What follows belongs to an exercise in optimizing a design on an open flow for a short achievable clock period and few clock cycles; a production flow would make more cautious choices.
At most, simulation tests tie the RTL to the original design; equivalence was not proved.
Not every run is shown, and edits may drop behaviour that the tests do not exercise.
Only the layout flow was run in runs 2 to 4 and 7; the RTL was not checked for function there.

File: flow/run.sh
#!/bin/bash
# synth_recipe.tcl (not shown) runs the flow's synth.tcl, then flattens the netlist and writes it again
# the make line also repeats each setting of config.mk as NAME=value (left out here)
make -C /OpenROAD-flow-scripts/flow DESIGN_CONFIG=/design/flow/config.mk WORK_HOME=/design/flow/orfs CLKGATE_MAP_FILE= SYNTH_SCRIPT=/design/flow/synth_recipe.tcl finish
File: flow/config.mk
export PLATFORM = sky130hd
export DESIGN_NAME = top_module
export DESIGN_NICKNAME = top_module
export VERILOG_FILES = /design/flow/design.v
export SDC_FILE = /design/flow/constraint.sdc
export NUM_CORES = 4
export LEC_CHECK = 0
export CAP_MARGIN = 20
export CORE_MARGIN = 2
export CORE_UTILIZATION = 40
export SLEW_MARGIN = 20
File: flow/constraint.sdc
create_clock -name core_clock -period 38.5 [get_ports {clk}]
set_input_delay 7.7000 -clock core_clock [delete_from_list [all_inputs] [get_ports {clk}]]
set_output_delay 7.7000 -clock core_clock [all_outputs]
set_load 0.01 [all_outputs]
File: flow/design.v
module alu (
    input  [18:0] a,
    input  [18:0] b,
    input  [4:0]  opcode,
    output reg [37:0] outau
);
always @(*) begin
    case (opcode)
        5'b00000: outau = {19'b0, a + b};         
        5'b00001: outau = {19'b0, a - b};         
        5'b00010: outau = a * b;                  
        5'b00011: outau = (b != 0) ? {19'b0, a / b} : 38'b0;  
        5'b00100: outau = {19'b0, a + 19'd1};     
        5'b00101: outau = {19'b0, a - 19'd1};     
        5'b00110: outau = {19'b0, a & b};         
        5'b00111: outau = {19'b0, a | b};         
        5'b01000: outau = {19'b0, a ^ b};         
        5'b01001: outau = {19'b0, ~a};            
        default : outau = 38'b0;                  
    endcase
end
endmodule
module program_counter (
    input clk,
    input rst,
    input pc_enable,
    input [1:0] pc_sel,            
    input [18:0] target_addr,      
    output reg [18:0] pc
);
always @(posedge clk or posedge rst) begin
    if (rst) begin
        pc <= 19'd0;
    end 
    else if (pc_enable) begin
        case (pc_sel)
            2'b00: pc <= pc + 1;         
            2'b01: pc <= target_addr;        
            2'b10: pc <= target_addr;        
            2'b11: pc <= target_addr;        
        endcase
    end
end
endmodule
module inst_reg (
    input clk,
    input load_IR,
    input [18:0] ins,               
    output reg [4:0] opcode,        
    output reg [3:0] rs1, rs2, rd,  
    output reg [13:0] addr_imm,     
    output reg [5:0] branch_offset  
);
    localparam OPC_ADD   = 5'd0,
               OPC_SUB   = 5'd1,
               OPC_MUL   = 5'd2,
               OPC_DIV   = 5'd3,
               OPC_INC   = 5'd4,
               OPC_DEC   = 5'd5,
               OPC_AND   = 5'd6,
               OPC_OR    = 5'd7,
               OPC_XOR   = 5'd8,
               OPC_NOT   = 5'd9,
               OPC_LD    = 5'd10,
               OPC_ST    = 5'd11,
               OPC_BEQ   = 5'd12,
               OPC_BNE   = 5'd13,
               OPC_JMP   = 5'd14,
               OPC_CALL  = 5'd15;
    always @(posedge clk) begin
        if (load_IR) begin
            opcode <= ins[18:14];
            rs1 <= 4'd0;
            rs2 <= 4'd0;
            rd <= 4'd0;
            addr_imm <= 14'd0;
            branch_offset <= 6'd0;
            case (ins[18:14])
                OPC_ADD, OPC_SUB, OPC_MUL, OPC_DIV,
                OPC_INC, OPC_DEC, OPC_AND, OPC_OR,
                OPC_XOR, OPC_NOT: begin
                    rs1 <= ins[13:10];
                    rs2 <= ins[9:6];
                    rd  <= ins[5:2];
                end
                OPC_LD, OPC_ST: begin
                    rs1 <= ins[13:10];             
                    rs2 <= ins[9:6];               
                    addr_imm <= {8'd0, ins[5:0]};  
                end
                OPC_BEQ, OPC_BNE: begin
                    rs1 <= ins[13:10];            
                    rs2 <= ins[9:6];              
                    branch_offset <= ins[5:0];    
                end
                OPC_JMP, OPC_CALL: begin
                    addr_imm <= ins[13:0];        
                end
                default: begin
                end
            endcase
        end
    end
endmodule
module reg_file (
    input clk,
    input rst,
    input reg_write,                  
    input [4:0] read_reg1,            
    input [4:0] read_reg2,            
    input [4:0] write_reg,            
    input [18:0] write_data,          
    output [18:0] read_data1,         
    output [18:0] read_data2          
);
    reg [18:0] registers [0:31];
    assign read_data1 = registers[read_reg1];
    assign read_data2 = registers[read_reg2];
    integer i;
    always @(posedge clk or posedge rst) begin
        if (rst) begin
            for (i = 0; i < 32; i = i + 1)
                registers[i] <= 19'd0;
        end else if (reg_write) begin
                        registers[write_reg] <= write_data;
        end
    end
endmodule
module control_unit (
    input clk, rst,
    input [4:0] opcode,                     	 
    input regs_equal,				 
    output reg mem_read,			 
    output reg mem_write,			 
    output reg reg_write,			 
    output reg load_IR,				 
    output reg pc_enable,			 
    output reg [4:0] ALU_op,			 
    output reg [1:0] pc_sel,			 
    output halted				 
);
    parameter FETCH = 3'b000, EXECUTE = 3'b001, MEMORY = 3'b010,
              WRITBK = 3'b011, CONTROL = 3'b100, HALT = 3'b101;
    reg [2:0] state, next_state;
    assign halted = (state == HALT);
    always @(posedge clk or posedge rst) begin
        if (rst)
            state <= FETCH;
        else
            state <= next_state;
    end
    always @(*) begin
        case (state)
            FETCH: next_state = EXECUTE;
            EXECUTE: begin
                case (opcode)
                    5'b01010, 5'b01011: next_state = MEMORY;   				 
                    5'b01100, 5'b01101, 5'b01110, 5'b01111: next_state = CONTROL;	 
                    5'b00000, 5'b00001, 5'b00010, 5'b00011, 5'b00100,
                    5'b00101, 5'b00110, 5'b00111, 5'b01000, 5'b01001: next_state = WRITBK;  
                    5'b11111: next_state = HALT;					 
                    default: next_state = FETCH;					 
                endcase
            end
            MEMORY: begin
                if (opcode == 5'b01010)
                    next_state = WRITBK;	  
                else
                    next_state = FETCH;  	 
            end
            WRITBK: next_state = FETCH;
            CONTROL: next_state = FETCH;
            HALT: next_state = HALT;
            default: next_state = FETCH;
        endcase
    end
    always @(*) begin
        mem_read = 0;
        mem_write = 0;
        reg_write = 0;
        load_IR = 0;
        pc_enable = 0;
        ALU_op = 5'b00000;
        pc_sel = 2'b00;
        case (state)
            FETCH: begin
                mem_read = 1;
                load_IR = 1;
                pc_enable = 1;
                pc_sel = 2'b00;
            end
            EXECUTE: begin
                ALU_op = opcode;
            end
            MEMORY: begin
                if (opcode == 5'b01010)
                    mem_read = 1;        
                else
                    mem_write = 1;       
            end
            WRITBK: begin
                ALU_op = opcode;
                if (opcode != 5'b01011)  
                    reg_write = 1;
            end
            CONTROL: begin
                case (opcode)
                    5'b01100: begin pc_enable = regs_equal;  pc_sel = 2'b01; end  
                    5'b01101: begin pc_enable = !regs_equal; pc_sel = 2'b01; end  
                    5'b01110, 5'b01111: begin pc_enable = 1; pc_sel = 2'b10; end  
                    default: ;
                endcase
            end
            default: ;
        endcase
    end
endmodule
module top_module (
    input clk,
    input rst,
    output [18:0] imem_addr,               
    input  [18:0] imem_rdata,              
    output [8:0]  dmem_addr,               
    input  [18:0] dmem_rdata,              
    output [18:0] dmem_wdata,              
    output        dmem_we,                 
    output        halt                     
);
    wire [4:0] opcode;
    wire [3:0] rs1, rs2, rd;
    wire [13:0] addr_imm;
    wire [5:0] branch_offset;
    wire [4:0] alu_opcode;
    wire [1:0] pc_sel;
    wire [18:0] reg_data1, reg_data2;
    wire [37:0] alu_result;
    wire mem_read, mem_write, reg_write, load_IR, pc_enable;
    wire [18:0] pc_value;
    wire [18:0] target_addr;
    reg [18:0] mem_read_data;
    always @(posedge clk) begin
        if (mem_read)
            mem_read_data <= dmem_rdata;
    end
    wire is_load = (opcode == 5'b01010);
    wire [3:0]  wb_reg  = is_load ? rs2 : rd;
    wire [18:0] wb_data = is_load ? mem_read_data : alu_result[18:0];
    wire [18:0] ea      = reg_data1 + {5'd0, addr_imm};
    assign imem_addr  = pc_value;
    assign dmem_addr  = ea[8:0];
    assign dmem_wdata = reg_data2;
    assign dmem_we    = mem_write;
    assign target_addr = (pc_sel == 2'b01) ? (pc_value + {{13{branch_offset[5]}}, branch_offset}) : {5'd0, addr_imm};
    program_counter PC (
        .clk(clk),
        .rst(rst),
        .pc_enable(pc_enable),
        .pc_sel(pc_sel),
        .target_addr(target_addr),
        .pc(pc_value)
    );
    inst_reg IR (
        .clk(clk),
        .load_IR(load_IR),
        .ins(imem_rdata),
        .opcode(opcode),
        .rs1(rs1),
        .rs2(rs2),
        .rd(rd),
        .addr_imm(addr_imm),
        .branch_offset(branch_offset)
    );
    control_unit CU (
        .clk(clk),
        .rst(rst),
        .opcode(opcode),
        .regs_equal(reg_data1 == reg_data2),
        .mem_read(mem_read),
        .mem_write(mem_write),
        .reg_write(reg_write),
        .load_IR(load_IR),
        .pc_enable(pc_enable),
        .ALU_op(alu_opcode),
        .pc_sel(pc_sel),
        .halted(halt)
    );
    reg_file RF (
        .clk(clk),
        .rst(rst),
        .reg_write(reg_write),
        .read_reg1({1'b0, rs1}),
        .read_reg2({1'b0, rs2}),
        .write_reg({1'b0, wb_reg}),
        .write_data(wb_data),
        .read_data1(reg_data1),
        .read_data2(reg_data2)
    );
    alu ALU (
        .a(reg_data1),
        .b(reg_data2),
        .opcode(alu_opcode),
        .outau(alu_result)
    );
endmodule
Fig. 1: run 1, the metal 1 layer
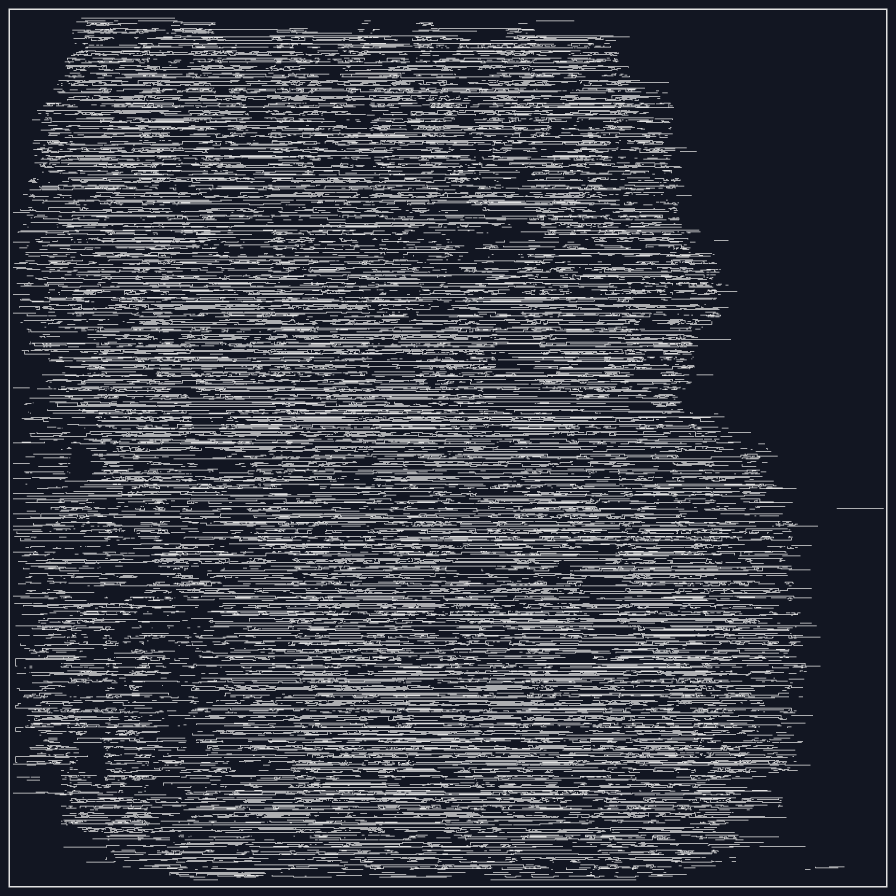
main direction: horizontal
wire length on this layer: 75.8 mm
met1 routing resource usage after global routing: 48.1%
routed vias: 40,700
Total Wirelength: 178 mm

Fig. 2: run 1, M2 wires
The bar under the picture is 100 um long.
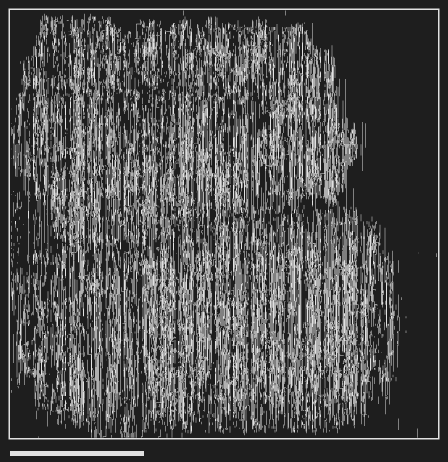
main direction: vertical
longest straight run: 95.8 um
nets with wire on the layer: 4,561

==> flow_metrics.tcl, run 1 <==
set metrics [dict create \
    critical_path.n_buffers_inverters 23 \
    cp-startpoint "IR.rs2[3]$_SDFFCE_PN0P_" \
    detailedPlacementHpwl_mm 127 \
    drt_pre_antenna_iters 7 \
    final.clkbuf_count 54 \
    cell_type_group_with_the_largest_total_delay_on_the_critical_path "compound AO/OA/AOI/OAI gates" \
    outcome "complete, no violations" \
    worst_setup_path_start_kind "flop" \
    worstSetupEndpointType "flop" \
    regToRegEndpoint "RF.registers[9][0]$_DFFE_PP0P_" \
    global_route.usage.total_pct 33.6 \
    inv_count 308 \
    bufAreaShareNonClock_pct 9.57 \
    ys_seq_elements 385 \
    topRoutingLayerUsed "met5" \
    grt_pass1_wl_mm 257 \
    detailedRoute.firstIterationViolations 4772 \
    ff_latch_area_um2 9900 \
    dominant_cells "multi-input gates" \
    logic_depth_of_the_worst_setup_path_including_buffers 198 \
    finClkSkew_ns 0.0370 \
    timing.critical_path.mode_cell "o21a_1" \
    fp.dieArea_um2 102000 \
    slowest_stage "or4_4" \
    finalWeightedCongestion 1.01 \
    timing.critical_path.to "RF.registers[9][0]$_DFFE_PP0P_" \
    area_share_of_the_leading_cell_type_in_the_synthesized_netlist_pct 20.6 \
    yosysUniqueCellTypes 111 \
    drive_above_1_share_pct 17.6 \
    finish.utilization_pct 48.2 \
    largest_registers_ranked_by_flip_flop_count "RF.registers: 304 flops, PC.pc: 19 flops, mem_read_data: 19 flops" \
    synth.top_cells.by_area "dfrtp_1, ha_1, fa_1, a21oi_1, nand2_1" \
    grt.met2_usage_pct 48.3 \
    final-hold-violation-count 0 \
    share_of_cell_area_taken_by_multi_input_logic_gates_pct 60.8 \
    htree_num_levels 2 \
    mappedNetlistNets 5321 \
    layout_worst_path_cycle_share_pct 97.0 \
    post_cts.resized_instances 27 \
    avg_inst_size_synth_um2 8.27 \
    route.met2.wl_mm 73.0 \
    dp_slack_ns -0.771 \
    floorplan.tapcells 1287 \
    num_clock_sinks 385 \
    yosys.area_share.adder_pct 17.7 \
    synth_enable_flop_cells 56 \
    syn_area_um2 39700 \
    clock_latency_ns 0.59 \
]
Testbench counts for the RTL of run 1, summed over its fixed seeds: cycles 169,994.
Fig. 3: run 1, M3 wires
The bar under the picture is 100 um long. Cells faint in the background.
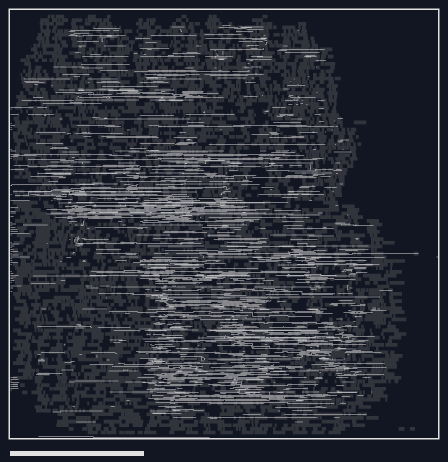
main direction: horizontal
wire length on this layer: 20.7 mm
nets with wire on the layer: 686
share of all routed wire: 12%
met3 capacity usage during global routing: 8.27%

Fig. 4: run 1, finished layout with every layer on
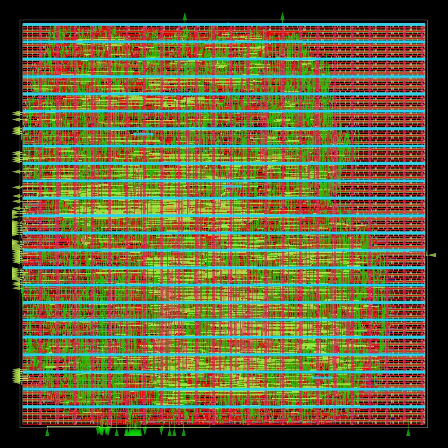

--- run 2 (changed files replaced; the others as in run 1) ---
==> flow/design.v <==
module top_module (
    input clk,
    input rst,
    output [18:0] imem_addr,
    input  [18:0] imem_rdata,
    output [8:0]  dmem_addr,
    input  [18:0] dmem_rdata,
    output [18:0] dmem_wdata,
    output        dmem_we,
    output        halt
);
    reg [18:0] pc;                  
    reg [18:0] ir;                  
    reg [18:0] ir_pc1;              
    reg        d_valid;
    reg        e_valid;             
    reg        e_wr;                
    reg [3:0]  e_rd;
    reg [4:0]  e_op;
    reg [18:0] e_a, e_b;
    reg        e_slow;              
    reg        e_first;             
    reg [8:0]  da;                  
    reg [18:0] dw;                  
    reg        we;                  
    reg        halt_r;
    reg        dv_busy;
    reg [2:0]  dv_cnt;
    reg [18:0] dv_r;
    reg [19:0] dv_n;
    reg [15:0] dv_q;
    reg [18:0] rf [0:15];
    assign imem_addr  = pc;
    assign dmem_addr  = da;
    assign dmem_wdata = dw;
    assign dmem_we    = we;
    assign halt       = halt_r;
    wire [4:0] op  = ir[18:14];
    wire [3:0] rs1 = ir[13:10];
    wire [3:0] rs2 = ir[9:6];
    wire [3:0] rd  = ir[5:2];
    wire [5:0] imm = ir[5:0];
    wire d_alu  = (op <= 5'd9);
    wire d_ld   = (op == 5'd10);
    wire d_st   = (op == 5'd11);
    wire d_beq  = (op == 5'd12);
    wire d_bne  = (op == 5'd13);
    wire d_jmp  = (op == 5'd14) | (op == 5'd15);
    wire d_halt = (op == 5'd31);
    wire d_br   = d_beq | d_bne;
    wire d_wr   = d_alu | d_ld;
    wire [3:0] d_dst = d_ld ? rs2 : rd;
    wire d_slow = (op == 5'd2) | (op == 5'd3) | d_ld;
    wire [18:0] x_add = e_a + e_b;
    wire [18:0] x_sub = e_a - e_b;
    wire [18:0] x_inc = e_a + 19'd1;
    wire [18:0] x_dec = e_a - 19'd1;
    reg  [18:0] e_fast;             
    always @(*) begin
        case (e_op)
            5'd0: e_fast = x_add;
            5'd1: e_fast = x_sub;
            5'd4: e_fast = x_inc;
            5'd5: e_fast = x_dec;
            5'd6: e_fast = e_a & e_b;
            5'd7: e_fast = e_a | e_b;
            5'd8: e_fast = e_a ^ e_b;
            default: e_fast = ~e_a;
        endcase
    end
    wire [18:0] x_mul = e_a * e_b;
    wire [22:0] bm [1:15];
    genvar gk;
    generate
        for (gk = 1; gk < 16; gk = gk + 1) begin : g_mult
            assign bm[gk] = e_b * gk;
        end
    endgenerate
    function [3:0] therm;
        input [15:1] t;
        begin
            therm[3] = t[8];
            therm[2] = t[8] ? t[12] : t[4];
            therm[1] = t[8] ? (t[12] ? t[14] : t[10]) : (t[4] ? t[6] : t[2]);
            therm[0] = t[8] ? (t[12] ? (t[14] ? t[15] : t[13]) : (t[10] ? t[11] : t[9]))
                            : (t[4] ? (t[6] ? t[7] : t[5]) : (t[2] ? t[3] : t[1]));
        end
    endfunction
    wire [15:1] ge_f;
    generate
        for (gk = 1; gk < 16; gk = gk + 1) begin : g_fast
            assign ge_f[gk] = ({4'd0, e_a} >= bm[gk]);
        end
    endgenerate
    wire [3:0] q_fast = therm(ge_f);
    wire b_zero  = (e_b == 19'd0);
    wire dv_big  = !b_zero && ({4'd0, e_a[18:4]} >= {4'd0, e_b});    
    reg  [22:0] dbm [1:15];
    wire [22:0] dv_x = {dv_r, dv_n[19:16]};
    wire [15:1] ge_e;
    wire [22:0] dif [0:15];
    assign dif[0] = dv_x;
    generate
        for (gk = 1; gk < 16; gk = gk + 1) begin : g_eng
            assign dif[gk]  = dv_x - dbm[gk];
            assign ge_e[gk] = (dv_x >= dbm[gk]);
        end
    endgenerate
    wire [3:0] q_eng = therm(ge_e);
    wire [18:0] r_eng = dif[q_eng][18:0];
    wire e_div   = (e_op == 5'd3);
    wire dv_start = e_valid && e_div && e_first && dv_big;
    wire dv_last  = dv_busy && (dv_cnt == 3'd1);
    wire e_hold   = dv_start || (dv_busy && !dv_last);    
    reg [18:0] e_result;
    always @(*) begin
        case (e_op)
            5'd2:  e_result = x_mul;
            5'd3:  e_result = dv_busy ? {dv_q[14:0], q_eng} : (b_zero ? 19'd0 : {15'd0, q_fast});
            5'd10: e_result = dmem_rdata;
            default: e_result = e_fast;
        endcase
    end
    wire e_match1 = e_valid && e_wr && (e_rd == rs1);
    wire e_match2 = e_valid && e_wr && (e_rd == rs2);
    wire [18:0] rf1 = rf[rs1];
    wire [18:0] rf2 = rf[rs2];
    wire hz = e_valid && e_wr && e_slow &&
              (((d_ld | d_st | d_br) && (e_rd == rs1)) || (d_br && (e_rd == rs2)));
    wire [18:0] v1 = e_match1 ? e_fast : rf1;
    wire [18:0] v2 = e_match2 ? e_fast : rf2;
    wire [18:0] l1 = e_match1 ? e_result : rf1;
    wire [18:0] l2 = e_match2 ? e_result : rf2;
    wire stall   = d_valid && (hz || e_hold);
    wire go      = d_valid && !stall && !halt_r;
    wire taken   = go && ((d_beq && (v1 == v2)) || (d_bne && (v1 != v2)) || d_jmp);
    wire [18:0] target = d_jmp ? {5'd0, ir[13:0]} : (ir_pc1 + {{13{imm[5]}}, imm});
    wire [8:0]  ea = v1[8:0] + {3'd0, imm};
    wire d_stop  = go && d_halt;
    integer i;
    always @(posedge clk or posedge rst) begin
        if (rst) begin
            for (i = 0; i < 16; i = i + 1) rf[i] <= 19'd0;
        end else if (e_valid && e_wr && !e_hold) begin
            rf[e_rd] <= e_result;
        end
    end
    always @(posedge clk or posedge rst) begin
        if (rst) begin
            pc      <= 19'd0;
            d_valid <= 1'b0;
            halt_r  <= 1'b0;
        end else if (halt_r || d_stop) begin
            halt_r  <= 1'b1;
            d_valid <= 1'b0;
        end else if (taken) begin
            pc      <= target;
            d_valid <= 1'b0;
        end else if (!stall) begin
            pc      <= pc + 19'd1;
            d_valid <= 1'b1;
        end
    end
    always @(posedge clk) begin
        if (!stall) begin
            ir     <= imem_rdata;
            ir_pc1 <= pc + 19'd1;
        end
    end
    always @(posedge clk or posedge rst) begin
        if (rst) begin
            e_valid <= 1'b0;
            e_wr    <= 1'b0;
            we      <= 1'b0;
            e_first <= 1'b0;
        end else if (e_hold) begin
            e_first <= 1'b0;
        end else begin
            e_valid <= go;
            e_wr    <= go && d_wr;
            we      <= go && d_st;
            e_first <= 1'b1;
        end
    end
    always @(posedge clk) begin
        if (!e_hold) begin
            e_rd   <= d_dst;
            e_op   <= op;
            e_slow <= d_slow;
            e_a    <= l1;
            e_b    <= l2;
            da     <= ea;
            dw     <= l2;
        end
    end
    always @(posedge clk or posedge rst) begin
        if (rst) begin
            dv_busy <= 1'b0;
            dv_cnt  <= 3'd0;
        end else if (dv_start) begin
            dv_busy <= 1'b1;
            dv_cnt  <= 3'd5;
        end else if (dv_busy) begin
            dv_busy <= !dv_last;
            dv_cnt  <= dv_cnt - 3'd1;
        end
    end
    always @(posedge clk) begin
        if (dv_start) begin
            dv_r <= 19'd0;
            dv_n <= {1'b0, e_a};
            dv_q <= 16'd0;
            for (i = 1; i < 16; i = i + 1) dbm[i] <= bm[i];
        end else if (dv_busy) begin
            dv_r <= r_eng;
            dv_n <= {dv_n[15:0], 4'd0};
            dv_q <= {dv_q[11:0], q_eng};
        end
    end
endmodule
Fig. 5: run 2, finished layout with every layer on
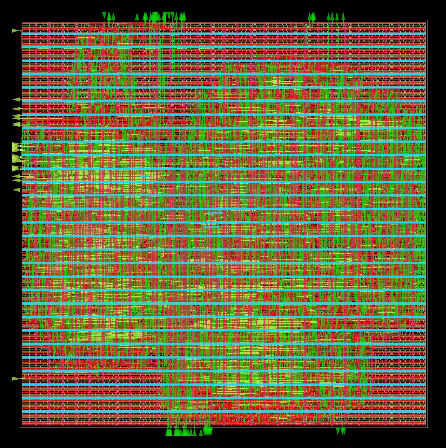
I/O pin count: 89
post-route cell area: 72,900 um^2
Chip Width: 411 um

Fig. 6: run 2, signal wires on met4
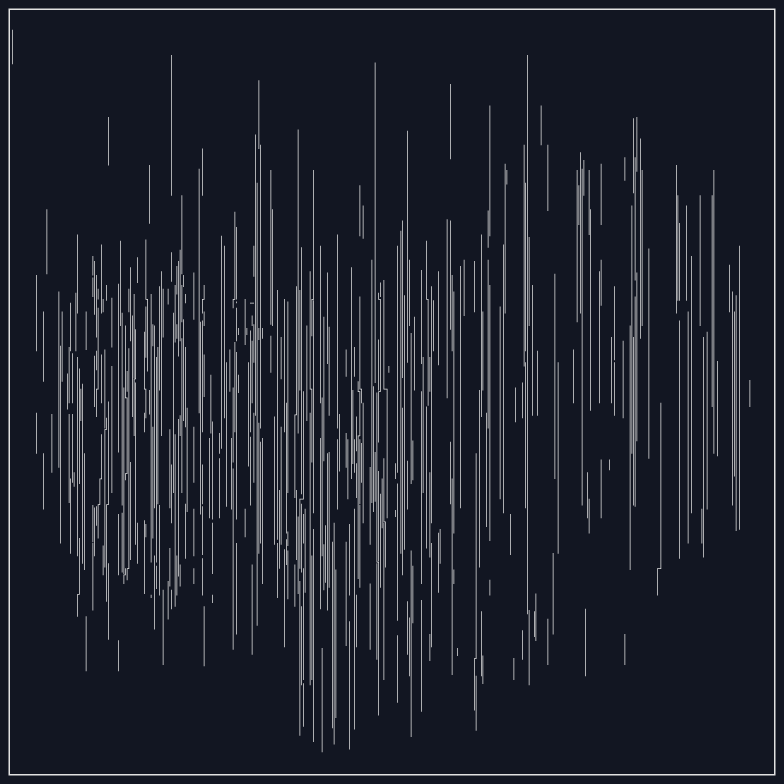
share of all routed wire: 8.2%
nets with wire on the layer: 275

==> run 2 against run 1 <==
  * Cell area increased by 54%
  * Sequential share of layout area increased by 2.8 points
  * Area after synthesis increased by 67%
  * Global-route usage decreased by 1.2 points
  * Hold slack improved by 0.051 ns
  * Clock-buffer cell count increased by 54
  * Maximum frequency increased to 3.7 times the previous value
  * Critical path type is now flop to primary output
==> flow_metrics.tcl, run 2 <==
set metrics [dict create \
    outcome "complete, no violations" \
    cp-startpoint "e_b[3]$_DFFE_PP_" \
    global_route.usage.total_pct 32.4 \
    drive_above_1_share_pct 7.09 \
    grt.met1_usage_pct 38.9 \
    synth.top_cells.by_area "ha_1, dfrtp_1, edfxtp_1, fa_1, inv_1" \
    largest_registers_ranked_by_flip_flop_count "rf: 304 flops, dbm: 159 flops, dv_n: 20 flops" \
    floorplan.tapcells 2189 \
    finalWeightedCongestion 1.00 \
    clock_latency_ns 0.73 \
    fraction_of_the_mapped_netlist_area_in_simple_logic_gates_pct 14.1 \
    use_met3_pct 7.14 \
    inv_count 778 \
    share_of_cell_area_taken_by_multi_input_logic_gates_pct 61.7 \
    worst_setup_path_start_kind "flop" \
    post_cts.resized_instances 0 \
    ys_seq_elements 641 \
    dominant_cells "multi-input gates" \
    yosys.area_share.adder_pct 25.1 \
    avg_inst_size_synth_um2 8.85 \
    final.clkbuf_count 108 \
    route.met2.wl_mm 124 \
    detailedRoute.firstIterationViolations 6564 \
    drt_pre_antenna_iters 9 \
    syn_area_um2 66200 \
    timing.critical_path.to "dmem_wdata[3]" \
    logic_depth_of_the_worst_setup_path_including_buffers 2 \
    postLayoutSetupSlackWorst_ns 28.53 \
    timing.critical_path.cells "buf_4, clkdlybuf4s50_1" \
    fp.dieArea_um2 169000 \
    mappedNetlistNets 8722 \
    worstSetupEndpointType "primary output" \
    numPortBuffers 88 \
    bufAreaShareNonClock_pct 3.20 \
    synth_enable_flop_cells 273 \
    finClkSkew_ns 0.0628 \
    regToRegEndpoint "dv_r[16]$_SDFFE_PP0P_" \
    syn_to_final_growth_pct 10.1 \
    yosysUniqueCellTypes 100 \
    grt.met2_usage_pct 51.4 \
    dp_slack_ns 28.06 \
    layout_worst_path_cycle_share_pct 25.9 \
    ff_latch_area_um2 17200 \
    drcViolationCount 0 \
    htree_num_levels 3 \
    rr_worst_depth 32 \
    avg_wl_per_cell_um 28.4 \
    grt_pass1_wl_mm 404 \
    area_share_of_the_leading_cell_type_in_the_synthesized_netlist_pct 18.4 \
    timing.max_cap.violations 0 \
    detailedPlacementHpwl_mm 204 \
]
Fig. 7: run 2, M3 wires
The bar under the picture is 100 um long. Cells faint in the background.
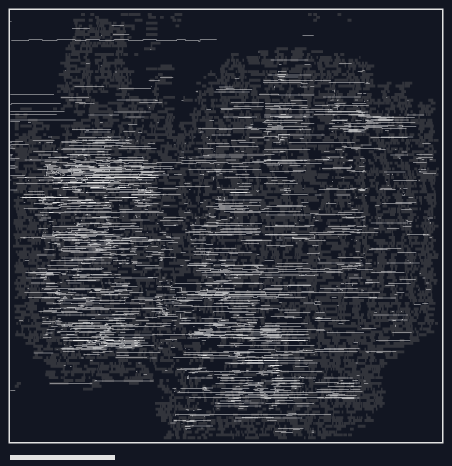
share of all routed wire: 8.8%
main direction: horizontal
longest straight run: 148 um
routed vias: 60,800
Total Wirelength: 278 mm

Fig. 8: run 2, the metal 1 layer
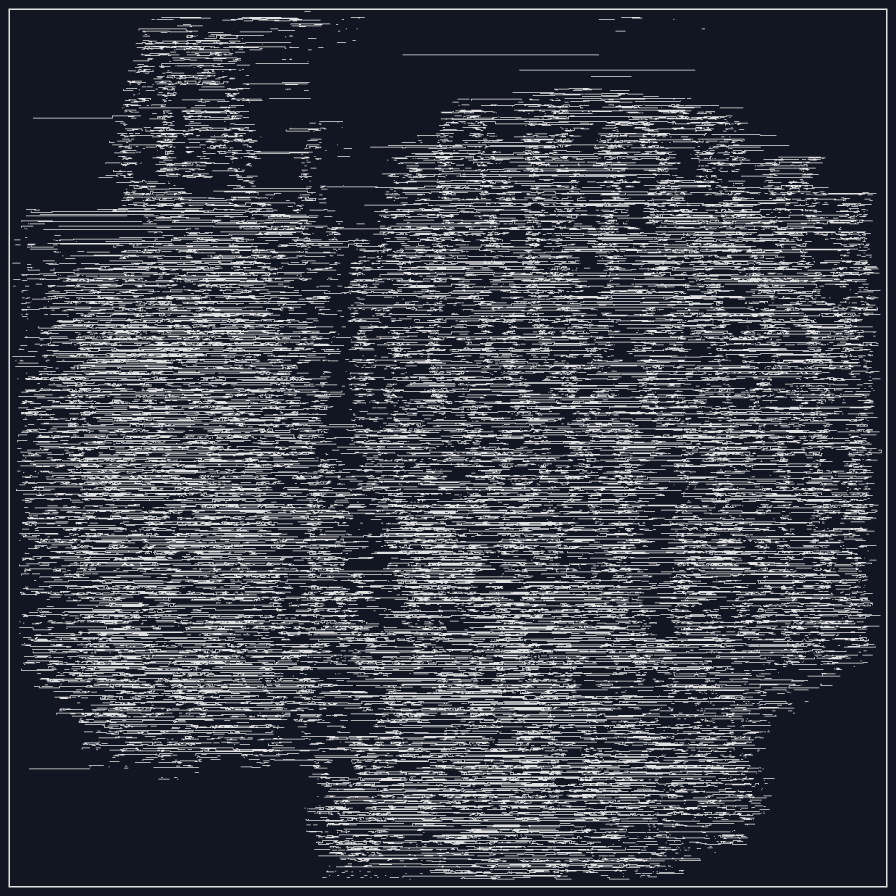

==> run 3, diff against run 2 <==
--- a/flow/design.v
+++ b/flow/design.v
@@ -25,4 +25,8 @@
     reg        we;                  
     reg        halt_r;
+    reg [18:0] ldr;                 
+    reg [3:0]  w_rd;
+    reg        w_valid;             
+    reg        e_lda, e_ldb;        
     reg        dv_busy;
     reg [2:0]  dv_cnt;
@@ -52,8 +56,10 @@
     wire [3:0] d_dst = d_ld ? rs2 : rd;
     wire d_slow = (op == 5'd2) | (op == 5'd3) | d_ld;
-    wire [18:0] x_add = e_a + e_b;
-    wire [18:0] x_sub = e_a - e_b;
-    wire [18:0] x_inc = e_a + 19'd1;
-    wire [18:0] x_dec = e_a - 19'd1;
+    wire [18:0] ea_v = e_lda ? ldr : e_a;
+    wire [18:0] eb_v = e_ldb ? ldr : e_b;
+    wire [18:0] x_add = ea_v + eb_v;
+    wire [18:0] x_sub = ea_v - eb_v;
+    wire [18:0] x_inc = ea_v + 19'd1;
+    wire [18:0] x_dec = ea_v - 19'd1;
     reg  [18:0] e_fast;             
     always @(*) begin
@@ -63,16 +69,16 @@
             5'd4: e_fast = x_inc;
             5'd5: e_fast = x_dec;
-            5'd6: e_fast = e_a & e_b;
-            5'd7: e_fast = e_a | e_b;
-            5'd8: e_fast = e_a ^ e_b;
-            default: e_fast = ~e_a;
+            5'd6: e_fast = ea_v & eb_v;
+            5'd7: e_fast = ea_v | eb_v;
+            5'd8: e_fast = ea_v ^ eb_v;
+            default: e_fast = ~ea_v;
         endcase
     end
-    wire [18:0] x_mul = e_a * e_b;
+    wire [18:0] x_mul = ea_v * eb_v;
     wire [22:0] bm [1:15];
     genvar gk;
     generate
         for (gk = 1; gk < 16; gk = gk + 1) begin : g_mult
-            assign bm[gk] = e_b * gk;
+            assign bm[gk] = eb_v * gk;
         end
     endgenerate
@@ -90,10 +96,10 @@
     generate
         for (gk = 1; gk < 16; gk = gk + 1) begin : g_fast
-            assign ge_f[gk] = ({4'd0, e_a} >= bm[gk]);
+            assign ge_f[gk] = ({4'd0, ea_v} >= bm[gk]);
         end
     endgenerate
     wire [3:0] q_fast = therm(ge_f);
-    wire b_zero  = (e_b == 19'd0);
-    wire dv_big  = !b_zero && ({4'd0, e_a[18:4]} >= {4'd0, e_b});    
+    wire b_zero  = (eb_v == 19'd0);
+    wire dv_big  = !b_zero && ({4'd0, ea_v[18:4]} >= {4'd0, eb_v});    
     reg  [22:0] dbm [1:15];
     wire [22:0] dv_x = {dv_r, dv_n[19:16]};
@@ -118,5 +124,4 @@
             5'd2:  e_result = x_mul;
             5'd3:  e_result = dv_busy ? {dv_q[14:0], q_eng} : (b_zero ? 19'd0 : {15'd0, q_fast});
-            5'd10: e_result = dmem_rdata;
             default: e_result = e_fast;
         endcase
@@ -127,9 +132,14 @@
     wire [18:0] rf2 = rf[rs2];
     wire hz = e_valid && e_wr && e_slow &&
-              (((d_ld | d_st | d_br) && (e_rd == rs1)) || (d_br && (e_rd == rs2)));
-    wire [18:0] v1 = e_match1 ? e_fast : rf1;
-    wire [18:0] v2 = e_match2 ? e_fast : rf2;
-    wire [18:0] l1 = e_match1 ? e_result : rf1;
-    wire [18:0] l2 = e_match2 ? e_result : rf2;
+              (((d_ld | d_st | d_br) && (e_rd == rs1)) || ((d_br | (d_st & e_ld)) && (e_rd == rs2)));
+    wire w_match1 = w_valid && (w_rd == rs1);
+    wire w_match2 = w_valid && (w_rd == rs2);
+    wire [18:0] r1 = w_match1 ? ldr : rf1;
+    wire [18:0] r2 = w_match2 ? ldr : rf2;
+    wire [18:0] v1 = e_match1 ? e_fast : r1;
+    wire [18:0] v2 = e_match2 ? e_fast : r2;
+    wire e_ld    = e_valid && (e_op == 5'd10);
+    wire [18:0] l1 = e_match1 ? e_result : r1;
+    wire [18:0] l2 = e_match2 ? e_result : r2;
     wire stall   = d_valid && (hz || e_hold);
     wire go      = d_valid && !stall && !halt_r;
@@ -142,7 +152,21 @@
         if (rst) begin
             for (i = 0; i < 16; i = i + 1) rf[i] <= 19'd0;
-        end else if (e_valid && e_wr && !e_hold) begin
-            rf[e_rd] <= e_result;
-        end
+        end else begin
+            for (i = 0; i < 16; i = i + 1)
+                if (e_valid && e_wr && !e_ld && !e_hold && e_rd == i)
+                    rf[i] <= e_result;
+                else if (w_valid && w_rd == i)
+                    rf[i] <= ldr;
+        end
+    end
+    always @(posedge clk or posedge rst) begin
+        if (rst)
+            w_valid <= 1'b0;
+        else
+            w_valid <= e_ld;
+    end
+    always @(posedge clk) begin
+        ldr  <= dmem_rdata;
+        w_rd <= e_rd;
     end
     always @(posedge clk or posedge rst) begin
@@ -190,7 +214,10 @@
             e_a    <= l1;
             e_b    <= l2;
+            e_lda  <= e_match1 && e_ld;
+            e_ldb  <= e_match2 && e_ld;
             da     <= ea;
+        end
+        if (!e_hold && d_st)
             dw     <= l2;
-        end
     end
     always @(posedge clk or posedge rst) begin
@@ -209,5 +236,5 @@
         if (dv_start) begin
             dv_r <= 19'd0;
-            dv_n <= {1'b0, e_a};
+            dv_n <= {1'b0, ea_v};
             dv_q <= 16'd0;
             for (i = 1; i < 16; i = i + 1) dbm[i] <= bm[i];
--- a/flow/config.mk
+++ b/flow/config.mk
@@ -6,4 +6,5 @@
 export NUM_CORES = 4
 export LEC_CHECK = 0
+export ABC_CLOCK_PERIOD_IN_PS = 8000
 export CAP_MARGIN = 20
 export CORE_MARGIN = 2
Fig. 9: run 3, the metal 1 layer
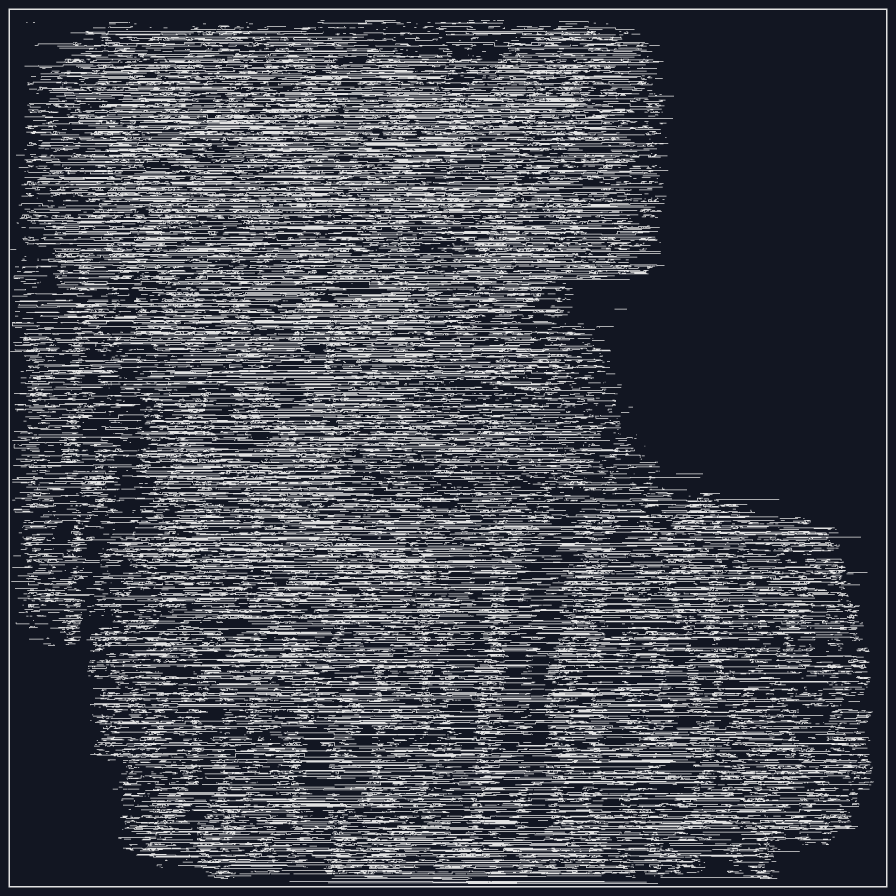
longest straight run: 104 um
wire length on this layer: 129 mm
nets with wire on the layer: 8,879

Fig. 10: run 3, signal wires on met4
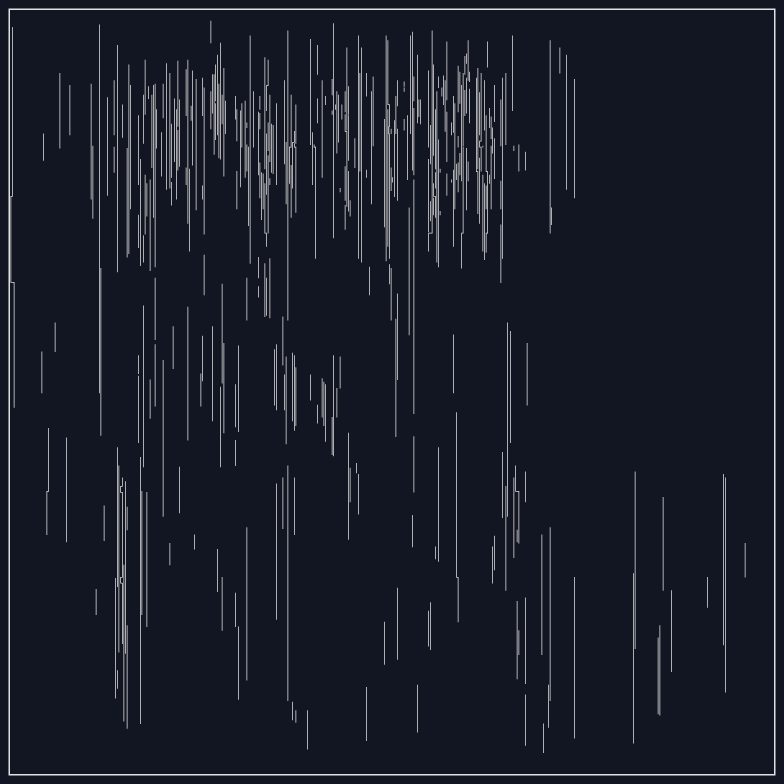
share of all routed wire: 4.6%
wire length on this layer: 14,000 um

Fig. 11: run 3, CTS result over the die
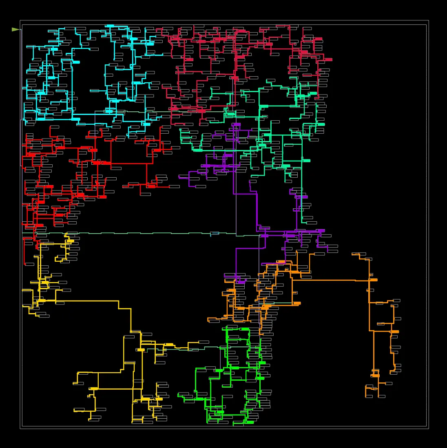
Num Clock Sinks: 686
number of buffers added by the clock tree synthesis step: 84

==> run 3 against run 2 <==
  * Still clean on timing, DRC and antenna
  * Setup slack improved by 0.37 ns
  * Clock skew decreased by 0.017 ns
  * Wire length increased by 9.9%
==> flow_metrics.tcl, run 3 <==
set metrics [dict create \
    area_share_of_the_leading_cell_type_in_the_synthesized_netlist_pct 16.9 \
    dp_slack_ns 27.86 \
    postLayoutSetupSlackWorst_ns 28.90 \
    share_of_cell_area_taken_by_multi_input_logic_gates_pct 62.5 \
    route.met2.wl_mm 123 \
    yosys.area_share.adder_pct 23.0 \
    syn_area_um2 72200 \
    bufAreaShareNonClock_pct 3.45 \
    worstSetupEndpointType "flop" \
    die-width_um 429 \
    ys_seq_elements 686 \
    fp.dieArea_um2 184000 \
    fraction_of_the_mapped_netlist_area_in_simple_logic_gates_pct 14.1 \
    drcViolationCount 0 \
    worst_setup_path_start_kind "flop" \
    dominant_cells "multi-input gates" \
    grt.met2_usage_pct 45.6 \
    syn_to_final_growth_pct 9.83 \
    synth.top_cells.by_area "ha_1, edfxtp_1, dfrtp_1, fa_1, inv_1" \
    grt.met1_usage_pct 45.2 \
    avg_inst_size_synth_um2 8.85 \
    avg_wl_per_cell_um 28.8 \
    global_route.usage.total_pct 32.1 \
    final_area_um2 79300 \
    logic_depth_of_the_worst_setup_path_including_buffers 32 \
    drt_pre_antenna_iters 7 \
    vias 67300 \
    outcome "complete, no violations" \
    cp-startpoint "e_ldb$_DFFE_PP_" \
    yosysUniqueCellTypes 115 \
    synth_enable_flop_cells 294 \
    drive_above_1_share_pct 8.93 \
    rr_worst_depth 32 \
    inv_count 772 \
    use_met3_pct 9.59 \
    layout_worst_path_cycle_share_pct 24.9 \
    regToRegEndpoint "e_b[0]$_DFFE_PP_" \
    mappedNetlistNets 9389 \
    largest_registers_ranked_by_flip_flop_count "rf: 304 flops, dbm: 159 flops, dv_n: 20 flops" \
    ff_latch_area_um2 18300 \
    timing.critical_path.to "e_b[0]$_DFFE_PP_" \
]
Fig. 12: run 3, M3 wires
The bar under the picture is 100 um long. Cells faint in the background.
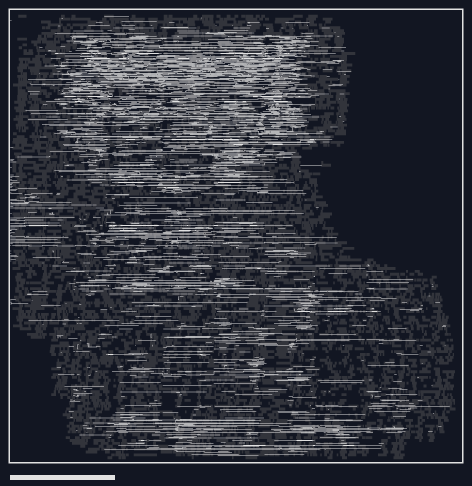

==> run 4, diff against run 3 <==
==> flow/flow/run.sh (new file) <==
#!/bin/bash
# The standard layout (standard.sh, unchanged synthesis), with repair_timing
# asked to leave 29.5 ns of setup slack so that it keeps working on timing.
set -euo pipefail
bash standard.sh SETUP_SLACK_MARGIN=29.5 finish > standard_flow.log 2>&1
==> flow/standard.sh (new file) <==
#!/bin/bash
# synth_recipe.tcl (not shown) runs the flow's synth.tcl, then flattens the netlist and writes it again
# the make line also repeats each setting of config.mk as NAME=value (left out here)
make -C /OpenROAD-flow-scripts/flow DESIGN_CONFIG=/design/flow/config.mk WORK_HOME=/design/flow/orfs CLKGATE_MAP_FILE= SYNTH_SCRIPT=/design/flow/synth_recipe.tcl "${@:-finish}"
removed: flow/run.sh
Fig. 13: run 4, M3 wires
The bar under the picture is 100 um long. Cells faint in the background.
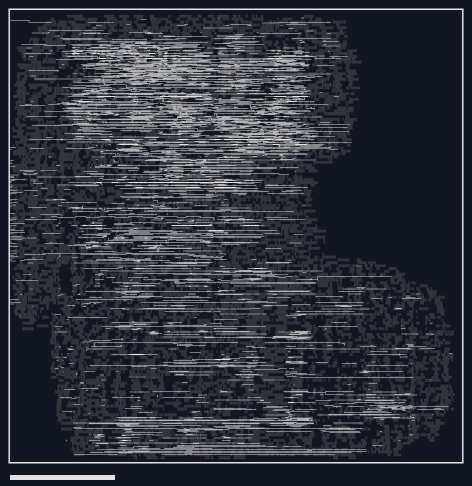
main direction: horizontal
wire length on this layer: 38.1 mm

Fig. 14: run 4, the metal 1 layer
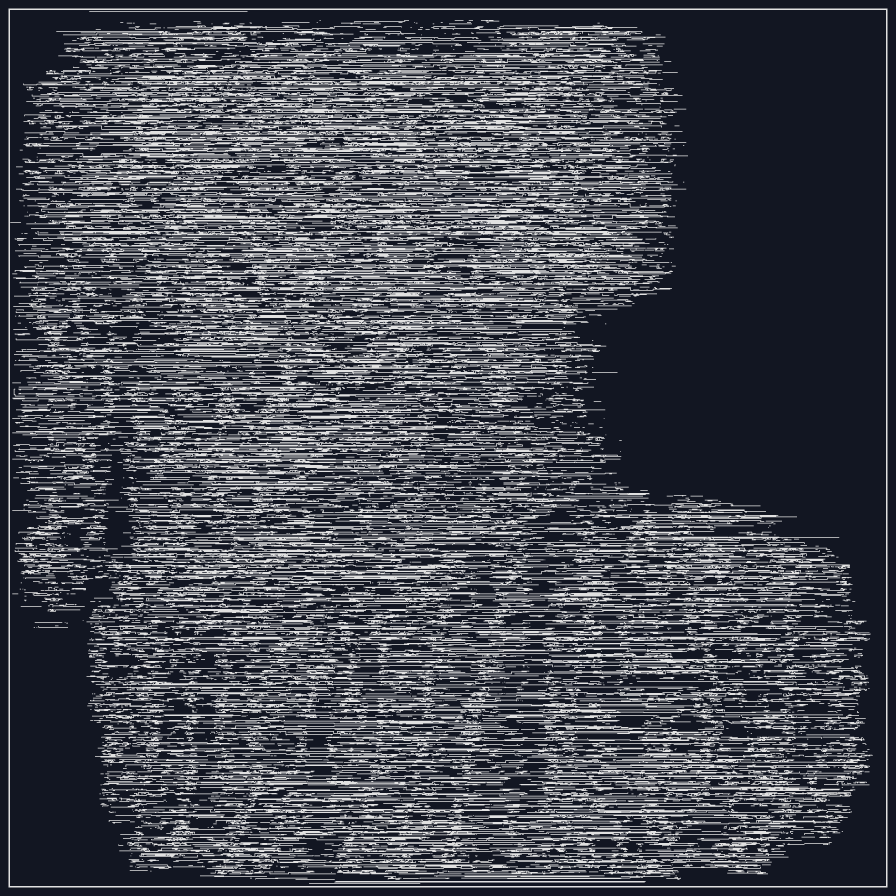
share of all routed wire: 42%
longest straight run: 152 um
wire length on this layer: 131 mm

==> run 4 against run 3 <==
  * Global-route usage is 0.30 points higher
  * Sequential share of layout area decreased by 0.080 points
  * Core utilization increased by 0.18 points
  * Maximum frequency is 5.8% higher
  * Synthesized cell count unchanged
  * Sequential cell count is the same
  * Cell area up 0.41%
  * Clock-buffer cell count up 7
  * Critical endpoint is now dmem_wdata[18]
==> flow_metrics.tcl, run 4 <==
set metrics [dict create \
    outcome "complete, no violations" \
    largest_registers_ranked_by_flip_flop_count "rf: 304 flops, dbm: 159 flops, dv_n: 20 flops" \
    grt.met1_usage_pct 45.2 \
    numCtsBuffers 84 \
    maxClockFrequency_ghz 0.110 \
    die-width_um 429 \
    vias 67500 \
    finish.cell_count_without_fillers 10600 \
    yosysUniqueCellTypes 115 \
    share_of_cell_area_taken_by_multi_input_logic_gates_pct 62.2 \
    worst_setup_path_start_kind "flop" \
    area_share_of_the_leading_cell_type_in_the_synthesized_netlist_pct 16.9 \
    rr_worst_depth 23 \
    num_clock_sinks 686 \
    synth.top_cells.by_area "ha_1, edfxtp_1, dfrtp_1, fa_1, inv_1" \
    global_route.usage.total_pct 32.4 \
    inv_count 772 \
    cp-startpoint "dw[18]$_DFFE_PP_" \
    n_antenna_cell 10 \
    fraction_of_the_mapped_netlist_area_in_simple_logic_gates_pct 14.1 \
    route.met2.wl_mm 125 \
    syn_to_final_growth_pct 10.3 \
    ys_seq_elements 686 \
    syn_area_um2 72200 \
    layout_worst_path_cycle_share_pct 23.6 \
    bufAreaShareNonClock_pct 3.56 \
    drt_pre_antenna_iters 7 \
    timing.critical_path.to "dmem_wdata[18]" \
    dominant_cells "multi-input gates" \
    use_met3_pct 9.60 \
    clock_latency_ns 0.76 \
    worstSetupEndpointType "primary output" \
    avg_inst_size_synth_um2 8.85 \
    fp.dieArea_um2 184000 \
    dp_slack_ns 28.52 \
    synth_enable_flop_cells 294 \
    timing.critical_path.cells "buf_6" \
    drive_above_1_share_pct 10.2 \
    avg_wl_per_cell_um 29.0 \
    mappedNetlistNets 9389 \
    regToRegEndpoint "e_b[0]$_DFFE_PP_" \
    logic_depth_of_the_worst_setup_path_including_buffers 1 \
    drcViolationCount 0 \
]
Fig. 15: run 4, CTS result over the die
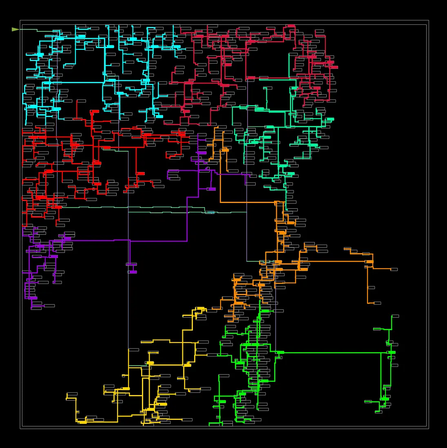
number of flip-flops and latches: 686
root buffer selected by CTS: clkbuf_16
H-tree level count: 3

Fig. 16: run 4, M2 wires
The bar under the picture is 100 um long.
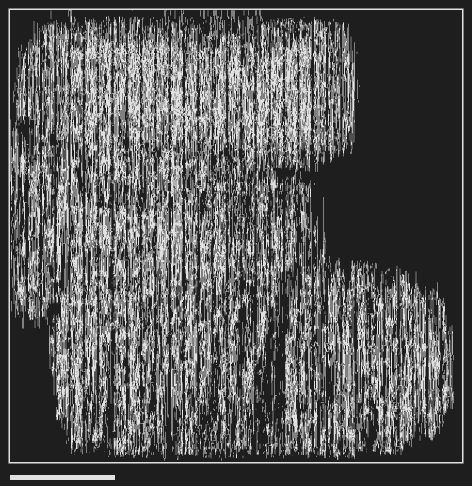

--- run 5 (changed files replaced; the others as in run 4) ---
==> flow/design.v <==
module top_module (
    input clk,
    input rst,
    output [18:0] imem_addr,
    input  [18:0] imem_rdata,
    output [8:0]  dmem_addr,
    input  [18:0] dmem_rdata,
    output [18:0] dmem_wdata,
    output        dmem_we,
    output        halt
);
    reg [18:0] pc;                  
    reg [18:0] pc_o;                
    reg [18:0] ir;                  
    reg [18:0] ir_pc1;              
    reg        d_valid;
    reg        e_valid;             
    reg        e_wr;                
    reg [3:0]  e_rd;
    reg [4:0]  e_op;
    reg [18:0] e_a, e_b;
    reg        e_slow;              
    reg        e_first;             
    reg [8:0]  da;                  
    reg [18:0] dw;                  
    reg        we;                  
    reg        halt_r;
    reg [18:0] ldr;                 
    reg [3:0]  w_rd;
    reg        w_valid;             
    reg        dv_busy;
    reg [2:0]  dv_cnt;
    reg [18:0] dv_r;
    reg [19:0] dv_n;
    reg [15:0] dv_q;
    reg [18:0] rf [0:15];
    reg [15:0] rf_ok;
    assign imem_addr  = pc_o;
    assign dmem_addr  = da;
    assign dmem_wdata = dw;
    assign dmem_we    = we;
    assign halt       = halt_r;
    wire [4:0] op  = ir[18:14];
    wire [3:0] rs1 = ir[13:10];
    wire [3:0] rs2 = ir[9:6];
    wire [3:0] rd  = ir[5:2];
    wire [5:0] imm = ir[5:0];
    wire d_alu  = (op <= 5'd9);
    wire d_ld   = (op == 5'd10);
    wire d_st   = (op == 5'd11);
    wire d_beq  = (op == 5'd12);
    wire d_bne  = (op == 5'd13);
    wire d_jmp  = (op == 5'd14) | (op == 5'd15);
    wire d_halt = (op == 5'd31);
    wire d_br   = d_beq | d_bne;
    wire d_wr   = d_alu | d_ld;
    wire [3:0] d_dst = d_ld ? rs2 : rd;
    wire d_slow = (op == 5'd2) | (op == 5'd3) | d_ld;
    wire [18:0] ea_v = e_a;
    wire [18:0] eb_v = e_b;
    wire [18:0] x_add = ea_v + eb_v;
    wire [18:0] x_sub = ea_v - eb_v;
    wire [18:0] x_inc = ea_v + 19'd1;
    wire [18:0] x_dec = ea_v - 19'd1;
    reg  [18:0] e_fast;             
    always @(*) begin
        case (e_op)
            5'd0: e_fast = x_add;
            5'd1: e_fast = x_sub;
            5'd4: e_fast = x_inc;
            5'd5: e_fast = x_dec;
            5'd6: e_fast = ea_v & eb_v;
            5'd7: e_fast = ea_v | eb_v;
            5'd8: e_fast = ea_v ^ eb_v;
            default: e_fast = ~ea_v;
        endcase
    end
    wire [18:0] x_mul = ea_v * eb_v;
    wire [22:0] bm [1:15];
    genvar gk;
    generate
        for (gk = 1; gk < 16; gk = gk + 1) begin : g_mult
            assign bm[gk] = eb_v * gk;
        end
    endgenerate
    function [3:0] therm;
        input [15:1] t;
        begin
            therm[3] = t[8];
            therm[2] = t[8] ? t[12] : t[4];
            therm[1] = t[8] ? (t[12] ? t[14] : t[10]) : (t[4] ? t[6] : t[2]);
            therm[0] = t[8] ? (t[12] ? (t[14] ? t[15] : t[13]) : (t[10] ? t[11] : t[9]))
                            : (t[4] ? (t[6] ? t[7] : t[5]) : (t[2] ? t[3] : t[1]));
        end
    endfunction
    wire [15:1] ge_f;
    generate
        for (gk = 1; gk < 16; gk = gk + 1) begin : g_fast
            assign ge_f[gk] = ({4'd0, ea_v} >= bm[gk]);
        end
    endgenerate
    wire [3:0] q_fast = therm(ge_f);
    wire b_zero  = (eb_v == 19'd0);
    wire big1 = !b_zero && (ea_v[18:4]  >= eb_v);
    wire big2 = !b_zero && (ea_v[18:8]  >= eb_v);
    wire big3 = !b_zero && (ea_v[18:12] >= eb_v);
    wire big4 = !b_zero && (ea_v[18:16] >= eb_v);
    wire dv_big  = big1;
    reg  [22:0] dbm [1:15];
    wire [22:0] dv_x = {dv_r, dv_n[19:16]};
    wire [15:1] ge_e;
    wire [22:0] dif [0:15];
    assign dif[0] = dv_x;
    generate
        for (gk = 1; gk < 16; gk = gk + 1) begin : g_eng
            assign dif[gk]  = dv_x - dbm[gk];
            assign ge_e[gk] = (dv_x >= dbm[gk]);
        end
    endgenerate
    wire [3:0] q_eng = therm(ge_e);
    wire [18:0] r_eng = dif[q_eng][18:0];
    wire e_div   = (e_op == 5'd3);
    wire dv_start = e_valid && e_div && e_first && dv_big;
    wire dv_last  = dv_busy && (dv_cnt == 3'd1);
    wire e_hold   = dv_start || (dv_busy && !dv_last);    
    reg [18:0] e_result;
    always @(*) begin
        case (e_op)
            5'd2:  e_result = x_mul;
            5'd3:  e_result = dv_busy ? {dv_q[14:0], q_eng} : (b_zero ? 19'd0 : {15'd0, q_fast});
            default: e_result = e_fast;
        endcase
    end
    wire e_match1 = e_valid && e_wr && (e_rd == rs1);
    wire e_match2 = e_valid && e_wr && (e_rd == rs2);
    wire [18:0] rf1 = rf_ok[rs1] ? rf[rs1] : 19'd0;
    wire [18:0] rf2 = rf_ok[rs2] ? rf[rs2] : 19'd0;
    wire hz = e_valid && e_wr && e_slow &&
              (((d_ld | d_st | d_br) && (e_rd == rs1)) || ((d_br | (d_st & e_ld)) && (e_rd == rs2)));
    wire w_match1 = w_valid && (w_rd == rs1);
    wire w_match2 = w_valid && (w_rd == rs2);
    wire [18:0] r1 = w_match1 ? ldr : rf1;
    wire [18:0] r2 = w_match2 ? ldr : rf2;
    wire [18:0] v1 = e_match1 ? e_fast : r1;
    wire [18:0] v2 = e_match2 ? e_fast : r2;
    wire e_ld    = e_valid && (e_op == 5'd10);
    wire [18:0] l1 = e_match1 ? e_result : r1;
    wire [18:0] l2 = e_match2 ? e_result : r2;
    wire ld1 = e_match1 && e_ld;
    wire ld2 = e_match2 && e_ld;
    wire stall   = d_valid && (hz || e_hold);
    wire go      = d_valid && !stall && !halt_r;
    wire cond    = (d_beq && (v1 == v2)) || (d_bne && (v1 != v2));
    wire taken   = go && d_br && cond;
    wire [18:0] target = ir_pc1 + {{13{imm[5]}}, imm};
    wire [18:0] fi    = imem_rdata;
    wire [18:0] pc1   = pc + 19'd1;
    wire f_jmp  = (fi[18:15] == 4'b0111);
    wire accept = !halt_r && !d_stop && !taken && !stall;
    wire [18:0] pc_base = (halt_r || d_stop) ? pc : taken ? target : stall ? pc : pc1;
    wire [18:0] pc_next = (accept && f_jmp) ? {5'd0, fi[13:0]} : pc_base;
    wire [8:0]  ea = v1[8:0] + {3'd0, imm};
    wire d_stop  = go && d_halt;
    integer i;
    wire rf_we = e_valid && e_wr && !e_ld && !e_hold;
    always @(posedge clk or posedge rst) begin
        if (rst) begin
            rf_ok <= 16'd0;
        end else begin
            for (i = 0; i < 16; i = i + 1)
                if ((rf_we && e_rd == i) || (w_valid && w_rd == i))
                    rf_ok[i] <= 1'b1;
        end
    end
    always @(posedge clk) begin
        for (i = 0; i < 16; i = i + 1)
            if (rf_we && e_rd == i)
                rf[i] <= e_result;
            else if (w_valid && w_rd == i)
                rf[i] <= ldr;
    end
    always @(posedge clk or posedge rst) begin
        if (rst)
            w_valid <= 1'b0;
        else
            w_valid <= e_ld;
    end
    always @(posedge clk) begin
        ldr  <= dmem_rdata;
        w_rd <= e_rd;
    end
    always @(posedge clk or posedge rst) begin
        if (rst) begin
            pc      <= 19'd0;
            d_valid <= 1'b0;
            halt_r  <= 1'b0;
        end else begin
            pc <= pc_next;
            if (halt_r || d_stop) begin
                halt_r  <= 1'b1;
                d_valid <= 1'b0;
            end else if (taken) begin
                d_valid <= 1'b0;
            end else if (!stall) begin
                d_valid <= 1'b1;
            end
        end
    end
    always @(posedge clk) begin
        if (!stall) begin
            ir      <= fi;
            ir_pc1  <= pc1;
        end
    end
    always @(posedge clk)
        pc_o <= rst ? 19'd0 : pc_next;
    always @(posedge clk or posedge rst) begin
        if (rst) begin
            e_valid <= 1'b0;
            e_wr    <= 1'b0;
            we      <= 1'b0;
            e_first <= 1'b0;
        end else if (e_hold) begin
            e_first <= 1'b0;
        end else begin
            e_valid <= go;
            e_wr    <= go && d_wr;
            we      <= go && d_st;
            e_first <= 1'b1;
        end
    end
    always @(posedge clk) begin
        if (!e_hold) begin
            e_rd   <= d_dst;
            e_op   <= op;
            e_slow <= d_slow;
            e_a    <= ld1 ? dmem_rdata : l1;
            e_b    <= ld2 ? dmem_rdata : l2;
        end
        da <= ea;
        dw <= l2;
    end
    always @(posedge clk or posedge rst) begin
        if (rst) begin
            dv_busy <= 1'b0;
            dv_cnt  <= 3'd0;
        end else if (dv_start) begin
            dv_busy <= 1'b1;
            dv_cnt  <= big4 ? 3'd5 : big3 ? 3'd4 : big2 ? 3'd3 : 3'd2;
        end else if (dv_busy) begin
            dv_busy <= !dv_last;
            dv_cnt  <= dv_cnt - 3'd1;
        end
    end
    always @(posedge clk) begin
        if (dv_start) begin
            dv_q <= 16'd0;
            if (big4) begin
                dv_r <= 19'd0;
                dv_n <= {1'b0, ea_v};
            end else if (big3) begin
                dv_r <= {16'd0, ea_v[18:16]};
                dv_n <= {ea_v[15:0], 4'd0};
            end else if (big2) begin
                dv_r <= {12'd0, ea_v[18:12]};
                dv_n <= {ea_v[11:0], 8'd0};
            end else begin
                dv_r <= {8'd0, ea_v[18:8]};
                dv_n <= {ea_v[7:0], 12'd0};
            end
            for (i = 1; i < 16; i = i + 1) dbm[i] <= bm[i];
        end else if (dv_busy) begin
            dv_r <= r_eng;
            dv_n <= {dv_n[15:0], 4'd0};
            dv_q <= {dv_q[11:0], q_eng};
        end
    end
endmodule
==> flow/flow/run.sh <==
#!/bin/bash
# The standard layout (standard.sh, unchanged synthesis), with repair_timing
# asked to leave 30.0 ns of setup slack so that it keeps working on timing.
set -euo pipefail
bash standard.sh SETUP_SLACK_MARGIN=30.0 finish > standard_flow.log 2>&1
==> flow/config.mk <==
export PLATFORM = sky130hd
export DESIGN_NAME = top_module
export DESIGN_NICKNAME = top_module
export VERILOG_FILES = /design/flow/design.v
export SDC_FILE = /design/flow/constraint.sdc
export NUM_CORES = 4
export LEC_CHECK = 0
export CAP_MARGIN = 40
export CORE_MARGIN = 2
export CORE_UTILIZATION = 40
export SLEW_MARGIN = 40
Fig. 17: run 5, M2 wires
The bar under the picture is 100 um long.
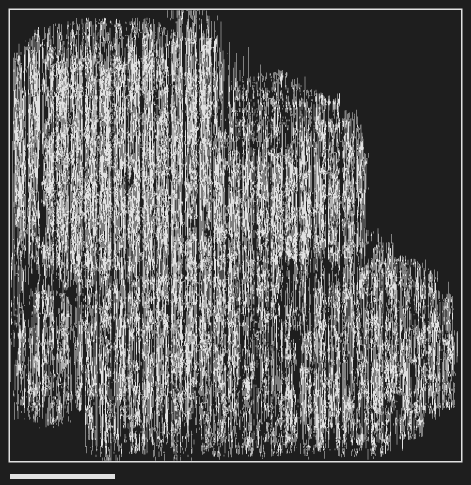
longest straight run: 135 um
share of all routed wire: 43%
nets with wire on the layer: 7,610
main direction: vertical
met2 usage: 52.3%
routed vias: 67,000

Fig. 18: run 5, the metal 1 layer
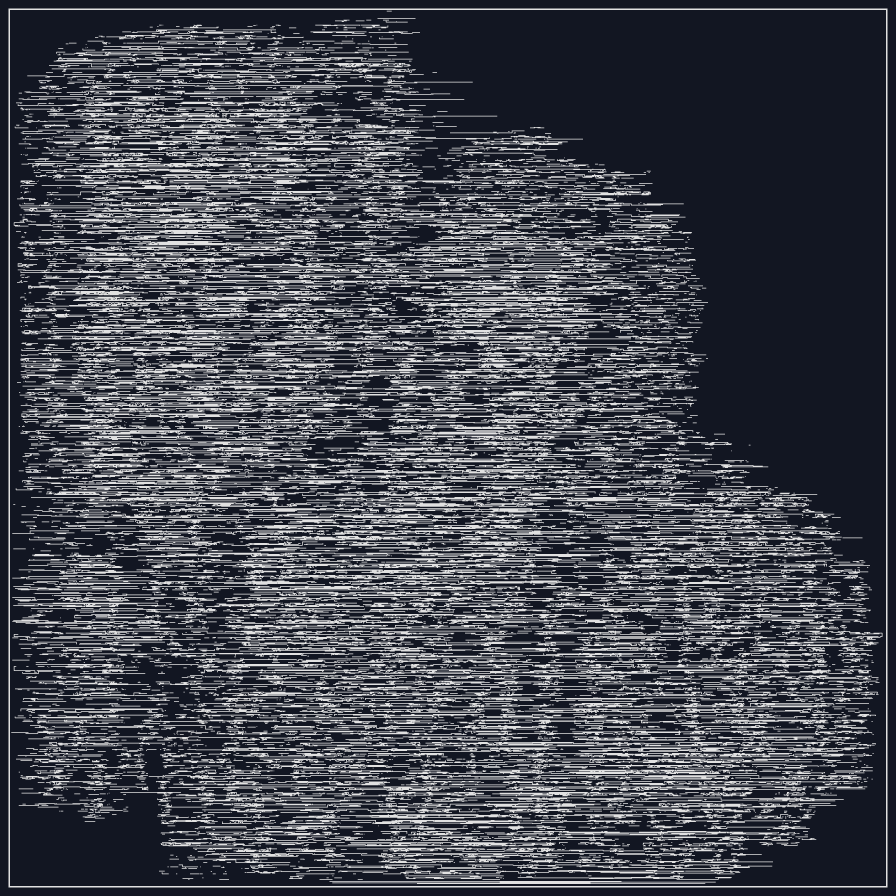
wire length on this layer: 125 mm
nets with wire on the layer: 8,812
longest straight run: 143 um
main direction: horizontal
share of all routed wire: 39%
Total Wirelength: 325 mm
met1 routing resource usage after global routing: 43.4%

Fig. 19: run 5, finished layout with every layer on
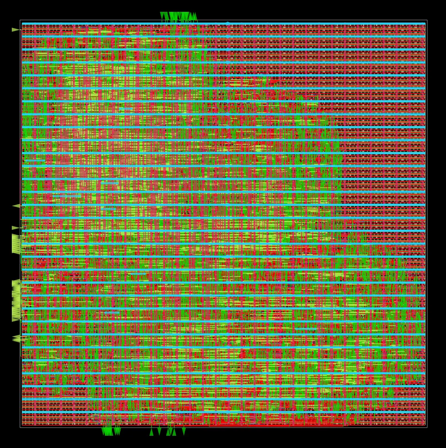
placement row count: 155
die area: 183,000 um^2
Post-Route Utilization: 44.7%
die span in y: 428 um

==> run 5 against run 4 <==
  * Sequential cell count rose by 33
  * Still clean
  * First-iteration DRC count rose by 12%
  * Synthesized cell count fell by 2.2%
  * Final cell count fell by 1.6%
==> flow_metrics.tcl, run 5 <==
set metrics [dict create \
    num_clock_sinks 719 \
    drive_above_1_share_pct 9.73 \
    fraction_of_the_mapped_netlist_area_in_simple_logic_gates_pct 13.6 \
    mappedNetlistNets 9240 \
    finalWeightedCongestion 1.04 \
    inv_count 799 \
    cp-startpoint "halt_r$_DFFE_PP0P_" \
    syn_to_final_growth_pct 10.9 \
    timing.critical_path.to "halt" \
    global_route.usage.total_pct 34.3 \
    drcViolationCount 0 \
    largest_registers_ranked_by_flip_flop_count "rf: 304 flops, dbm: 159 flops, dv_n: 20 flops" \
    finish.cell_count_without_fillers 10500 \
    route.met2.wl_mm 139 \
    clockRootBuffer "clkbuf_16" \
    syn_area_um2 71900 \
    avg_wl_per_cell_um 31.0 \
    worstSetupEndpointType "primary output" \
    post-route-min-period_ns 8.98 \
    synth.top_cells.by_area "edfxtp_1, ha_1, fa_1, o21ai_0, inv_1" \
    dominant_cells "multi-input gates" \
    bufAreaShareNonClock_pct 3.63 \
    final.clkbuf_count 121 \
    yosysUniqueCellTypes 98 \
    maxClockFrequency_ghz 0.111 \
    dp_slack_ns 28.46 \
    area_share_of_the_leading_cell_type_in_the_synthesized_netlist_pct 24.5 \
    worst_setup_path_start_kind "flop" \
    outcome "complete, no violations" \
    cts_hold_repair.buffers 0 \
    rr_worst_depth 26 \
    share_of_cell_area_taken_by_multi_input_logic_gates_pct 59.4 \
    die-width_um 428 \
    use_met3_pct 8.60 \
    synth_enable_flop_cells 588 \
    seq_cell_count 719 \
    logic_depth_of_the_worst_setup_path_including_buffers 1 \
    htree_num_levels 3 \
    numCtsBuffers 86 \
    numPlacedInstances 10300 \
    min_delay_worst_endpoint "e_wr$_DFFE_PP0P_" \
    n_antenna_cell 8 \
    clock_latency_ns 0.78 \
    regToRegEndpoint "pc_o[0]$_SDFF_PP0_" \
    drt_pre_antenna_iters 9 \
    detailedPlacementHpwl_mm 237 \
]
Testbench counts for the RTL of run 5, summed over its fixed seeds: cycles 59,443.
Fig. 20: run 5, CTS result over the die
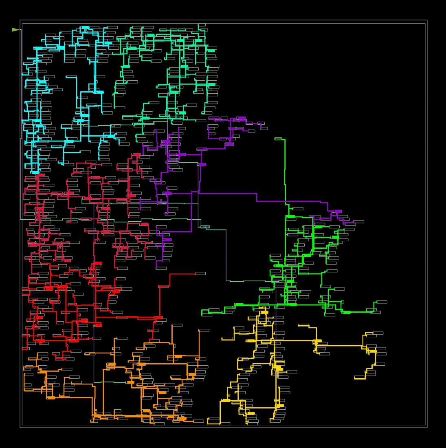

==> run 6, diff against run 5 <==
--- a/flow/config.mk
+++ b/flow/config.mk
@@ -9,3 +9,5 @@
 export CORE_MARGIN = 2
 export CORE_UTILIZATION = 40
+export CTS_CLUSTER_DIAMETER = 100
+export CTS_CLUSTER_SIZE = 20
 export SLEW_MARGIN = 40
Fig. 21: run 6, CTS result over the die
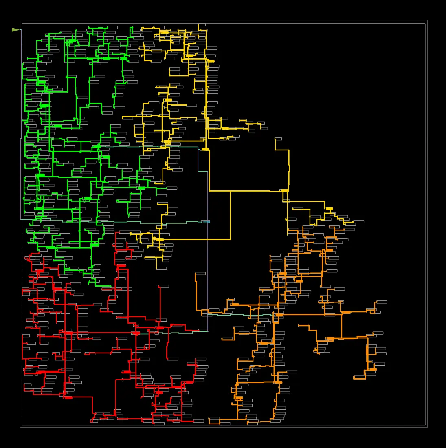
number of flip-flops and latches: 719
number of buffers added by the clock tree synthesis step: 47

Fig. 22: run 6, M3 wires
The bar under the picture is 100 um long. Cells faint in the background.
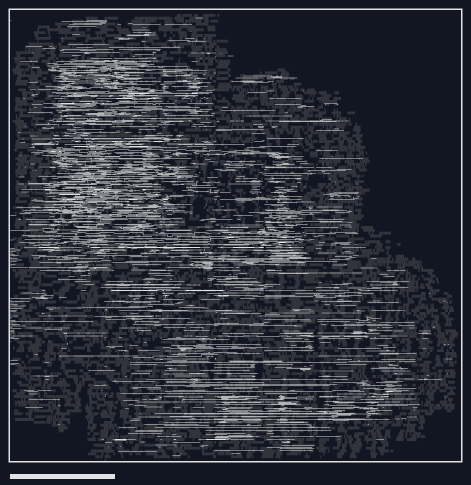
share of all routed wire: 11%
nets with wire on the layer: 1,044
longest straight run: 205 um
wire length on this layer: 35.8 mm

Fig. 23: run 6, finished layout with every layer on
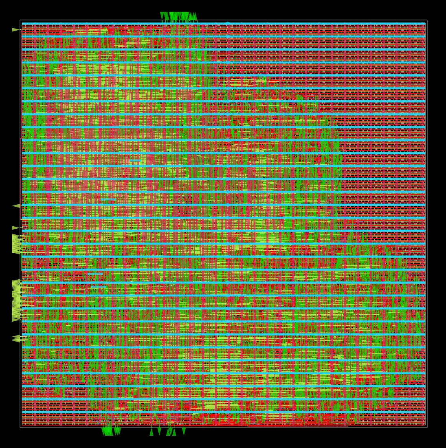
post-route cell area: 78,300 um^2
Total Wirelength: 322 mm
filler-free cell count of the finished design: 10,400
Chip Width: 428 um
Post-Route Utilization: 43.9%

==> run 6 against run 5 <==
  * Sequential cell count unchanged
  * Global-route usage decreased by 0.33 points
  * Setup slack improved by 0.034 ns
  * Largest cell class unchanged
  * Still clean
  * Final cell count decreased by 0.71%
  * Critical path depth unchanged
  * Clock skew increased by 0.027 ns
  * Register-to-register slack got worse by 0.14 ns
==> flow_metrics.tcl, run 6 <==
set metrics [dict create \
    final.clkbuf_count 70 \
    num_clock_sinks 719 \
    route.met2.wl_mm 137 \
    worstSetupEndpointType "primary output" \
    post-route-min-period_ns 8.95 \
    dp_slack_ns 28.46 \
    drive_above_1_share_pct 8.89 \
    cp-startpoint "we$_DFFE_PP0P_" \
    share_of_cell_area_taken_by_multi_input_logic_gates_pct 60.5 \
    timing.critical_path.to "dmem_we" \
    avg_wl_per_cell_um 31.0 \
    finalWeightedCongestion 1.04 \
    syn_to_final_growth_pct 8.91 \
    grt.met2_usage_pct 51.5 \
    clock_latency_ns 0.75 \
    numPlacedInstances 10300 \
    area_share_of_the_leading_cell_type_in_the_synthesized_netlist_pct 24.5 \
    fraction_of_the_mapped_netlist_area_in_simple_logic_gates_pct 13.6 \
    global_route.usage.total_pct 34.0 \
    detailedPlacementHpwl_mm 237 \
    cts_hold_repair.buffers 0 \
    inv_count 799 \
    outcome "complete, no violations" \
    clockRootBuffer "clkbuf_16" \
    bufAreaShareNonClock_pct 3.70 \
    fp.dieArea_um2 183000 \
    syn_area_um2 71900 \
    drcViolationCount 0 \
    mappedNetlistNets 9240 \
    synth.top_cells.by_area "edfxtp_1, ha_1, fa_1, o21ai_0, inv_1" \
    grt.met1_usage_pct 43.1 \
    yosysUniqueCellTypes 98 \
]
Fig. 24: run 6, the metal 1 layer
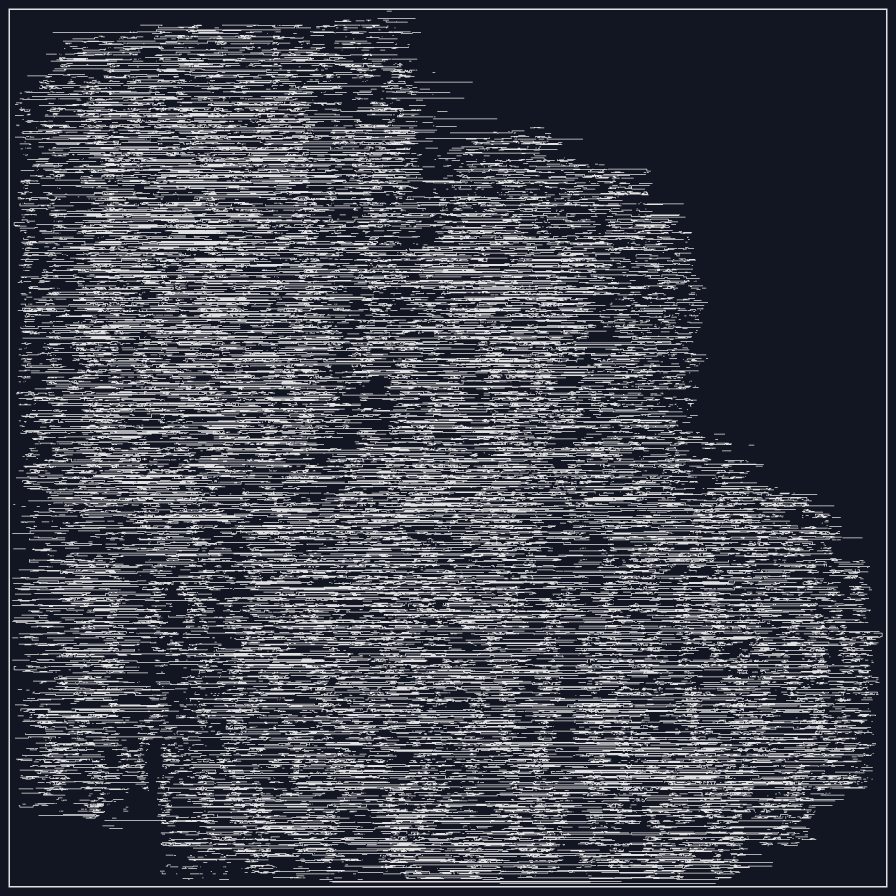

==> run 7, diff against run 6 <==
--- a/flow/design.v
+++ b/flow/design.v
@@ -26,4 +26,5 @@
     reg        we;                  
     reg        halt_r;
+    reg        halt_o;              
     reg [18:0] ldr;                 
     reg [3:0]  w_rd;
@@ -40,5 +41,5 @@
     assign dmem_wdata = dw;
     assign dmem_we    = we;
-    assign halt       = halt_r;
+    assign halt       = halt_o;
     wire [4:0] op  = ir[18:14];
     wire [3:0] rs1 = ir[13:10];
@@ -215,9 +216,12 @@
     always @(posedge clk)
         pc_o <= rst ? 19'd0 : pc_next;
+    always @(posedge clk) begin
+        we     <= go && d_st;
+        halt_o <= halt_r || d_stop;
+    end
     always @(posedge clk or posedge rst) begin
         if (rst) begin
             e_valid <= 1'b0;
             e_wr    <= 1'b0;
-            we      <= 1'b0;
             e_first <= 1'b0;
         end else if (e_hold) begin
@@ -226,5 +230,4 @@
             e_valid <= go;
             e_wr    <= go && d_wr;
-            we      <= go && d_st;
             e_first <= 1'b1;
         end
--- a/flow/config.mk
+++ b/flow/config.mk
@@ -8,5 +8,5 @@
 export CAP_MARGIN = 40
 export CORE_MARGIN = 2
-export CORE_UTILIZATION = 40
+export CORE_UTILIZATION = 60
 export CTS_CLUSTER_DIAMETER = 100
 export CTS_CLUSTER_SIZE = 20
Fig. 25: run 7, the metal 1 layer
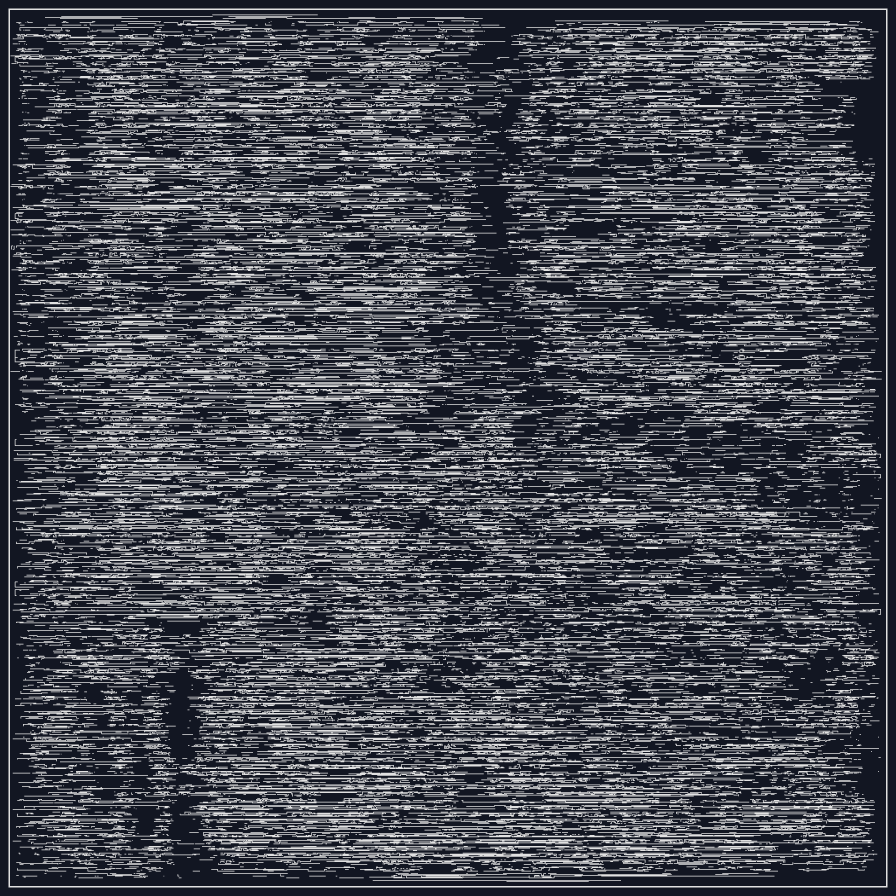
main direction: horizontal
share of all routed wire: 34%
wire length on this layer: 104 mm
longest straight run: 98.9 um
met1 routing resource usage after global routing: 57.0%
routed vias: 67,000
Total Wirelength: 306 mm

Fig. 26: run 7, CTS result over the die
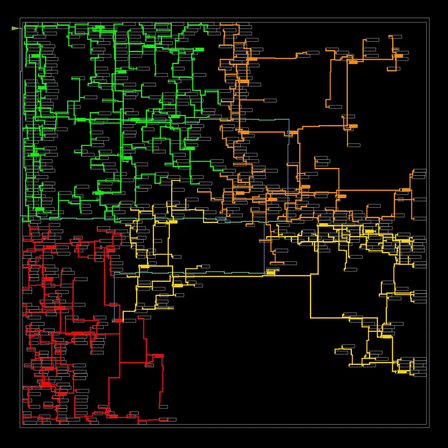
Num Clock Sinks: 720
number of flip-flops and latches: 720
H-tree level count: 2

Fig. 27: run 7, M3 wires
The bar under the picture is 100 um long. Cells faint in the background.
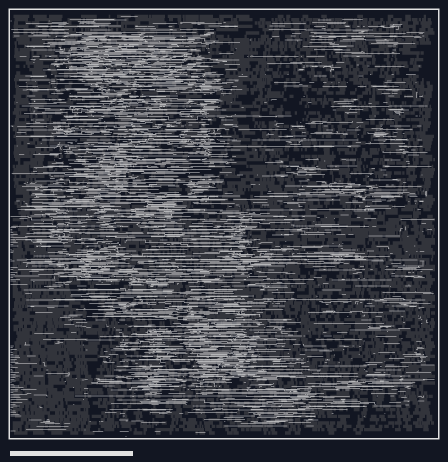
wire length on this layer: 40.4 mm
longest straight run: 122 um
share of all routed wire: 13%
main direction: horizontal

==> run 7 against run 6 <==
  * Critical path depth did not move
  * Maximum frequency rose by 1.1%
  * Area after synthesis is 0.58% lower
  * Clock skew barely moved
  * Critical path type unchanged
  * Hold slack better by 0.0064 ns
  * Via count rose by 0.92%
  * Sequential cell count increased by 1
  * Core utilization increased by 21 points
==> flow_metrics.tcl, run 7 <==
set metrics [dict create \
    global_route.usage.total_pct 49.4 \
    cts_hold_repair.buffers 0 \
    timing.critical_path.to "imem_addr[5]" \
    outcome "complete, no violations" \
    drcViolationCount 0 \
    finalWeightedCongestion 1.05 \
    share_of_cell_area_taken_by_multi_input_logic_gates_pct 61.3 \
    inv_count 775 \
    mappedNetlistNets 9109 \
    fp.dieArea_um2 122000 \
    seq_area_frac_synth_pct 28.7 \
    syn_area_um2 71500 \
    avg_wl_per_cell_um 32.3 \
    final.clkbuf_count 74 \
    clock_latency_ns 0.74 \
    synth.top_cells.by_area "edfxtp_1, ha_1, fa_1, o21ai_0, inv_1" \
    drive_above_1_share_pct 8.96 \
    syn_to_final_growth_pct 7.49 \
    finish.cell_count_without_fillers 9458 \
    cp-startpoint "pc_o[5]$_SDFF_PP0_" \
    yosysUniqueCellTypes 100 \
    route.met2.wl_mm 128 \
    final_area_um2 76900 \
    die-width_um 349 \
    grt.met2_usage_pct 73.2 \
    clockRootBuffer "clkbuf_16" \
    area_share_of_the_leading_cell_type_in_the_synthesized_netlist_pct 24.7 \
    post-route-min-period_ns 8.85 \
    numPlacedInstances 9321 \
    cp_data_required_time_ns 30.80 \
]
Fig. 28: run 7, M2 wires
The bar under the picture is 100 um long.
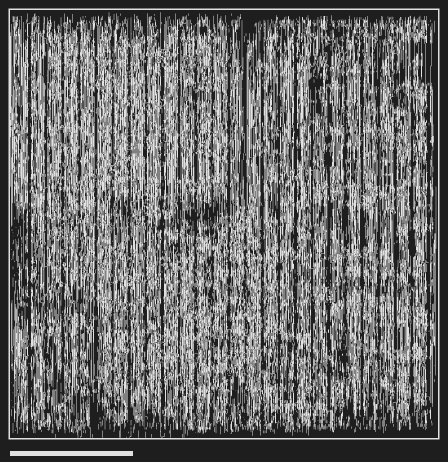

==> run 8, diff against run 7 <==
--- a/flow/design.v
+++ b/flow/design.v
@@ -36,4 +36,5 @@
     reg [15:0] dv_q;
     reg [18:0] rf [0:15];
+    integer i;
     reg [15:0] rf_ok;
     assign imem_addr  = pc_o;
@@ -108,4 +109,11 @@
     wire big4 = !b_zero && (ea_v[18:16] >= eb_v);
     wire dv_big  = big1;
+    wire b_pow2  = !b_zero && ((eb_v & (eb_v - 19'd1)) == 19'd0);
+    reg [18:0] q_shift;
+    always @(*) begin
+        q_shift = 19'd0;
+        for (i = 0; i < 19; i = i + 1)
+            if (eb_v[i]) q_shift = q_shift | (ea_v >> i);
+    end
     reg  [22:0] dbm [1:15];
     wire [22:0] dv_x = {dv_r, dv_n[19:16]};
@@ -122,5 +130,5 @@
     wire [18:0] r_eng = dif[q_eng][18:0];
     wire e_div   = (e_op == 5'd3);
-    wire dv_start = e_valid && e_div && e_first && dv_big;
+    wire dv_start = e_valid && e_div && e_first && dv_big && !b_pow2;
     wire dv_last  = dv_busy && (dv_cnt == 3'd1);
     wire e_hold   = dv_start || (dv_busy && !dv_last);    
@@ -129,5 +137,5 @@
         case (e_op)
             5'd2:  e_result = x_mul;
-            5'd3:  e_result = dv_busy ? {dv_q[14:0], q_eng} : (b_zero ? 19'd0 : {15'd0, q_fast});
+            5'd3:  e_result = dv_busy ? {dv_q[14:0], q_eng} : b_pow2 ? q_shift : (b_zero ? 19'd0 : {15'd0, q_fast});
             default: e_result = e_fast;
         endcase
@@ -163,5 +171,4 @@
     wire [8:0]  ea = v1[8:0] + {3'd0, imm};
     wire d_stop  = go && d_halt;
-    integer i;
     wire rf_we = e_valid && e_wr && !e_ld && !e_hold;
     always @(posedge clk or posedge rst) begin
Fig. 29: run 8, M2 wires
The bar under the picture is 100 um long.
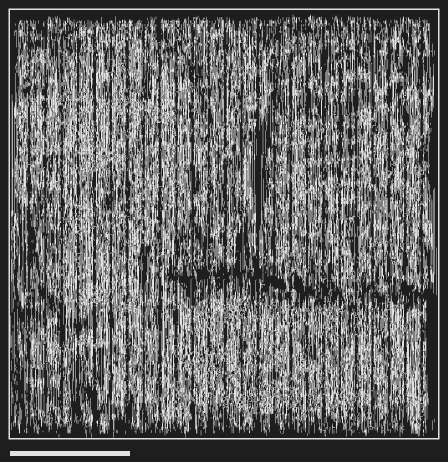
longest straight run: 181 um
nets with wire on the layer: 7,763
share of all routed wire: 38%
wire length on this layer: 121 mm
main direction: vertical

Fig. 30: run 8, finished layout with every layer on
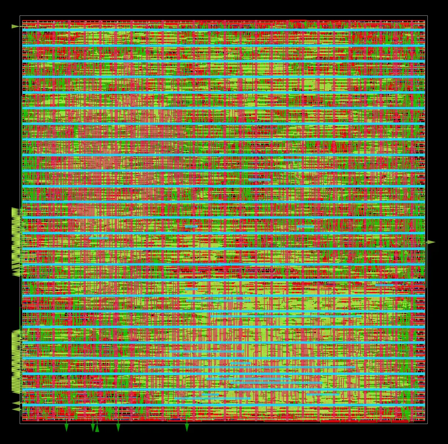
die span in y: 355 um
filler-free cell count of the finished design: 9,844
Post-Route Utilization: 64.9%
placement row count: 128
post-route cell area: 79,300 um^2

==> run 8 against run 7 <==
  * Still clean on timing, DRC and antenna
  * Setup slack got worse by 0.039 ns
  * Register-to-register slack got worse by 0.12 ns
  * Clock-buffer cell count fell by 11
  * Critical path depth did not move
  * Critical endpoint is now imem_addr[3]
  * Largest cell class unchanged
==> flow_metrics.tcl, run 8 <==
set metrics [dict create \
    cp-startpoint "pc_o[3]$_SDFF_PP0_" \
    global_route.usage.total_pct 49.5 \
    route.met2.wl_mm 121 \
    num_clock_sinks 720 \
    synth_xor_area_share_pct 3.84 \
    worstSetupEndpointType "primary output" \
    finalWeightedCongestion 1.09 \
    critPathMaxStageDelay_ns 0.37 \
    htree_num_levels 2 \
    mappedNetlistNets 9450 \
    outcome "complete, no violations" \
    n_fill_cell 10200 \
    inv_count 789 \
    grt.met2_usage_pct 65.9 \
    seq_cell_count 720 \
    cts_hold_repair.buffers 0 \
    die-width_um 355 \
    avg_wl_per_cell_um 32.8 \
    drcViolationCount 0 \
    clock_latency_ns 0.72 \
    cell_type_group_with_the_largest_total_delay_on_the_critical_path "flip-flops" \
    area_share_of_the_leading_cell_type_in_the_synthesized_netlist_pct 23.9 \
    seq-cell-share_pct 26.0 \
    numPlacedInstances 9733 \
    syn_area_um2 74000 \
    layout_worst_path_cycle_share_pct 23.1 \
    synth.top_cells.by_area "edfxtp_1, ha_1, fa_1, inv_1, o21ai_0" \
    cp_data_required_time_ns 30.80 \
    synth-compound-area-share_pct 20.5 \
    final.clkbuf_count 63 \
    share_of_cell_area_taken_by_multi_input_logic_gates_pct 62.1 \
    ff_latch_area_um2 20600 \
    seq_area_frac_synth_pct 27.7 \
    drive_above_1_share_pct 9.66 \
    logic_depth_of_the_worst_setup_path_including_buffers 1 \
    syn_to_final_growth_pct 7.09 \
    post-route-min-period_ns 8.89 \
    met3WireLength_mm 56.6 \
]
Testbench counts for the RTL of run 8, summed over its fixed seeds: cycles 58,761.
Fig. 31: run 8, the metal 1 layer
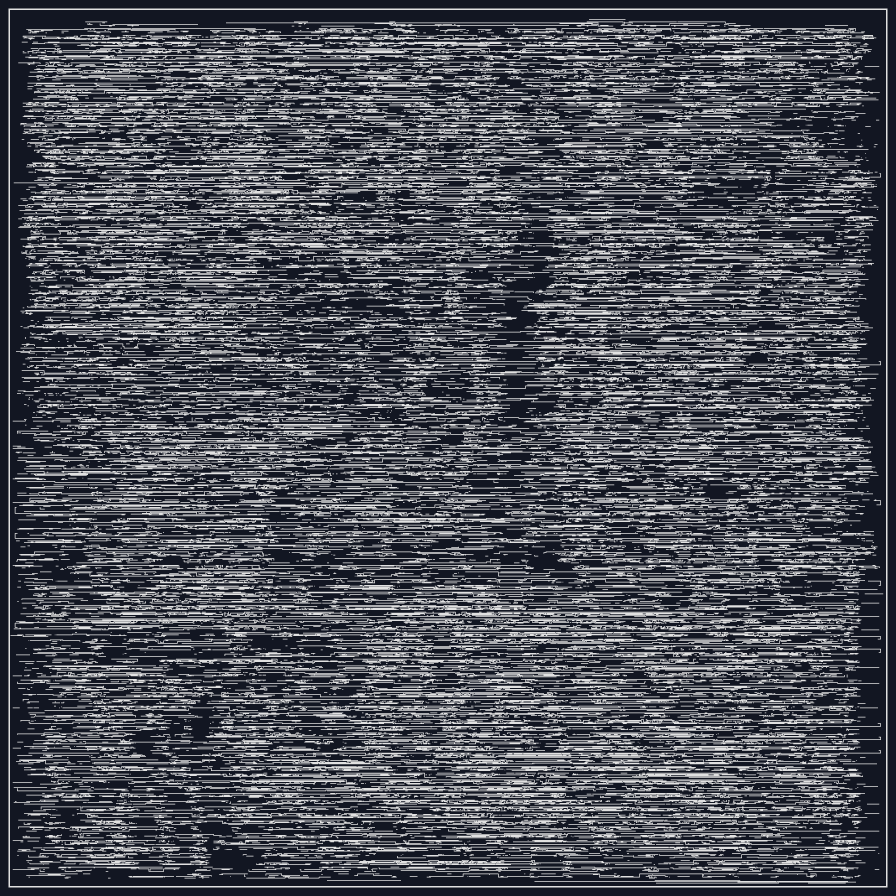
main direction: horizontal
nets with wire on the layer: 8,922
wire length on this layer: 119 mm
share of all routed wire: 37%
routed vias: 71,500
met1 routing resource usage after global routing: 65.5%
Total Wirelength: 323 mm

Fig. 32: run 8, CTS result over the die
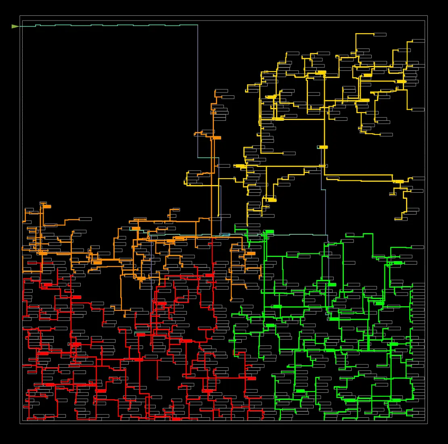

==> run 9, diff against run 8 <==
--- a/flow/config.mk
+++ b/flow/config.mk
@@ -9,5 +9,5 @@
 export CORE_MARGIN = 2
 export CORE_UTILIZATION = 60
-export CTS_CLUSTER_DIAMETER = 100
-export CTS_CLUSTER_SIZE = 20
+export CTS_CLUSTER_DIAMETER = 150
+export CTS_CLUSTER_SIZE = 26
 export SLEW_MARGIN = 40
Fig. 33: run 9, CTS result over the die
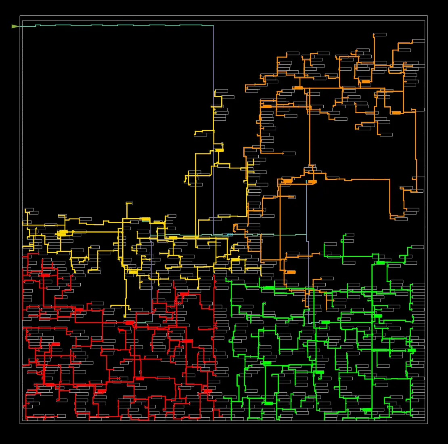
number of buffers added by the clock tree synthesis step: 34

Fig. 34: run 9, finished layout with every layer on
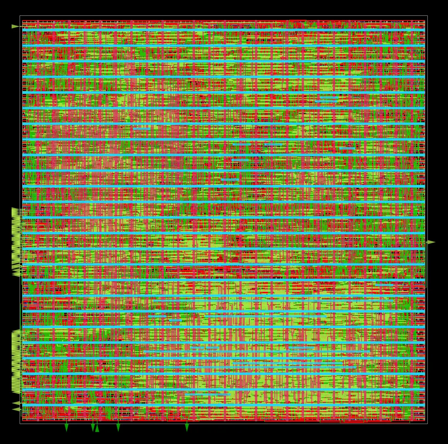
die area: 126,000 um^2
Total Wirelength: 322 mm

Fig. 35: run 9, M3 wires
The bar under the picture is 100 um long. Cells faint in the background.
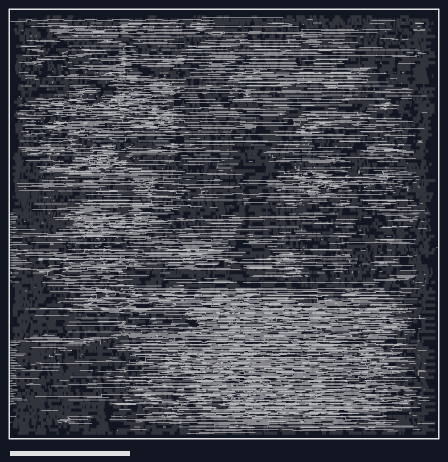
nets with wire on the layer: 1,394
wire length on this layer: 56.2 mm
main direction: horizontal
longest straight run: 202 um
routed vias: 71,400
met3 capacity usage during global routing: 21.3%

==> run 9 against run 8 <==
  * Register-to-register slack improved by 0.11 ns
  * Wire length down 0.35%
  * Maximum frequency grew 0.47%
  * Global-route usage fell by 0.10 points
==> flow_metrics.tcl, run 9 <==
set metrics [dict create \
    leading_cell_types_in_the_layout_fill_and_taps_excluded "ha_1, inv_1, nand2_1" \
    synth_xor_area_share_pct 3.84 \
    area_share_of_the_leading_cell_type_in_the_synthesized_netlist_pct 23.9 \
    drive_above_1_share_pct 9.54 \
    n_fill_cell 10300 \
    inv_count 789 \
    synth-compound-area-share_pct 20.5 \
    cp-startpoint "pc_o[3]$_SDFF_PP0_" \
    tritoncts "yes" \
    htree_num_levels 2 \
    avg_wl_per_cell_um 32.7 \
    cts_hold_repair.buffers 0 \
    seq_cell_count 720 \
    grt.met1_usage_pct 65.5 \
    critPathMaxStageDelay_ns 0.38 \
    finish.cell_count_without_fillers 9831 \
    seq-cell-share_pct 26.1 \
    topRoutingLayerUsed "met5" \
    layout_worst_path_cycle_share_pct 23.0 \
    drcViolationCount 0 \
    num-multi-input-gates 6266 \
    cp_data_required_time_ns 30.80 \
    finalWeightedCongestion 1.09 \
    numPlacedInstances 9733 \
    met3WireLength_mm 56.2 \
    finalSetupTns_ns 0 \
    global_route.peak_usage_layer "met2" \
    syn_to_final_growth_pct 6.64 \
    finish.utilization_pct 64.7 \
    ys_seq_elements 720 \
    worstSetupEndpointType "primary output" \
    fp-row-count 128 \
    cell_type_group_with_the_largest_total_delay_on_the_critical_path "flip-flops" \
    final.clkbuf_count 54 \
    outcome "complete, no violations" \
    global_route.usage.total_pct 49.4 \
    mappedNetlistNets 9450 \
    logic_depth_of_the_worst_setup_path_including_buffers 1 \
    die-width_um 355 \
    clock_latency_ns 0.68 \
    final_area_um2 78900 \
    route.met2.wl_mm 122 \
    syn_area_um2 74000 \
    post-route-min-period_ns 8.85 \
    seq_area_frac_synth_pct 27.7 \
    share_of_cell_area_taken_by_multi_input_logic_gates_pct 62.4 \
]
Fig. 36: run 9, M2 wires
The bar under the picture is 100 um long.
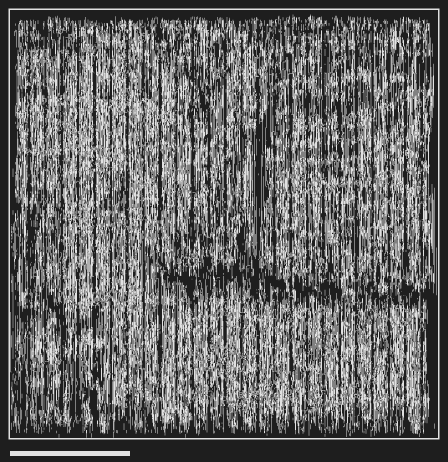

==> run 10, diff against run 9 <==
--- a/flow/design.v
+++ b/flow/design.v
@@ -14,4 +14,6 @@
     reg [18:0] ir;                  
     reg [18:0] ir_pc1;              
+    reg [18:0] win [1:10];
+    reg [3:0]  w_cnt;
     reg        d_valid;
     reg        e_valid;             
@@ -161,11 +163,17 @@
     wire go      = d_valid && !stall && !halt_r;
     wire cond    = (d_beq && (v1 == v2)) || (d_bne && (v1 != v2));
-    wire taken   = go && d_br && cond;
+    wire taken   = go && d_br && cond && (imm != 6'd0);
     wire [18:0] target = ir_pc1 + {{13{imm[5]}}, imm};
+    wire [18:0] target1 = ir_pc1 + {{13{imm[5]}}, imm} + 19'd1;
+    wire [5:0]  back  = ~imm;
+    wire [18:0] w_word = win[back[3:0]];
+    wire w_hit   = imm[5] && (back >= 6'd1) && (back <= 6'd10) && ({2'd0, back} < {2'd0, w_cnt}) &&
+                   (w_word[18:15] != 4'b0111);
+    wire [18:0] redir_pc = w_hit ? target1 : target;
     wire [18:0] fi    = imem_rdata;
     wire [18:0] pc1   = pc + 19'd1;
     wire f_jmp  = (fi[18:15] == 4'b0111);
     wire accept = !halt_r && !d_stop && !taken && !stall;
-    wire [18:0] pc_base = (halt_r || d_stop) ? pc : taken ? target : stall ? pc : pc1;
+    wire [18:0] pc_base = (halt_r || d_stop) ? pc : taken ? redir_pc : stall ? pc : pc1;
     wire [18:0] pc_next = (accept && f_jmp) ? {5'd0, fi[13:0]} : pc_base;
     wire [8:0]  ea = v1[8:0] + {3'd0, imm};
@@ -209,5 +217,5 @@
                 d_valid <= 1'b0;
             end else if (taken) begin
-                d_valid <= 1'b0;
+                d_valid <= w_hit;
             end else if (!stall) begin
                 d_valid <= 1'b1;
@@ -215,10 +223,26 @@
         end
     end
+    wire w_seq = (pc == ir_pc1);
     always @(posedge clk) begin
-        if (!stall) begin
+        if (taken && w_hit) begin
+            ir      <= w_word;
+            ir_pc1  <= target1;
+        end else if (!stall) begin
             ir      <= fi;
             ir_pc1  <= pc1;
+            if (w_seq) begin
+                win[1] <= ir;
+                for (i = 2; i <= 10; i = i + 1) win[i] <= win[i-1];
+            end
         end
     end
+    always @(posedge clk or posedge rst) begin
+        if (rst)
+            w_cnt <= 4'd0;
+        else if (taken && w_hit)
+            w_cnt <= 4'd1;
+        else if (!stall)
+            w_cnt <= (w_seq && w_cnt != 4'd0) ? ((w_cnt == 4'd11) ? 4'd11 : w_cnt + 4'd1) : 4'd1;
+    end
     always @(posedge clk)
         pc_o <= rst ? 19'd0 : pc_next;
--- a/flow/config.mk
+++ b/flow/config.mk
@@ -9,5 +9,5 @@
 export CORE_MARGIN = 2
 export CORE_UTILIZATION = 60
-export CTS_CLUSTER_DIAMETER = 150
-export CTS_CLUSTER_SIZE = 26
+export CTS_CLUSTER_DIAMETER = 100
+export CTS_CLUSTER_SIZE = 20
 export SLEW_MARGIN = 40
Fig. 37: run 10, M2 wires
The bar under the picture is 100 um long.
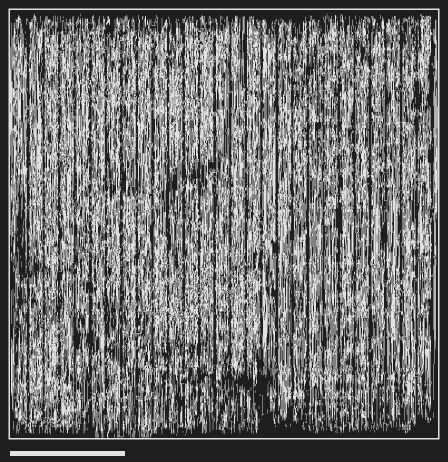
longest straight run: 129 um
share of all routed wire: 42%
wire length on this layer: 147 mm
main direction: vertical
nets with wire on the layer: 8,290
routed vias: 76,200
met2 usage: 72.6%

Fig. 38: run 10, finished layout with every layer on
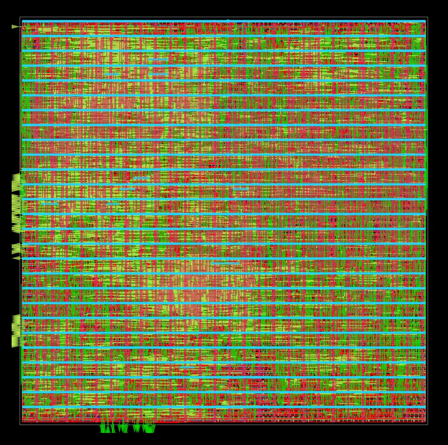
die span in y: 374 um
die area: 140,000 um^2
Total Wirelength: 349 mm
placement row count: 135
filler-free cell count of the finished design: 10,600

==> run 10 against run 9 <==
  * Sequential cell count grew 194
  * Highest routed layer unchanged
  * Clock skew grew 0.029 ns
  * Final cell count grew 7.6%
  * Still clean
  * Cell area grew 12%
  * Clock-buffer cell count grew 36
  * Hold slack lost 0.045 ns
  * Core utilization grew 0.40 points
==> flow_metrics.tcl, run 10 <==
set metrics [dict create \
    outcome "complete, no violations" \
    report.final.slew_viol_count 0 \
    numPlacedInstances 10400 \
    inv_count 818 \
    num-multi-input-gates 6589 \
    post-route-min-period_ns 8.93 \
    area_share_of_the_leading_cell_type_in_the_synthesized_netlist_pct 28.5 \
    synthArstFlopShare_pct 5.36 \
    postLayoutSetupSlackWorst_ns 29.57 \
    mappedNetlistNets 10000 \
    finalWeightedCongestion 1.04 \
    post_cts.resized_instances 280 \
    seq_cell_count 914 \
    met3WireLength_mm 46.4 \
    setup_viol_count_final 0 \
    htree_num_levels 2 \
    syn_area_um2 82000 \
    logic_depth_of_the_worst_setup_path_including_buffers 1 \
    seq_area_frac_synth_pct 32.1 \
    synth-compound-area-share_pct 20.6 \
    avg_wl_per_cell_um 33.0 \
    syn_to_final_growth_pct 7.61 \
    clock_latency_ns 0.78 \
    numCtsBuffers 60 \
    synth_xor_area_share_pct 3.94 \
    final_area_um2 88300 \
    timing.max_cap.violations 0 \
    first_global_vias 73600 \
    drive_above_1_share_pct 8.91 \
    cp-startpoint "pc_o[5]$_SDFF_PP0_" \
    global_route.peak_usage_layer "met2" \
    leading_cell_types_in_the_layout_fill_and_taps_excluded "ha_1, inv_1, edfxtp_1" \
    die-width_um 374 \
    layout_worst_path_cycle_share_pct 23.2 \
    critPathMaxStageDelay_ns 0.37 \
    cts_hold_repair.buffers 0 \
    drcViolationCount 0 \
    grt_setup_unrepaired "true" \
    yosys_warnings 23 \
    seq-cell-share_pct 29.9 \
    share_of_cell_area_taken_by_multi_input_logic_gates_pct 58.4 \
    final.clkbuf_count 90 \
    route.met2.wl_mm 147 \
    n_fill_cell 11000 \
    finish.utilization_pct 65.1 \
    cp_data_required_time_ns 30.80 \
    use_met3_pct 14.6 \
    global_route.usage.total_pct 48.6 \
    cell_type_group_with_the_largest_total_delay_on_the_critical_path "flip-flops" \
    grt.met1_usage_pct 57.4 \
    ys_seq_elements 914 \
    topRoutingLayerUsed "met5" \
    tritoncts "yes" \
    worstSetupEndpointType "primary output" \
]
Testbench counts for the RTL of run 10, summed over its fixed seeds: cycles 56,127.
Fig. 39: run 10, M3 wires
The bar under the picture is 100 um long. Cells faint in the background.
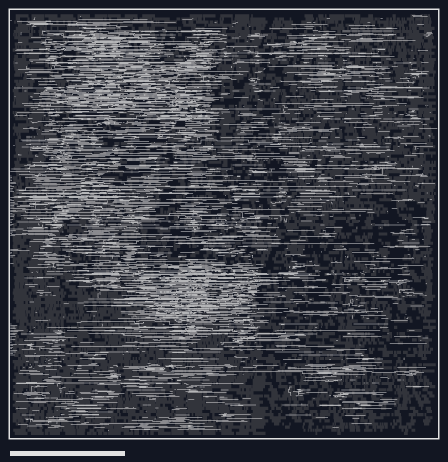
nets with wire on the layer: 1,475
wire length on this layer: 46.4 mm
main direction: horizontal
share of all routed wire: 13%

Fig. 40: run 10, the metal 1 layer
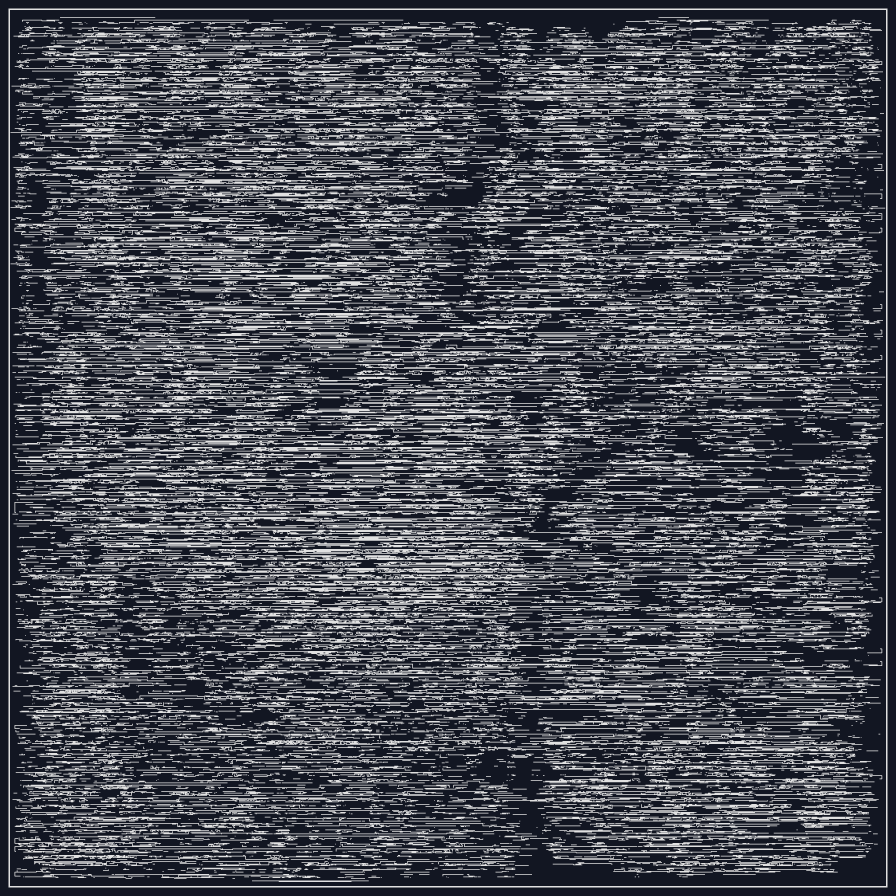

==> run 11, diff against run 10 <==
--- a/flow/design.v
+++ b/flow/design.v
@@ -148,5 +148,5 @@
     wire [18:0] rf2 = rf_ok[rs2] ? rf[rs2] : 19'd0;
     wire hz = e_valid && e_wr && e_slow &&
-              (((d_ld | d_st | d_br) && (e_rd == rs1)) || ((d_br | (d_st & e_ld)) && (e_rd == rs2)));
+              (((d_ld | d_st | d_br) && (e_rd == rs1)) || (d_br && (e_rd == rs2)));
     wire w_match1 = w_valid && (w_rd == rs1);
     wire w_match2 = w_valid && (w_rd == rs2);
@@ -273,5 +273,5 @@
         end
         da <= ea;
-        dw <= l2;
+        dw <= ld2 ? dmem_rdata : l2;
     end
     always @(posedge clk or posedge rst) begin
Fig. 41: run 11, the metal 1 layer
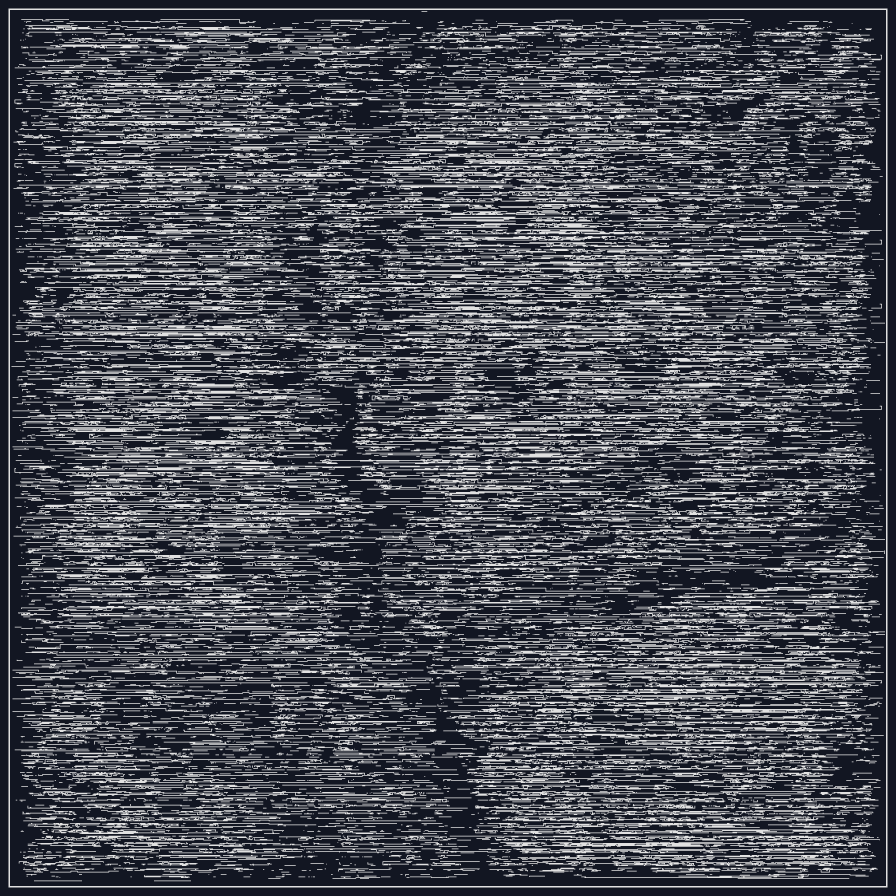
main direction: horizontal
longest straight run: 127 um
share of all routed wire: 35%
wire length on this layer: 117 mm

Fig. 42: run 11, signal wires on met4
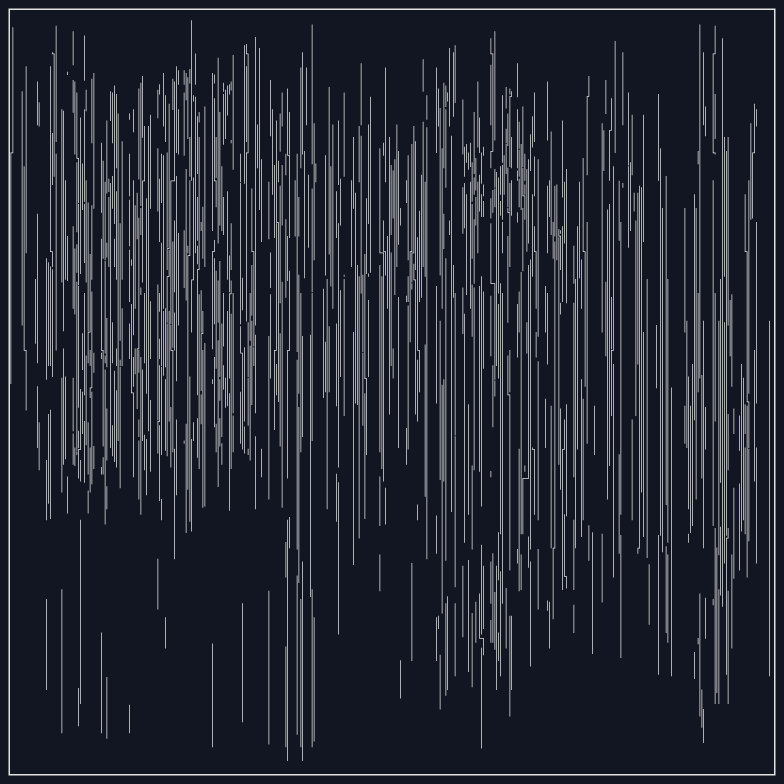
wire length on this layer: 34.0 mm
longest straight run: 277 um
Total Wirelength: 331 mm
routed vias: 72,700

==> run 11 against run 10 <==
  * Sequential cell count stayed put
  * Clock skew is 0.010 ns higher
  * Sequential share of layout area is 0.10 points higher
  * Critical endpoint is now dmem_wdata[1]
  * Largest cell class unchanged
  * Highest routed layer unchanged
==> flow_metrics.tcl, run 11 <==
set metrics [dict create \
    outcome "complete, no violations" \
    numPlacedInstances 10100 \
    tritoncts "yes" \
    final.clkbuf_count 92 \
    postLayoutSetupSlackWorst_ns 29.46 \
    layout_worst_path_cycle_share_pct 23.5 \
    cp_data_required_time_ns 30.80 \
    numCtsBuffers 57 \
    seq_cell_count 914 \
    global_route.usage.total_pct 46.1 \
    n_fill_cell 11100 \
    worstSetupEndpointType "primary output" \
    leading_cell_types_in_the_layout_fill_and_taps_excluded "ha_1, edfxtp_1, inv_1" \
    synth-compound-area-share_pct 18.8 \
    synth_xor_area_share_pct 3.98 \
    timing.max_cap.violations 0 \
    cp-startpoint "dw[1]$_DFF_P_" \
    cts_hold_repair.buffers 0 \
    fp.dieArea_um2 139000 \
    inv_count 795 \
    topRoutingLayerUsed "met5" \
    floorplan.die.height_um 373 \
    post_cts.resized_instances 288 \
    drcViolationCount 0 \
    post-route-min-period_ns 9.04 \
    global_route.peak_usage_layer "met2" \
    finish.utilization_pct 65.0 \
    mappedNetlistNets 9689 \
    seq_area_frac_synth_pct 32.2 \
    clock_latency_ns 0.79 \
    yosys_warnings 23 \
    finalWeightedCongestion 1.04 \
    cell_type_group_with_the_largest_total_delay_on_the_critical_path "flip-flops" \
    setup_viol_count_final 0 \
    grt.met1_usage_pct 55.7 \
    route.met2.wl_mm 140 \
    ys_seq_elements 914 \
    syn_area_um2 81900 \
    die-width_um 373 \
    critPathMaxStageDelay_ns 0.42 \
    num-multi-input-gates 6326 \
    first_global_vias 70000 \
    report.final.slew_viol_count 0 \
]
Testbench counts for the RTL of run 11, summed over its fixed seeds: cycles 56,093.
Fig. 43: run 11, M2 wires
The bar under the picture is 100 um long.
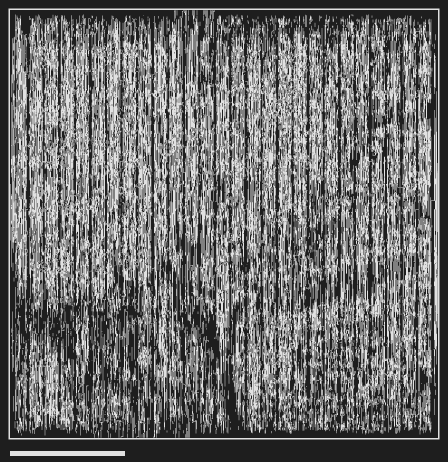
wire length on this layer: 140 mm
share of all routed wire: 42%
longest straight run: 144 um
met2 usage: 69.3%

Fig. 44: run 11, CTS result over the die
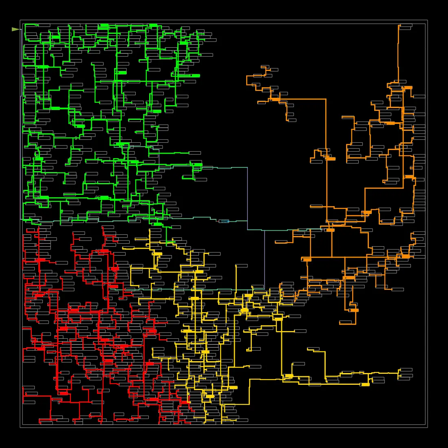

==> run 12, diff against run 11 <==
--- a/flow/config.mk
+++ b/flow/config.mk
@@ -8,5 +8,5 @@
 export CAP_MARGIN = 40
 export CORE_MARGIN = 2
-export CORE_UTILIZATION = 60
+export CORE_UTILIZATION = 72
 export CTS_CLUSTER_DIAMETER = 100
 export CTS_CLUSTER_SIZE = 20
Fig. 45: run 12, CTS result over the die
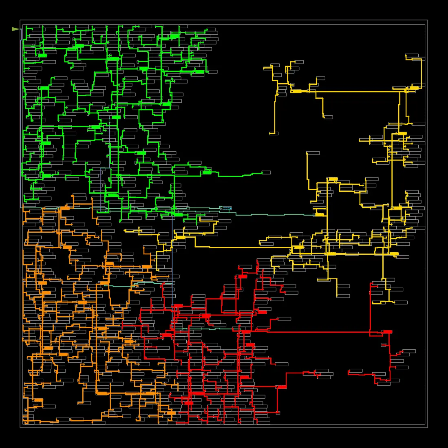
Num Clock Sinks: 914
number of flip-flops and latches: 914

Fig. 46: run 12, finished layout with every layer on
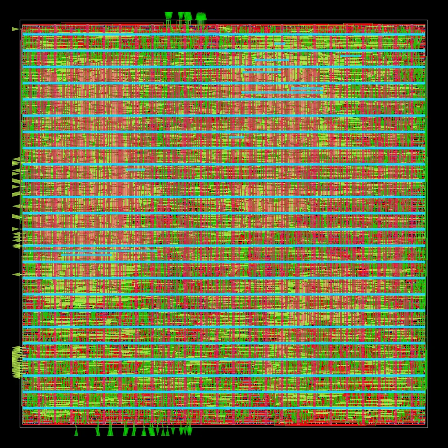
post-route cell area: 87,600 um^2
die span in y: 341 um

==> run 12 against run 11 <==
  * Still clean
  * Critical path depth unchanged
==> flow_metrics.tcl, run 12 <==
set metrics [dict create \
    synth_xor_area_share_pct 3.98 \
    ys_seq_elements 914 \
    fp.dieArea_um2 116000 \
    num-multi-input-gates 6326 \
    setup_viol_count_final 0 \
    post-route-min-period_ns 9.01 \
    post_cts.resized_instances 295 \
    topRoutingLayerUsed "met5" \
    layout_worst_path_cycle_share_pct 23.4 \
    global_route.peak_usage_layer "met2" \
    n_fill_cell 7507 \
    yosys_warnings 23 \
    synth.top_cells.by_area "edfxtp_1, ha_1, fa_1, mux2_2, inv_1" \
    outcome "complete, no violations" \
    vias 76300 \
    critPathMaxStageDelay_ns 0.42 \
    worstSetupEndpointType "primary output" \
    inv_count 795 \
    first_global_vias 73600 \
    grt.met2_usage_pct 77.7 \
    grt_pass1_wl_mm 474 \
    grt.met1_usage_pct 64.5 \
    ys.flop_type "edfxtp_1" \
    seq_area_frac_synth_pct 32.2 \
    route.met2.wl_mm 131 \
    postLayoutSetupSlackWorst_ns 29.49 \
    numCtsBuffers 55 \
    clockRootBuffer "clkbuf_16" \
    fp.coreArea_um2 113000 \
    global_route.usage.total_pct 54.9 \
    cell_type_group_with_the_largest_total_delay_on_the_critical_path "flip-flops" \
    tritoncts "yes" \
    cp-startpoint "dw[18]$_DFF_P_" \
    finish.utilization_pct 77.8 \
    largest_registers_ranked_by_flip_flop_count "rf: 304 flops, win: 190 flops, dbm: 159 flops" \
    syn_area_um2 81900 \
    finalWeightedCongestion 1.09 \
    numPlacedInstances 9855 \
    cts_hold_repair.buffers 0 \
    cp_data_required_time_ns 30.80 \
    synth-compound-area-share_pct 18.8 \
    detail_route.wirelength_mm 328 \
    drcViolationCount 0 \
    die-width_um 341 \
    leading_cell_types_in_the_layout_fill_and_taps_excluded "ha_1, edfxtp_1, inv_1" \
    final.clkbuf_count 93 \
    report.final.slew_viol_count 0 \
]
Fig. 47: run 12, M3 wires
The bar under the picture is 100 um long. Cells faint in the background.
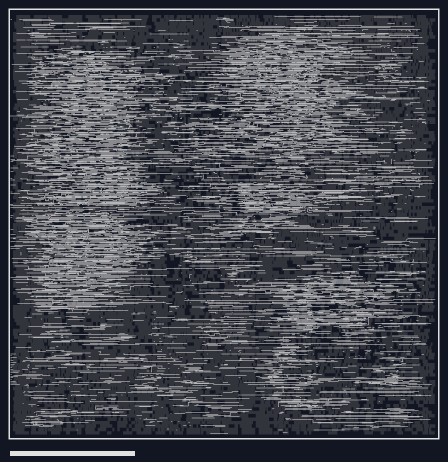
longest straight run: 117 um
nets with wire on the layer: 1,600
wire length on this layer: 53.1 mm
main direction: horizontal
share of all routed wire: 16%


==> screenshots <==
M2 wires.
The bar under the picture is 100 um long.
Plate I
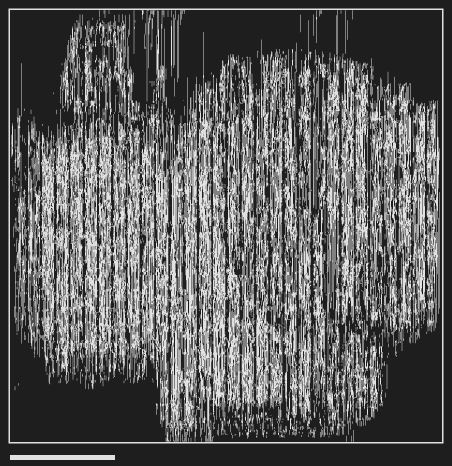
Plate II
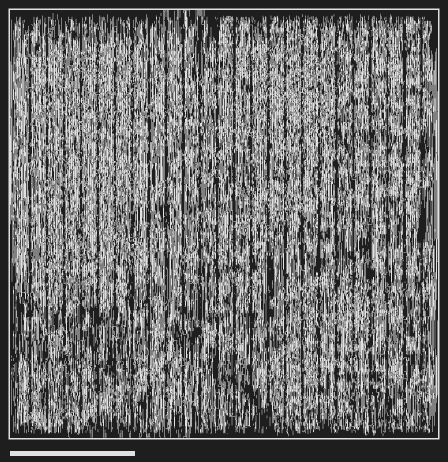
Plate III
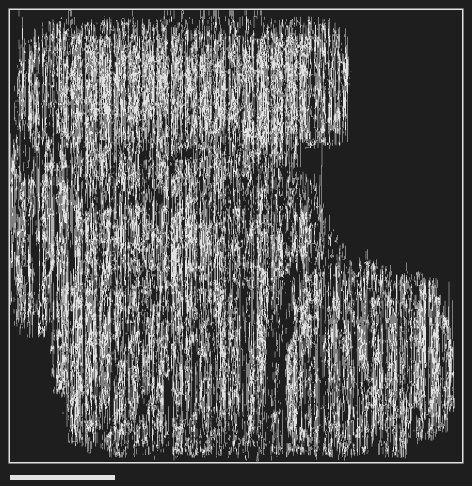
Plate IV
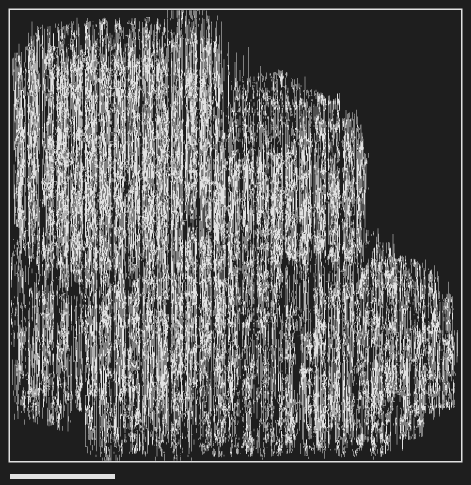
run 2 -> Plate I
run 12 -> Plate II
run 3 -> Plate III
run 6 -> Plate IV
- smallest die: Plate II


==> layout pictures side by side <==
M3 wires.
The bar under the picture is 100 um long. Cells faint in the background.
image #1
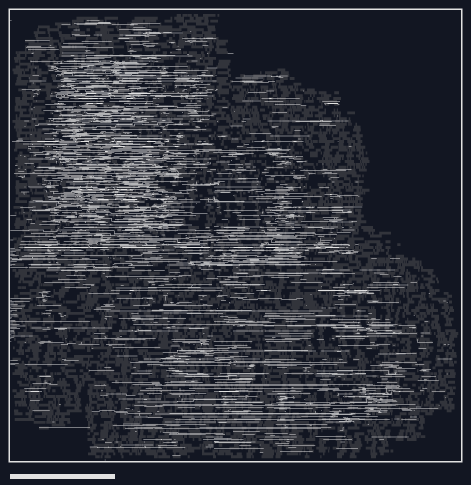
image #2
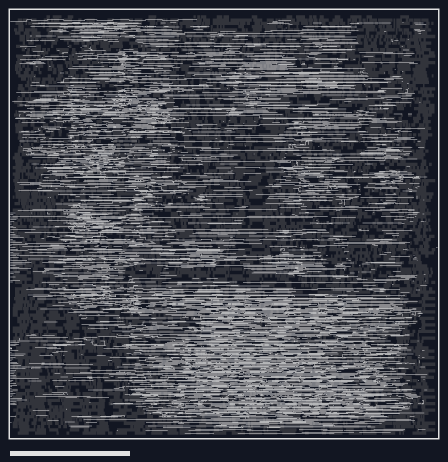
image #3
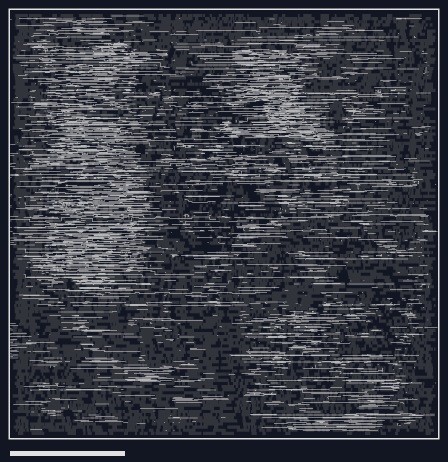
Of these, largest die: image #1
| from | picture |
|---|---|
| run 5 | image #1 |
| run 8 | image #2 |
| run 11 | image #3 |

Key to image #1:
share of all routed wire: 11%
main direction: horizontal
longest straight run: 228 um
nets with wire on the layer: 1,054

==> re-timing with driven ports <==
The flow's constraints put no driver on any port. The routed layouts listed below were extracted and timed again, unchanged, in two steps. Step 1 sets driving cells, clkbuf_16 on the clock port and buf_2 on the other inputs (assumed; they add their load-dependent delay and slew). Step 2 also shifts input and output timing later by t, the mid clock arrival at the registers, as if the neighbouring blocks saw the same clock. Slacks: ideal / step 1 / step 2; pairs: ideal / step 1.
run	t (ns)	setup WS [ns]	worst hold slack (ns)	latest minus earliest clock arrival (ns)
run 1	0.622	1.171 / 1.171 / 1.171	0.441 / 0.441 / 0.441	0.038 / 0.038
run 2	0.788	28.527 / 28.442 / 27.941	0.492 / 0.492 / 0.492	0.064 / 0.064
run 3	0.804	28.900 / 28.856 / 28.394	0.492 / 0.492 / 0.492	0.057 / 0.056
run 4	0.826	29.429 / 29.334 / 29.025	0.492 / 0.492 / 0.492	0.064 / 0.064
run 5	0.844	29.517 / 29.430 / 29.319	0.487 / 0.487 / 0.487	0.045 / 0.046
run 6	0.796	29.552 / 29.467 / 29.286	0.492 / 0.492 / 0.492	0.072 / 0.072
run 7	0.791	29.652 / 29.567 / 29.307	0.499 / 0.499 / 0.499	0.073 / 0.073
run 8	0.776	29.613 / 29.525 / 29.373	0.470 / 0.470 / 0.470	0.059 / 0.059
run 9	0.742	29.654 / 29.564 / 29.386	0.474 / 0.474 / 0.474	0.050 / 0.051
run 10	0.829	29.573 / 29.484 / 29.319	0.429 / 0.429 / 0.429	0.082 / 0.082
run 11	0.836	29.462 / 29.372 / 29.315	0.448 / 0.448 / 0.448	0.091 / 0.090
run 12	0.817	29.490 / 29.406 / 29.315	0.458 / 0.458 / 0.458	0.073 / 0.073
After both steps setup and hold are still met in every run listed. The setup slack of run 2, which loses most, moves by -0.085 ns with the drivers and by -0.586 ns with both steps. The worst setup slack also covers recovery checks on asynchronous resets.
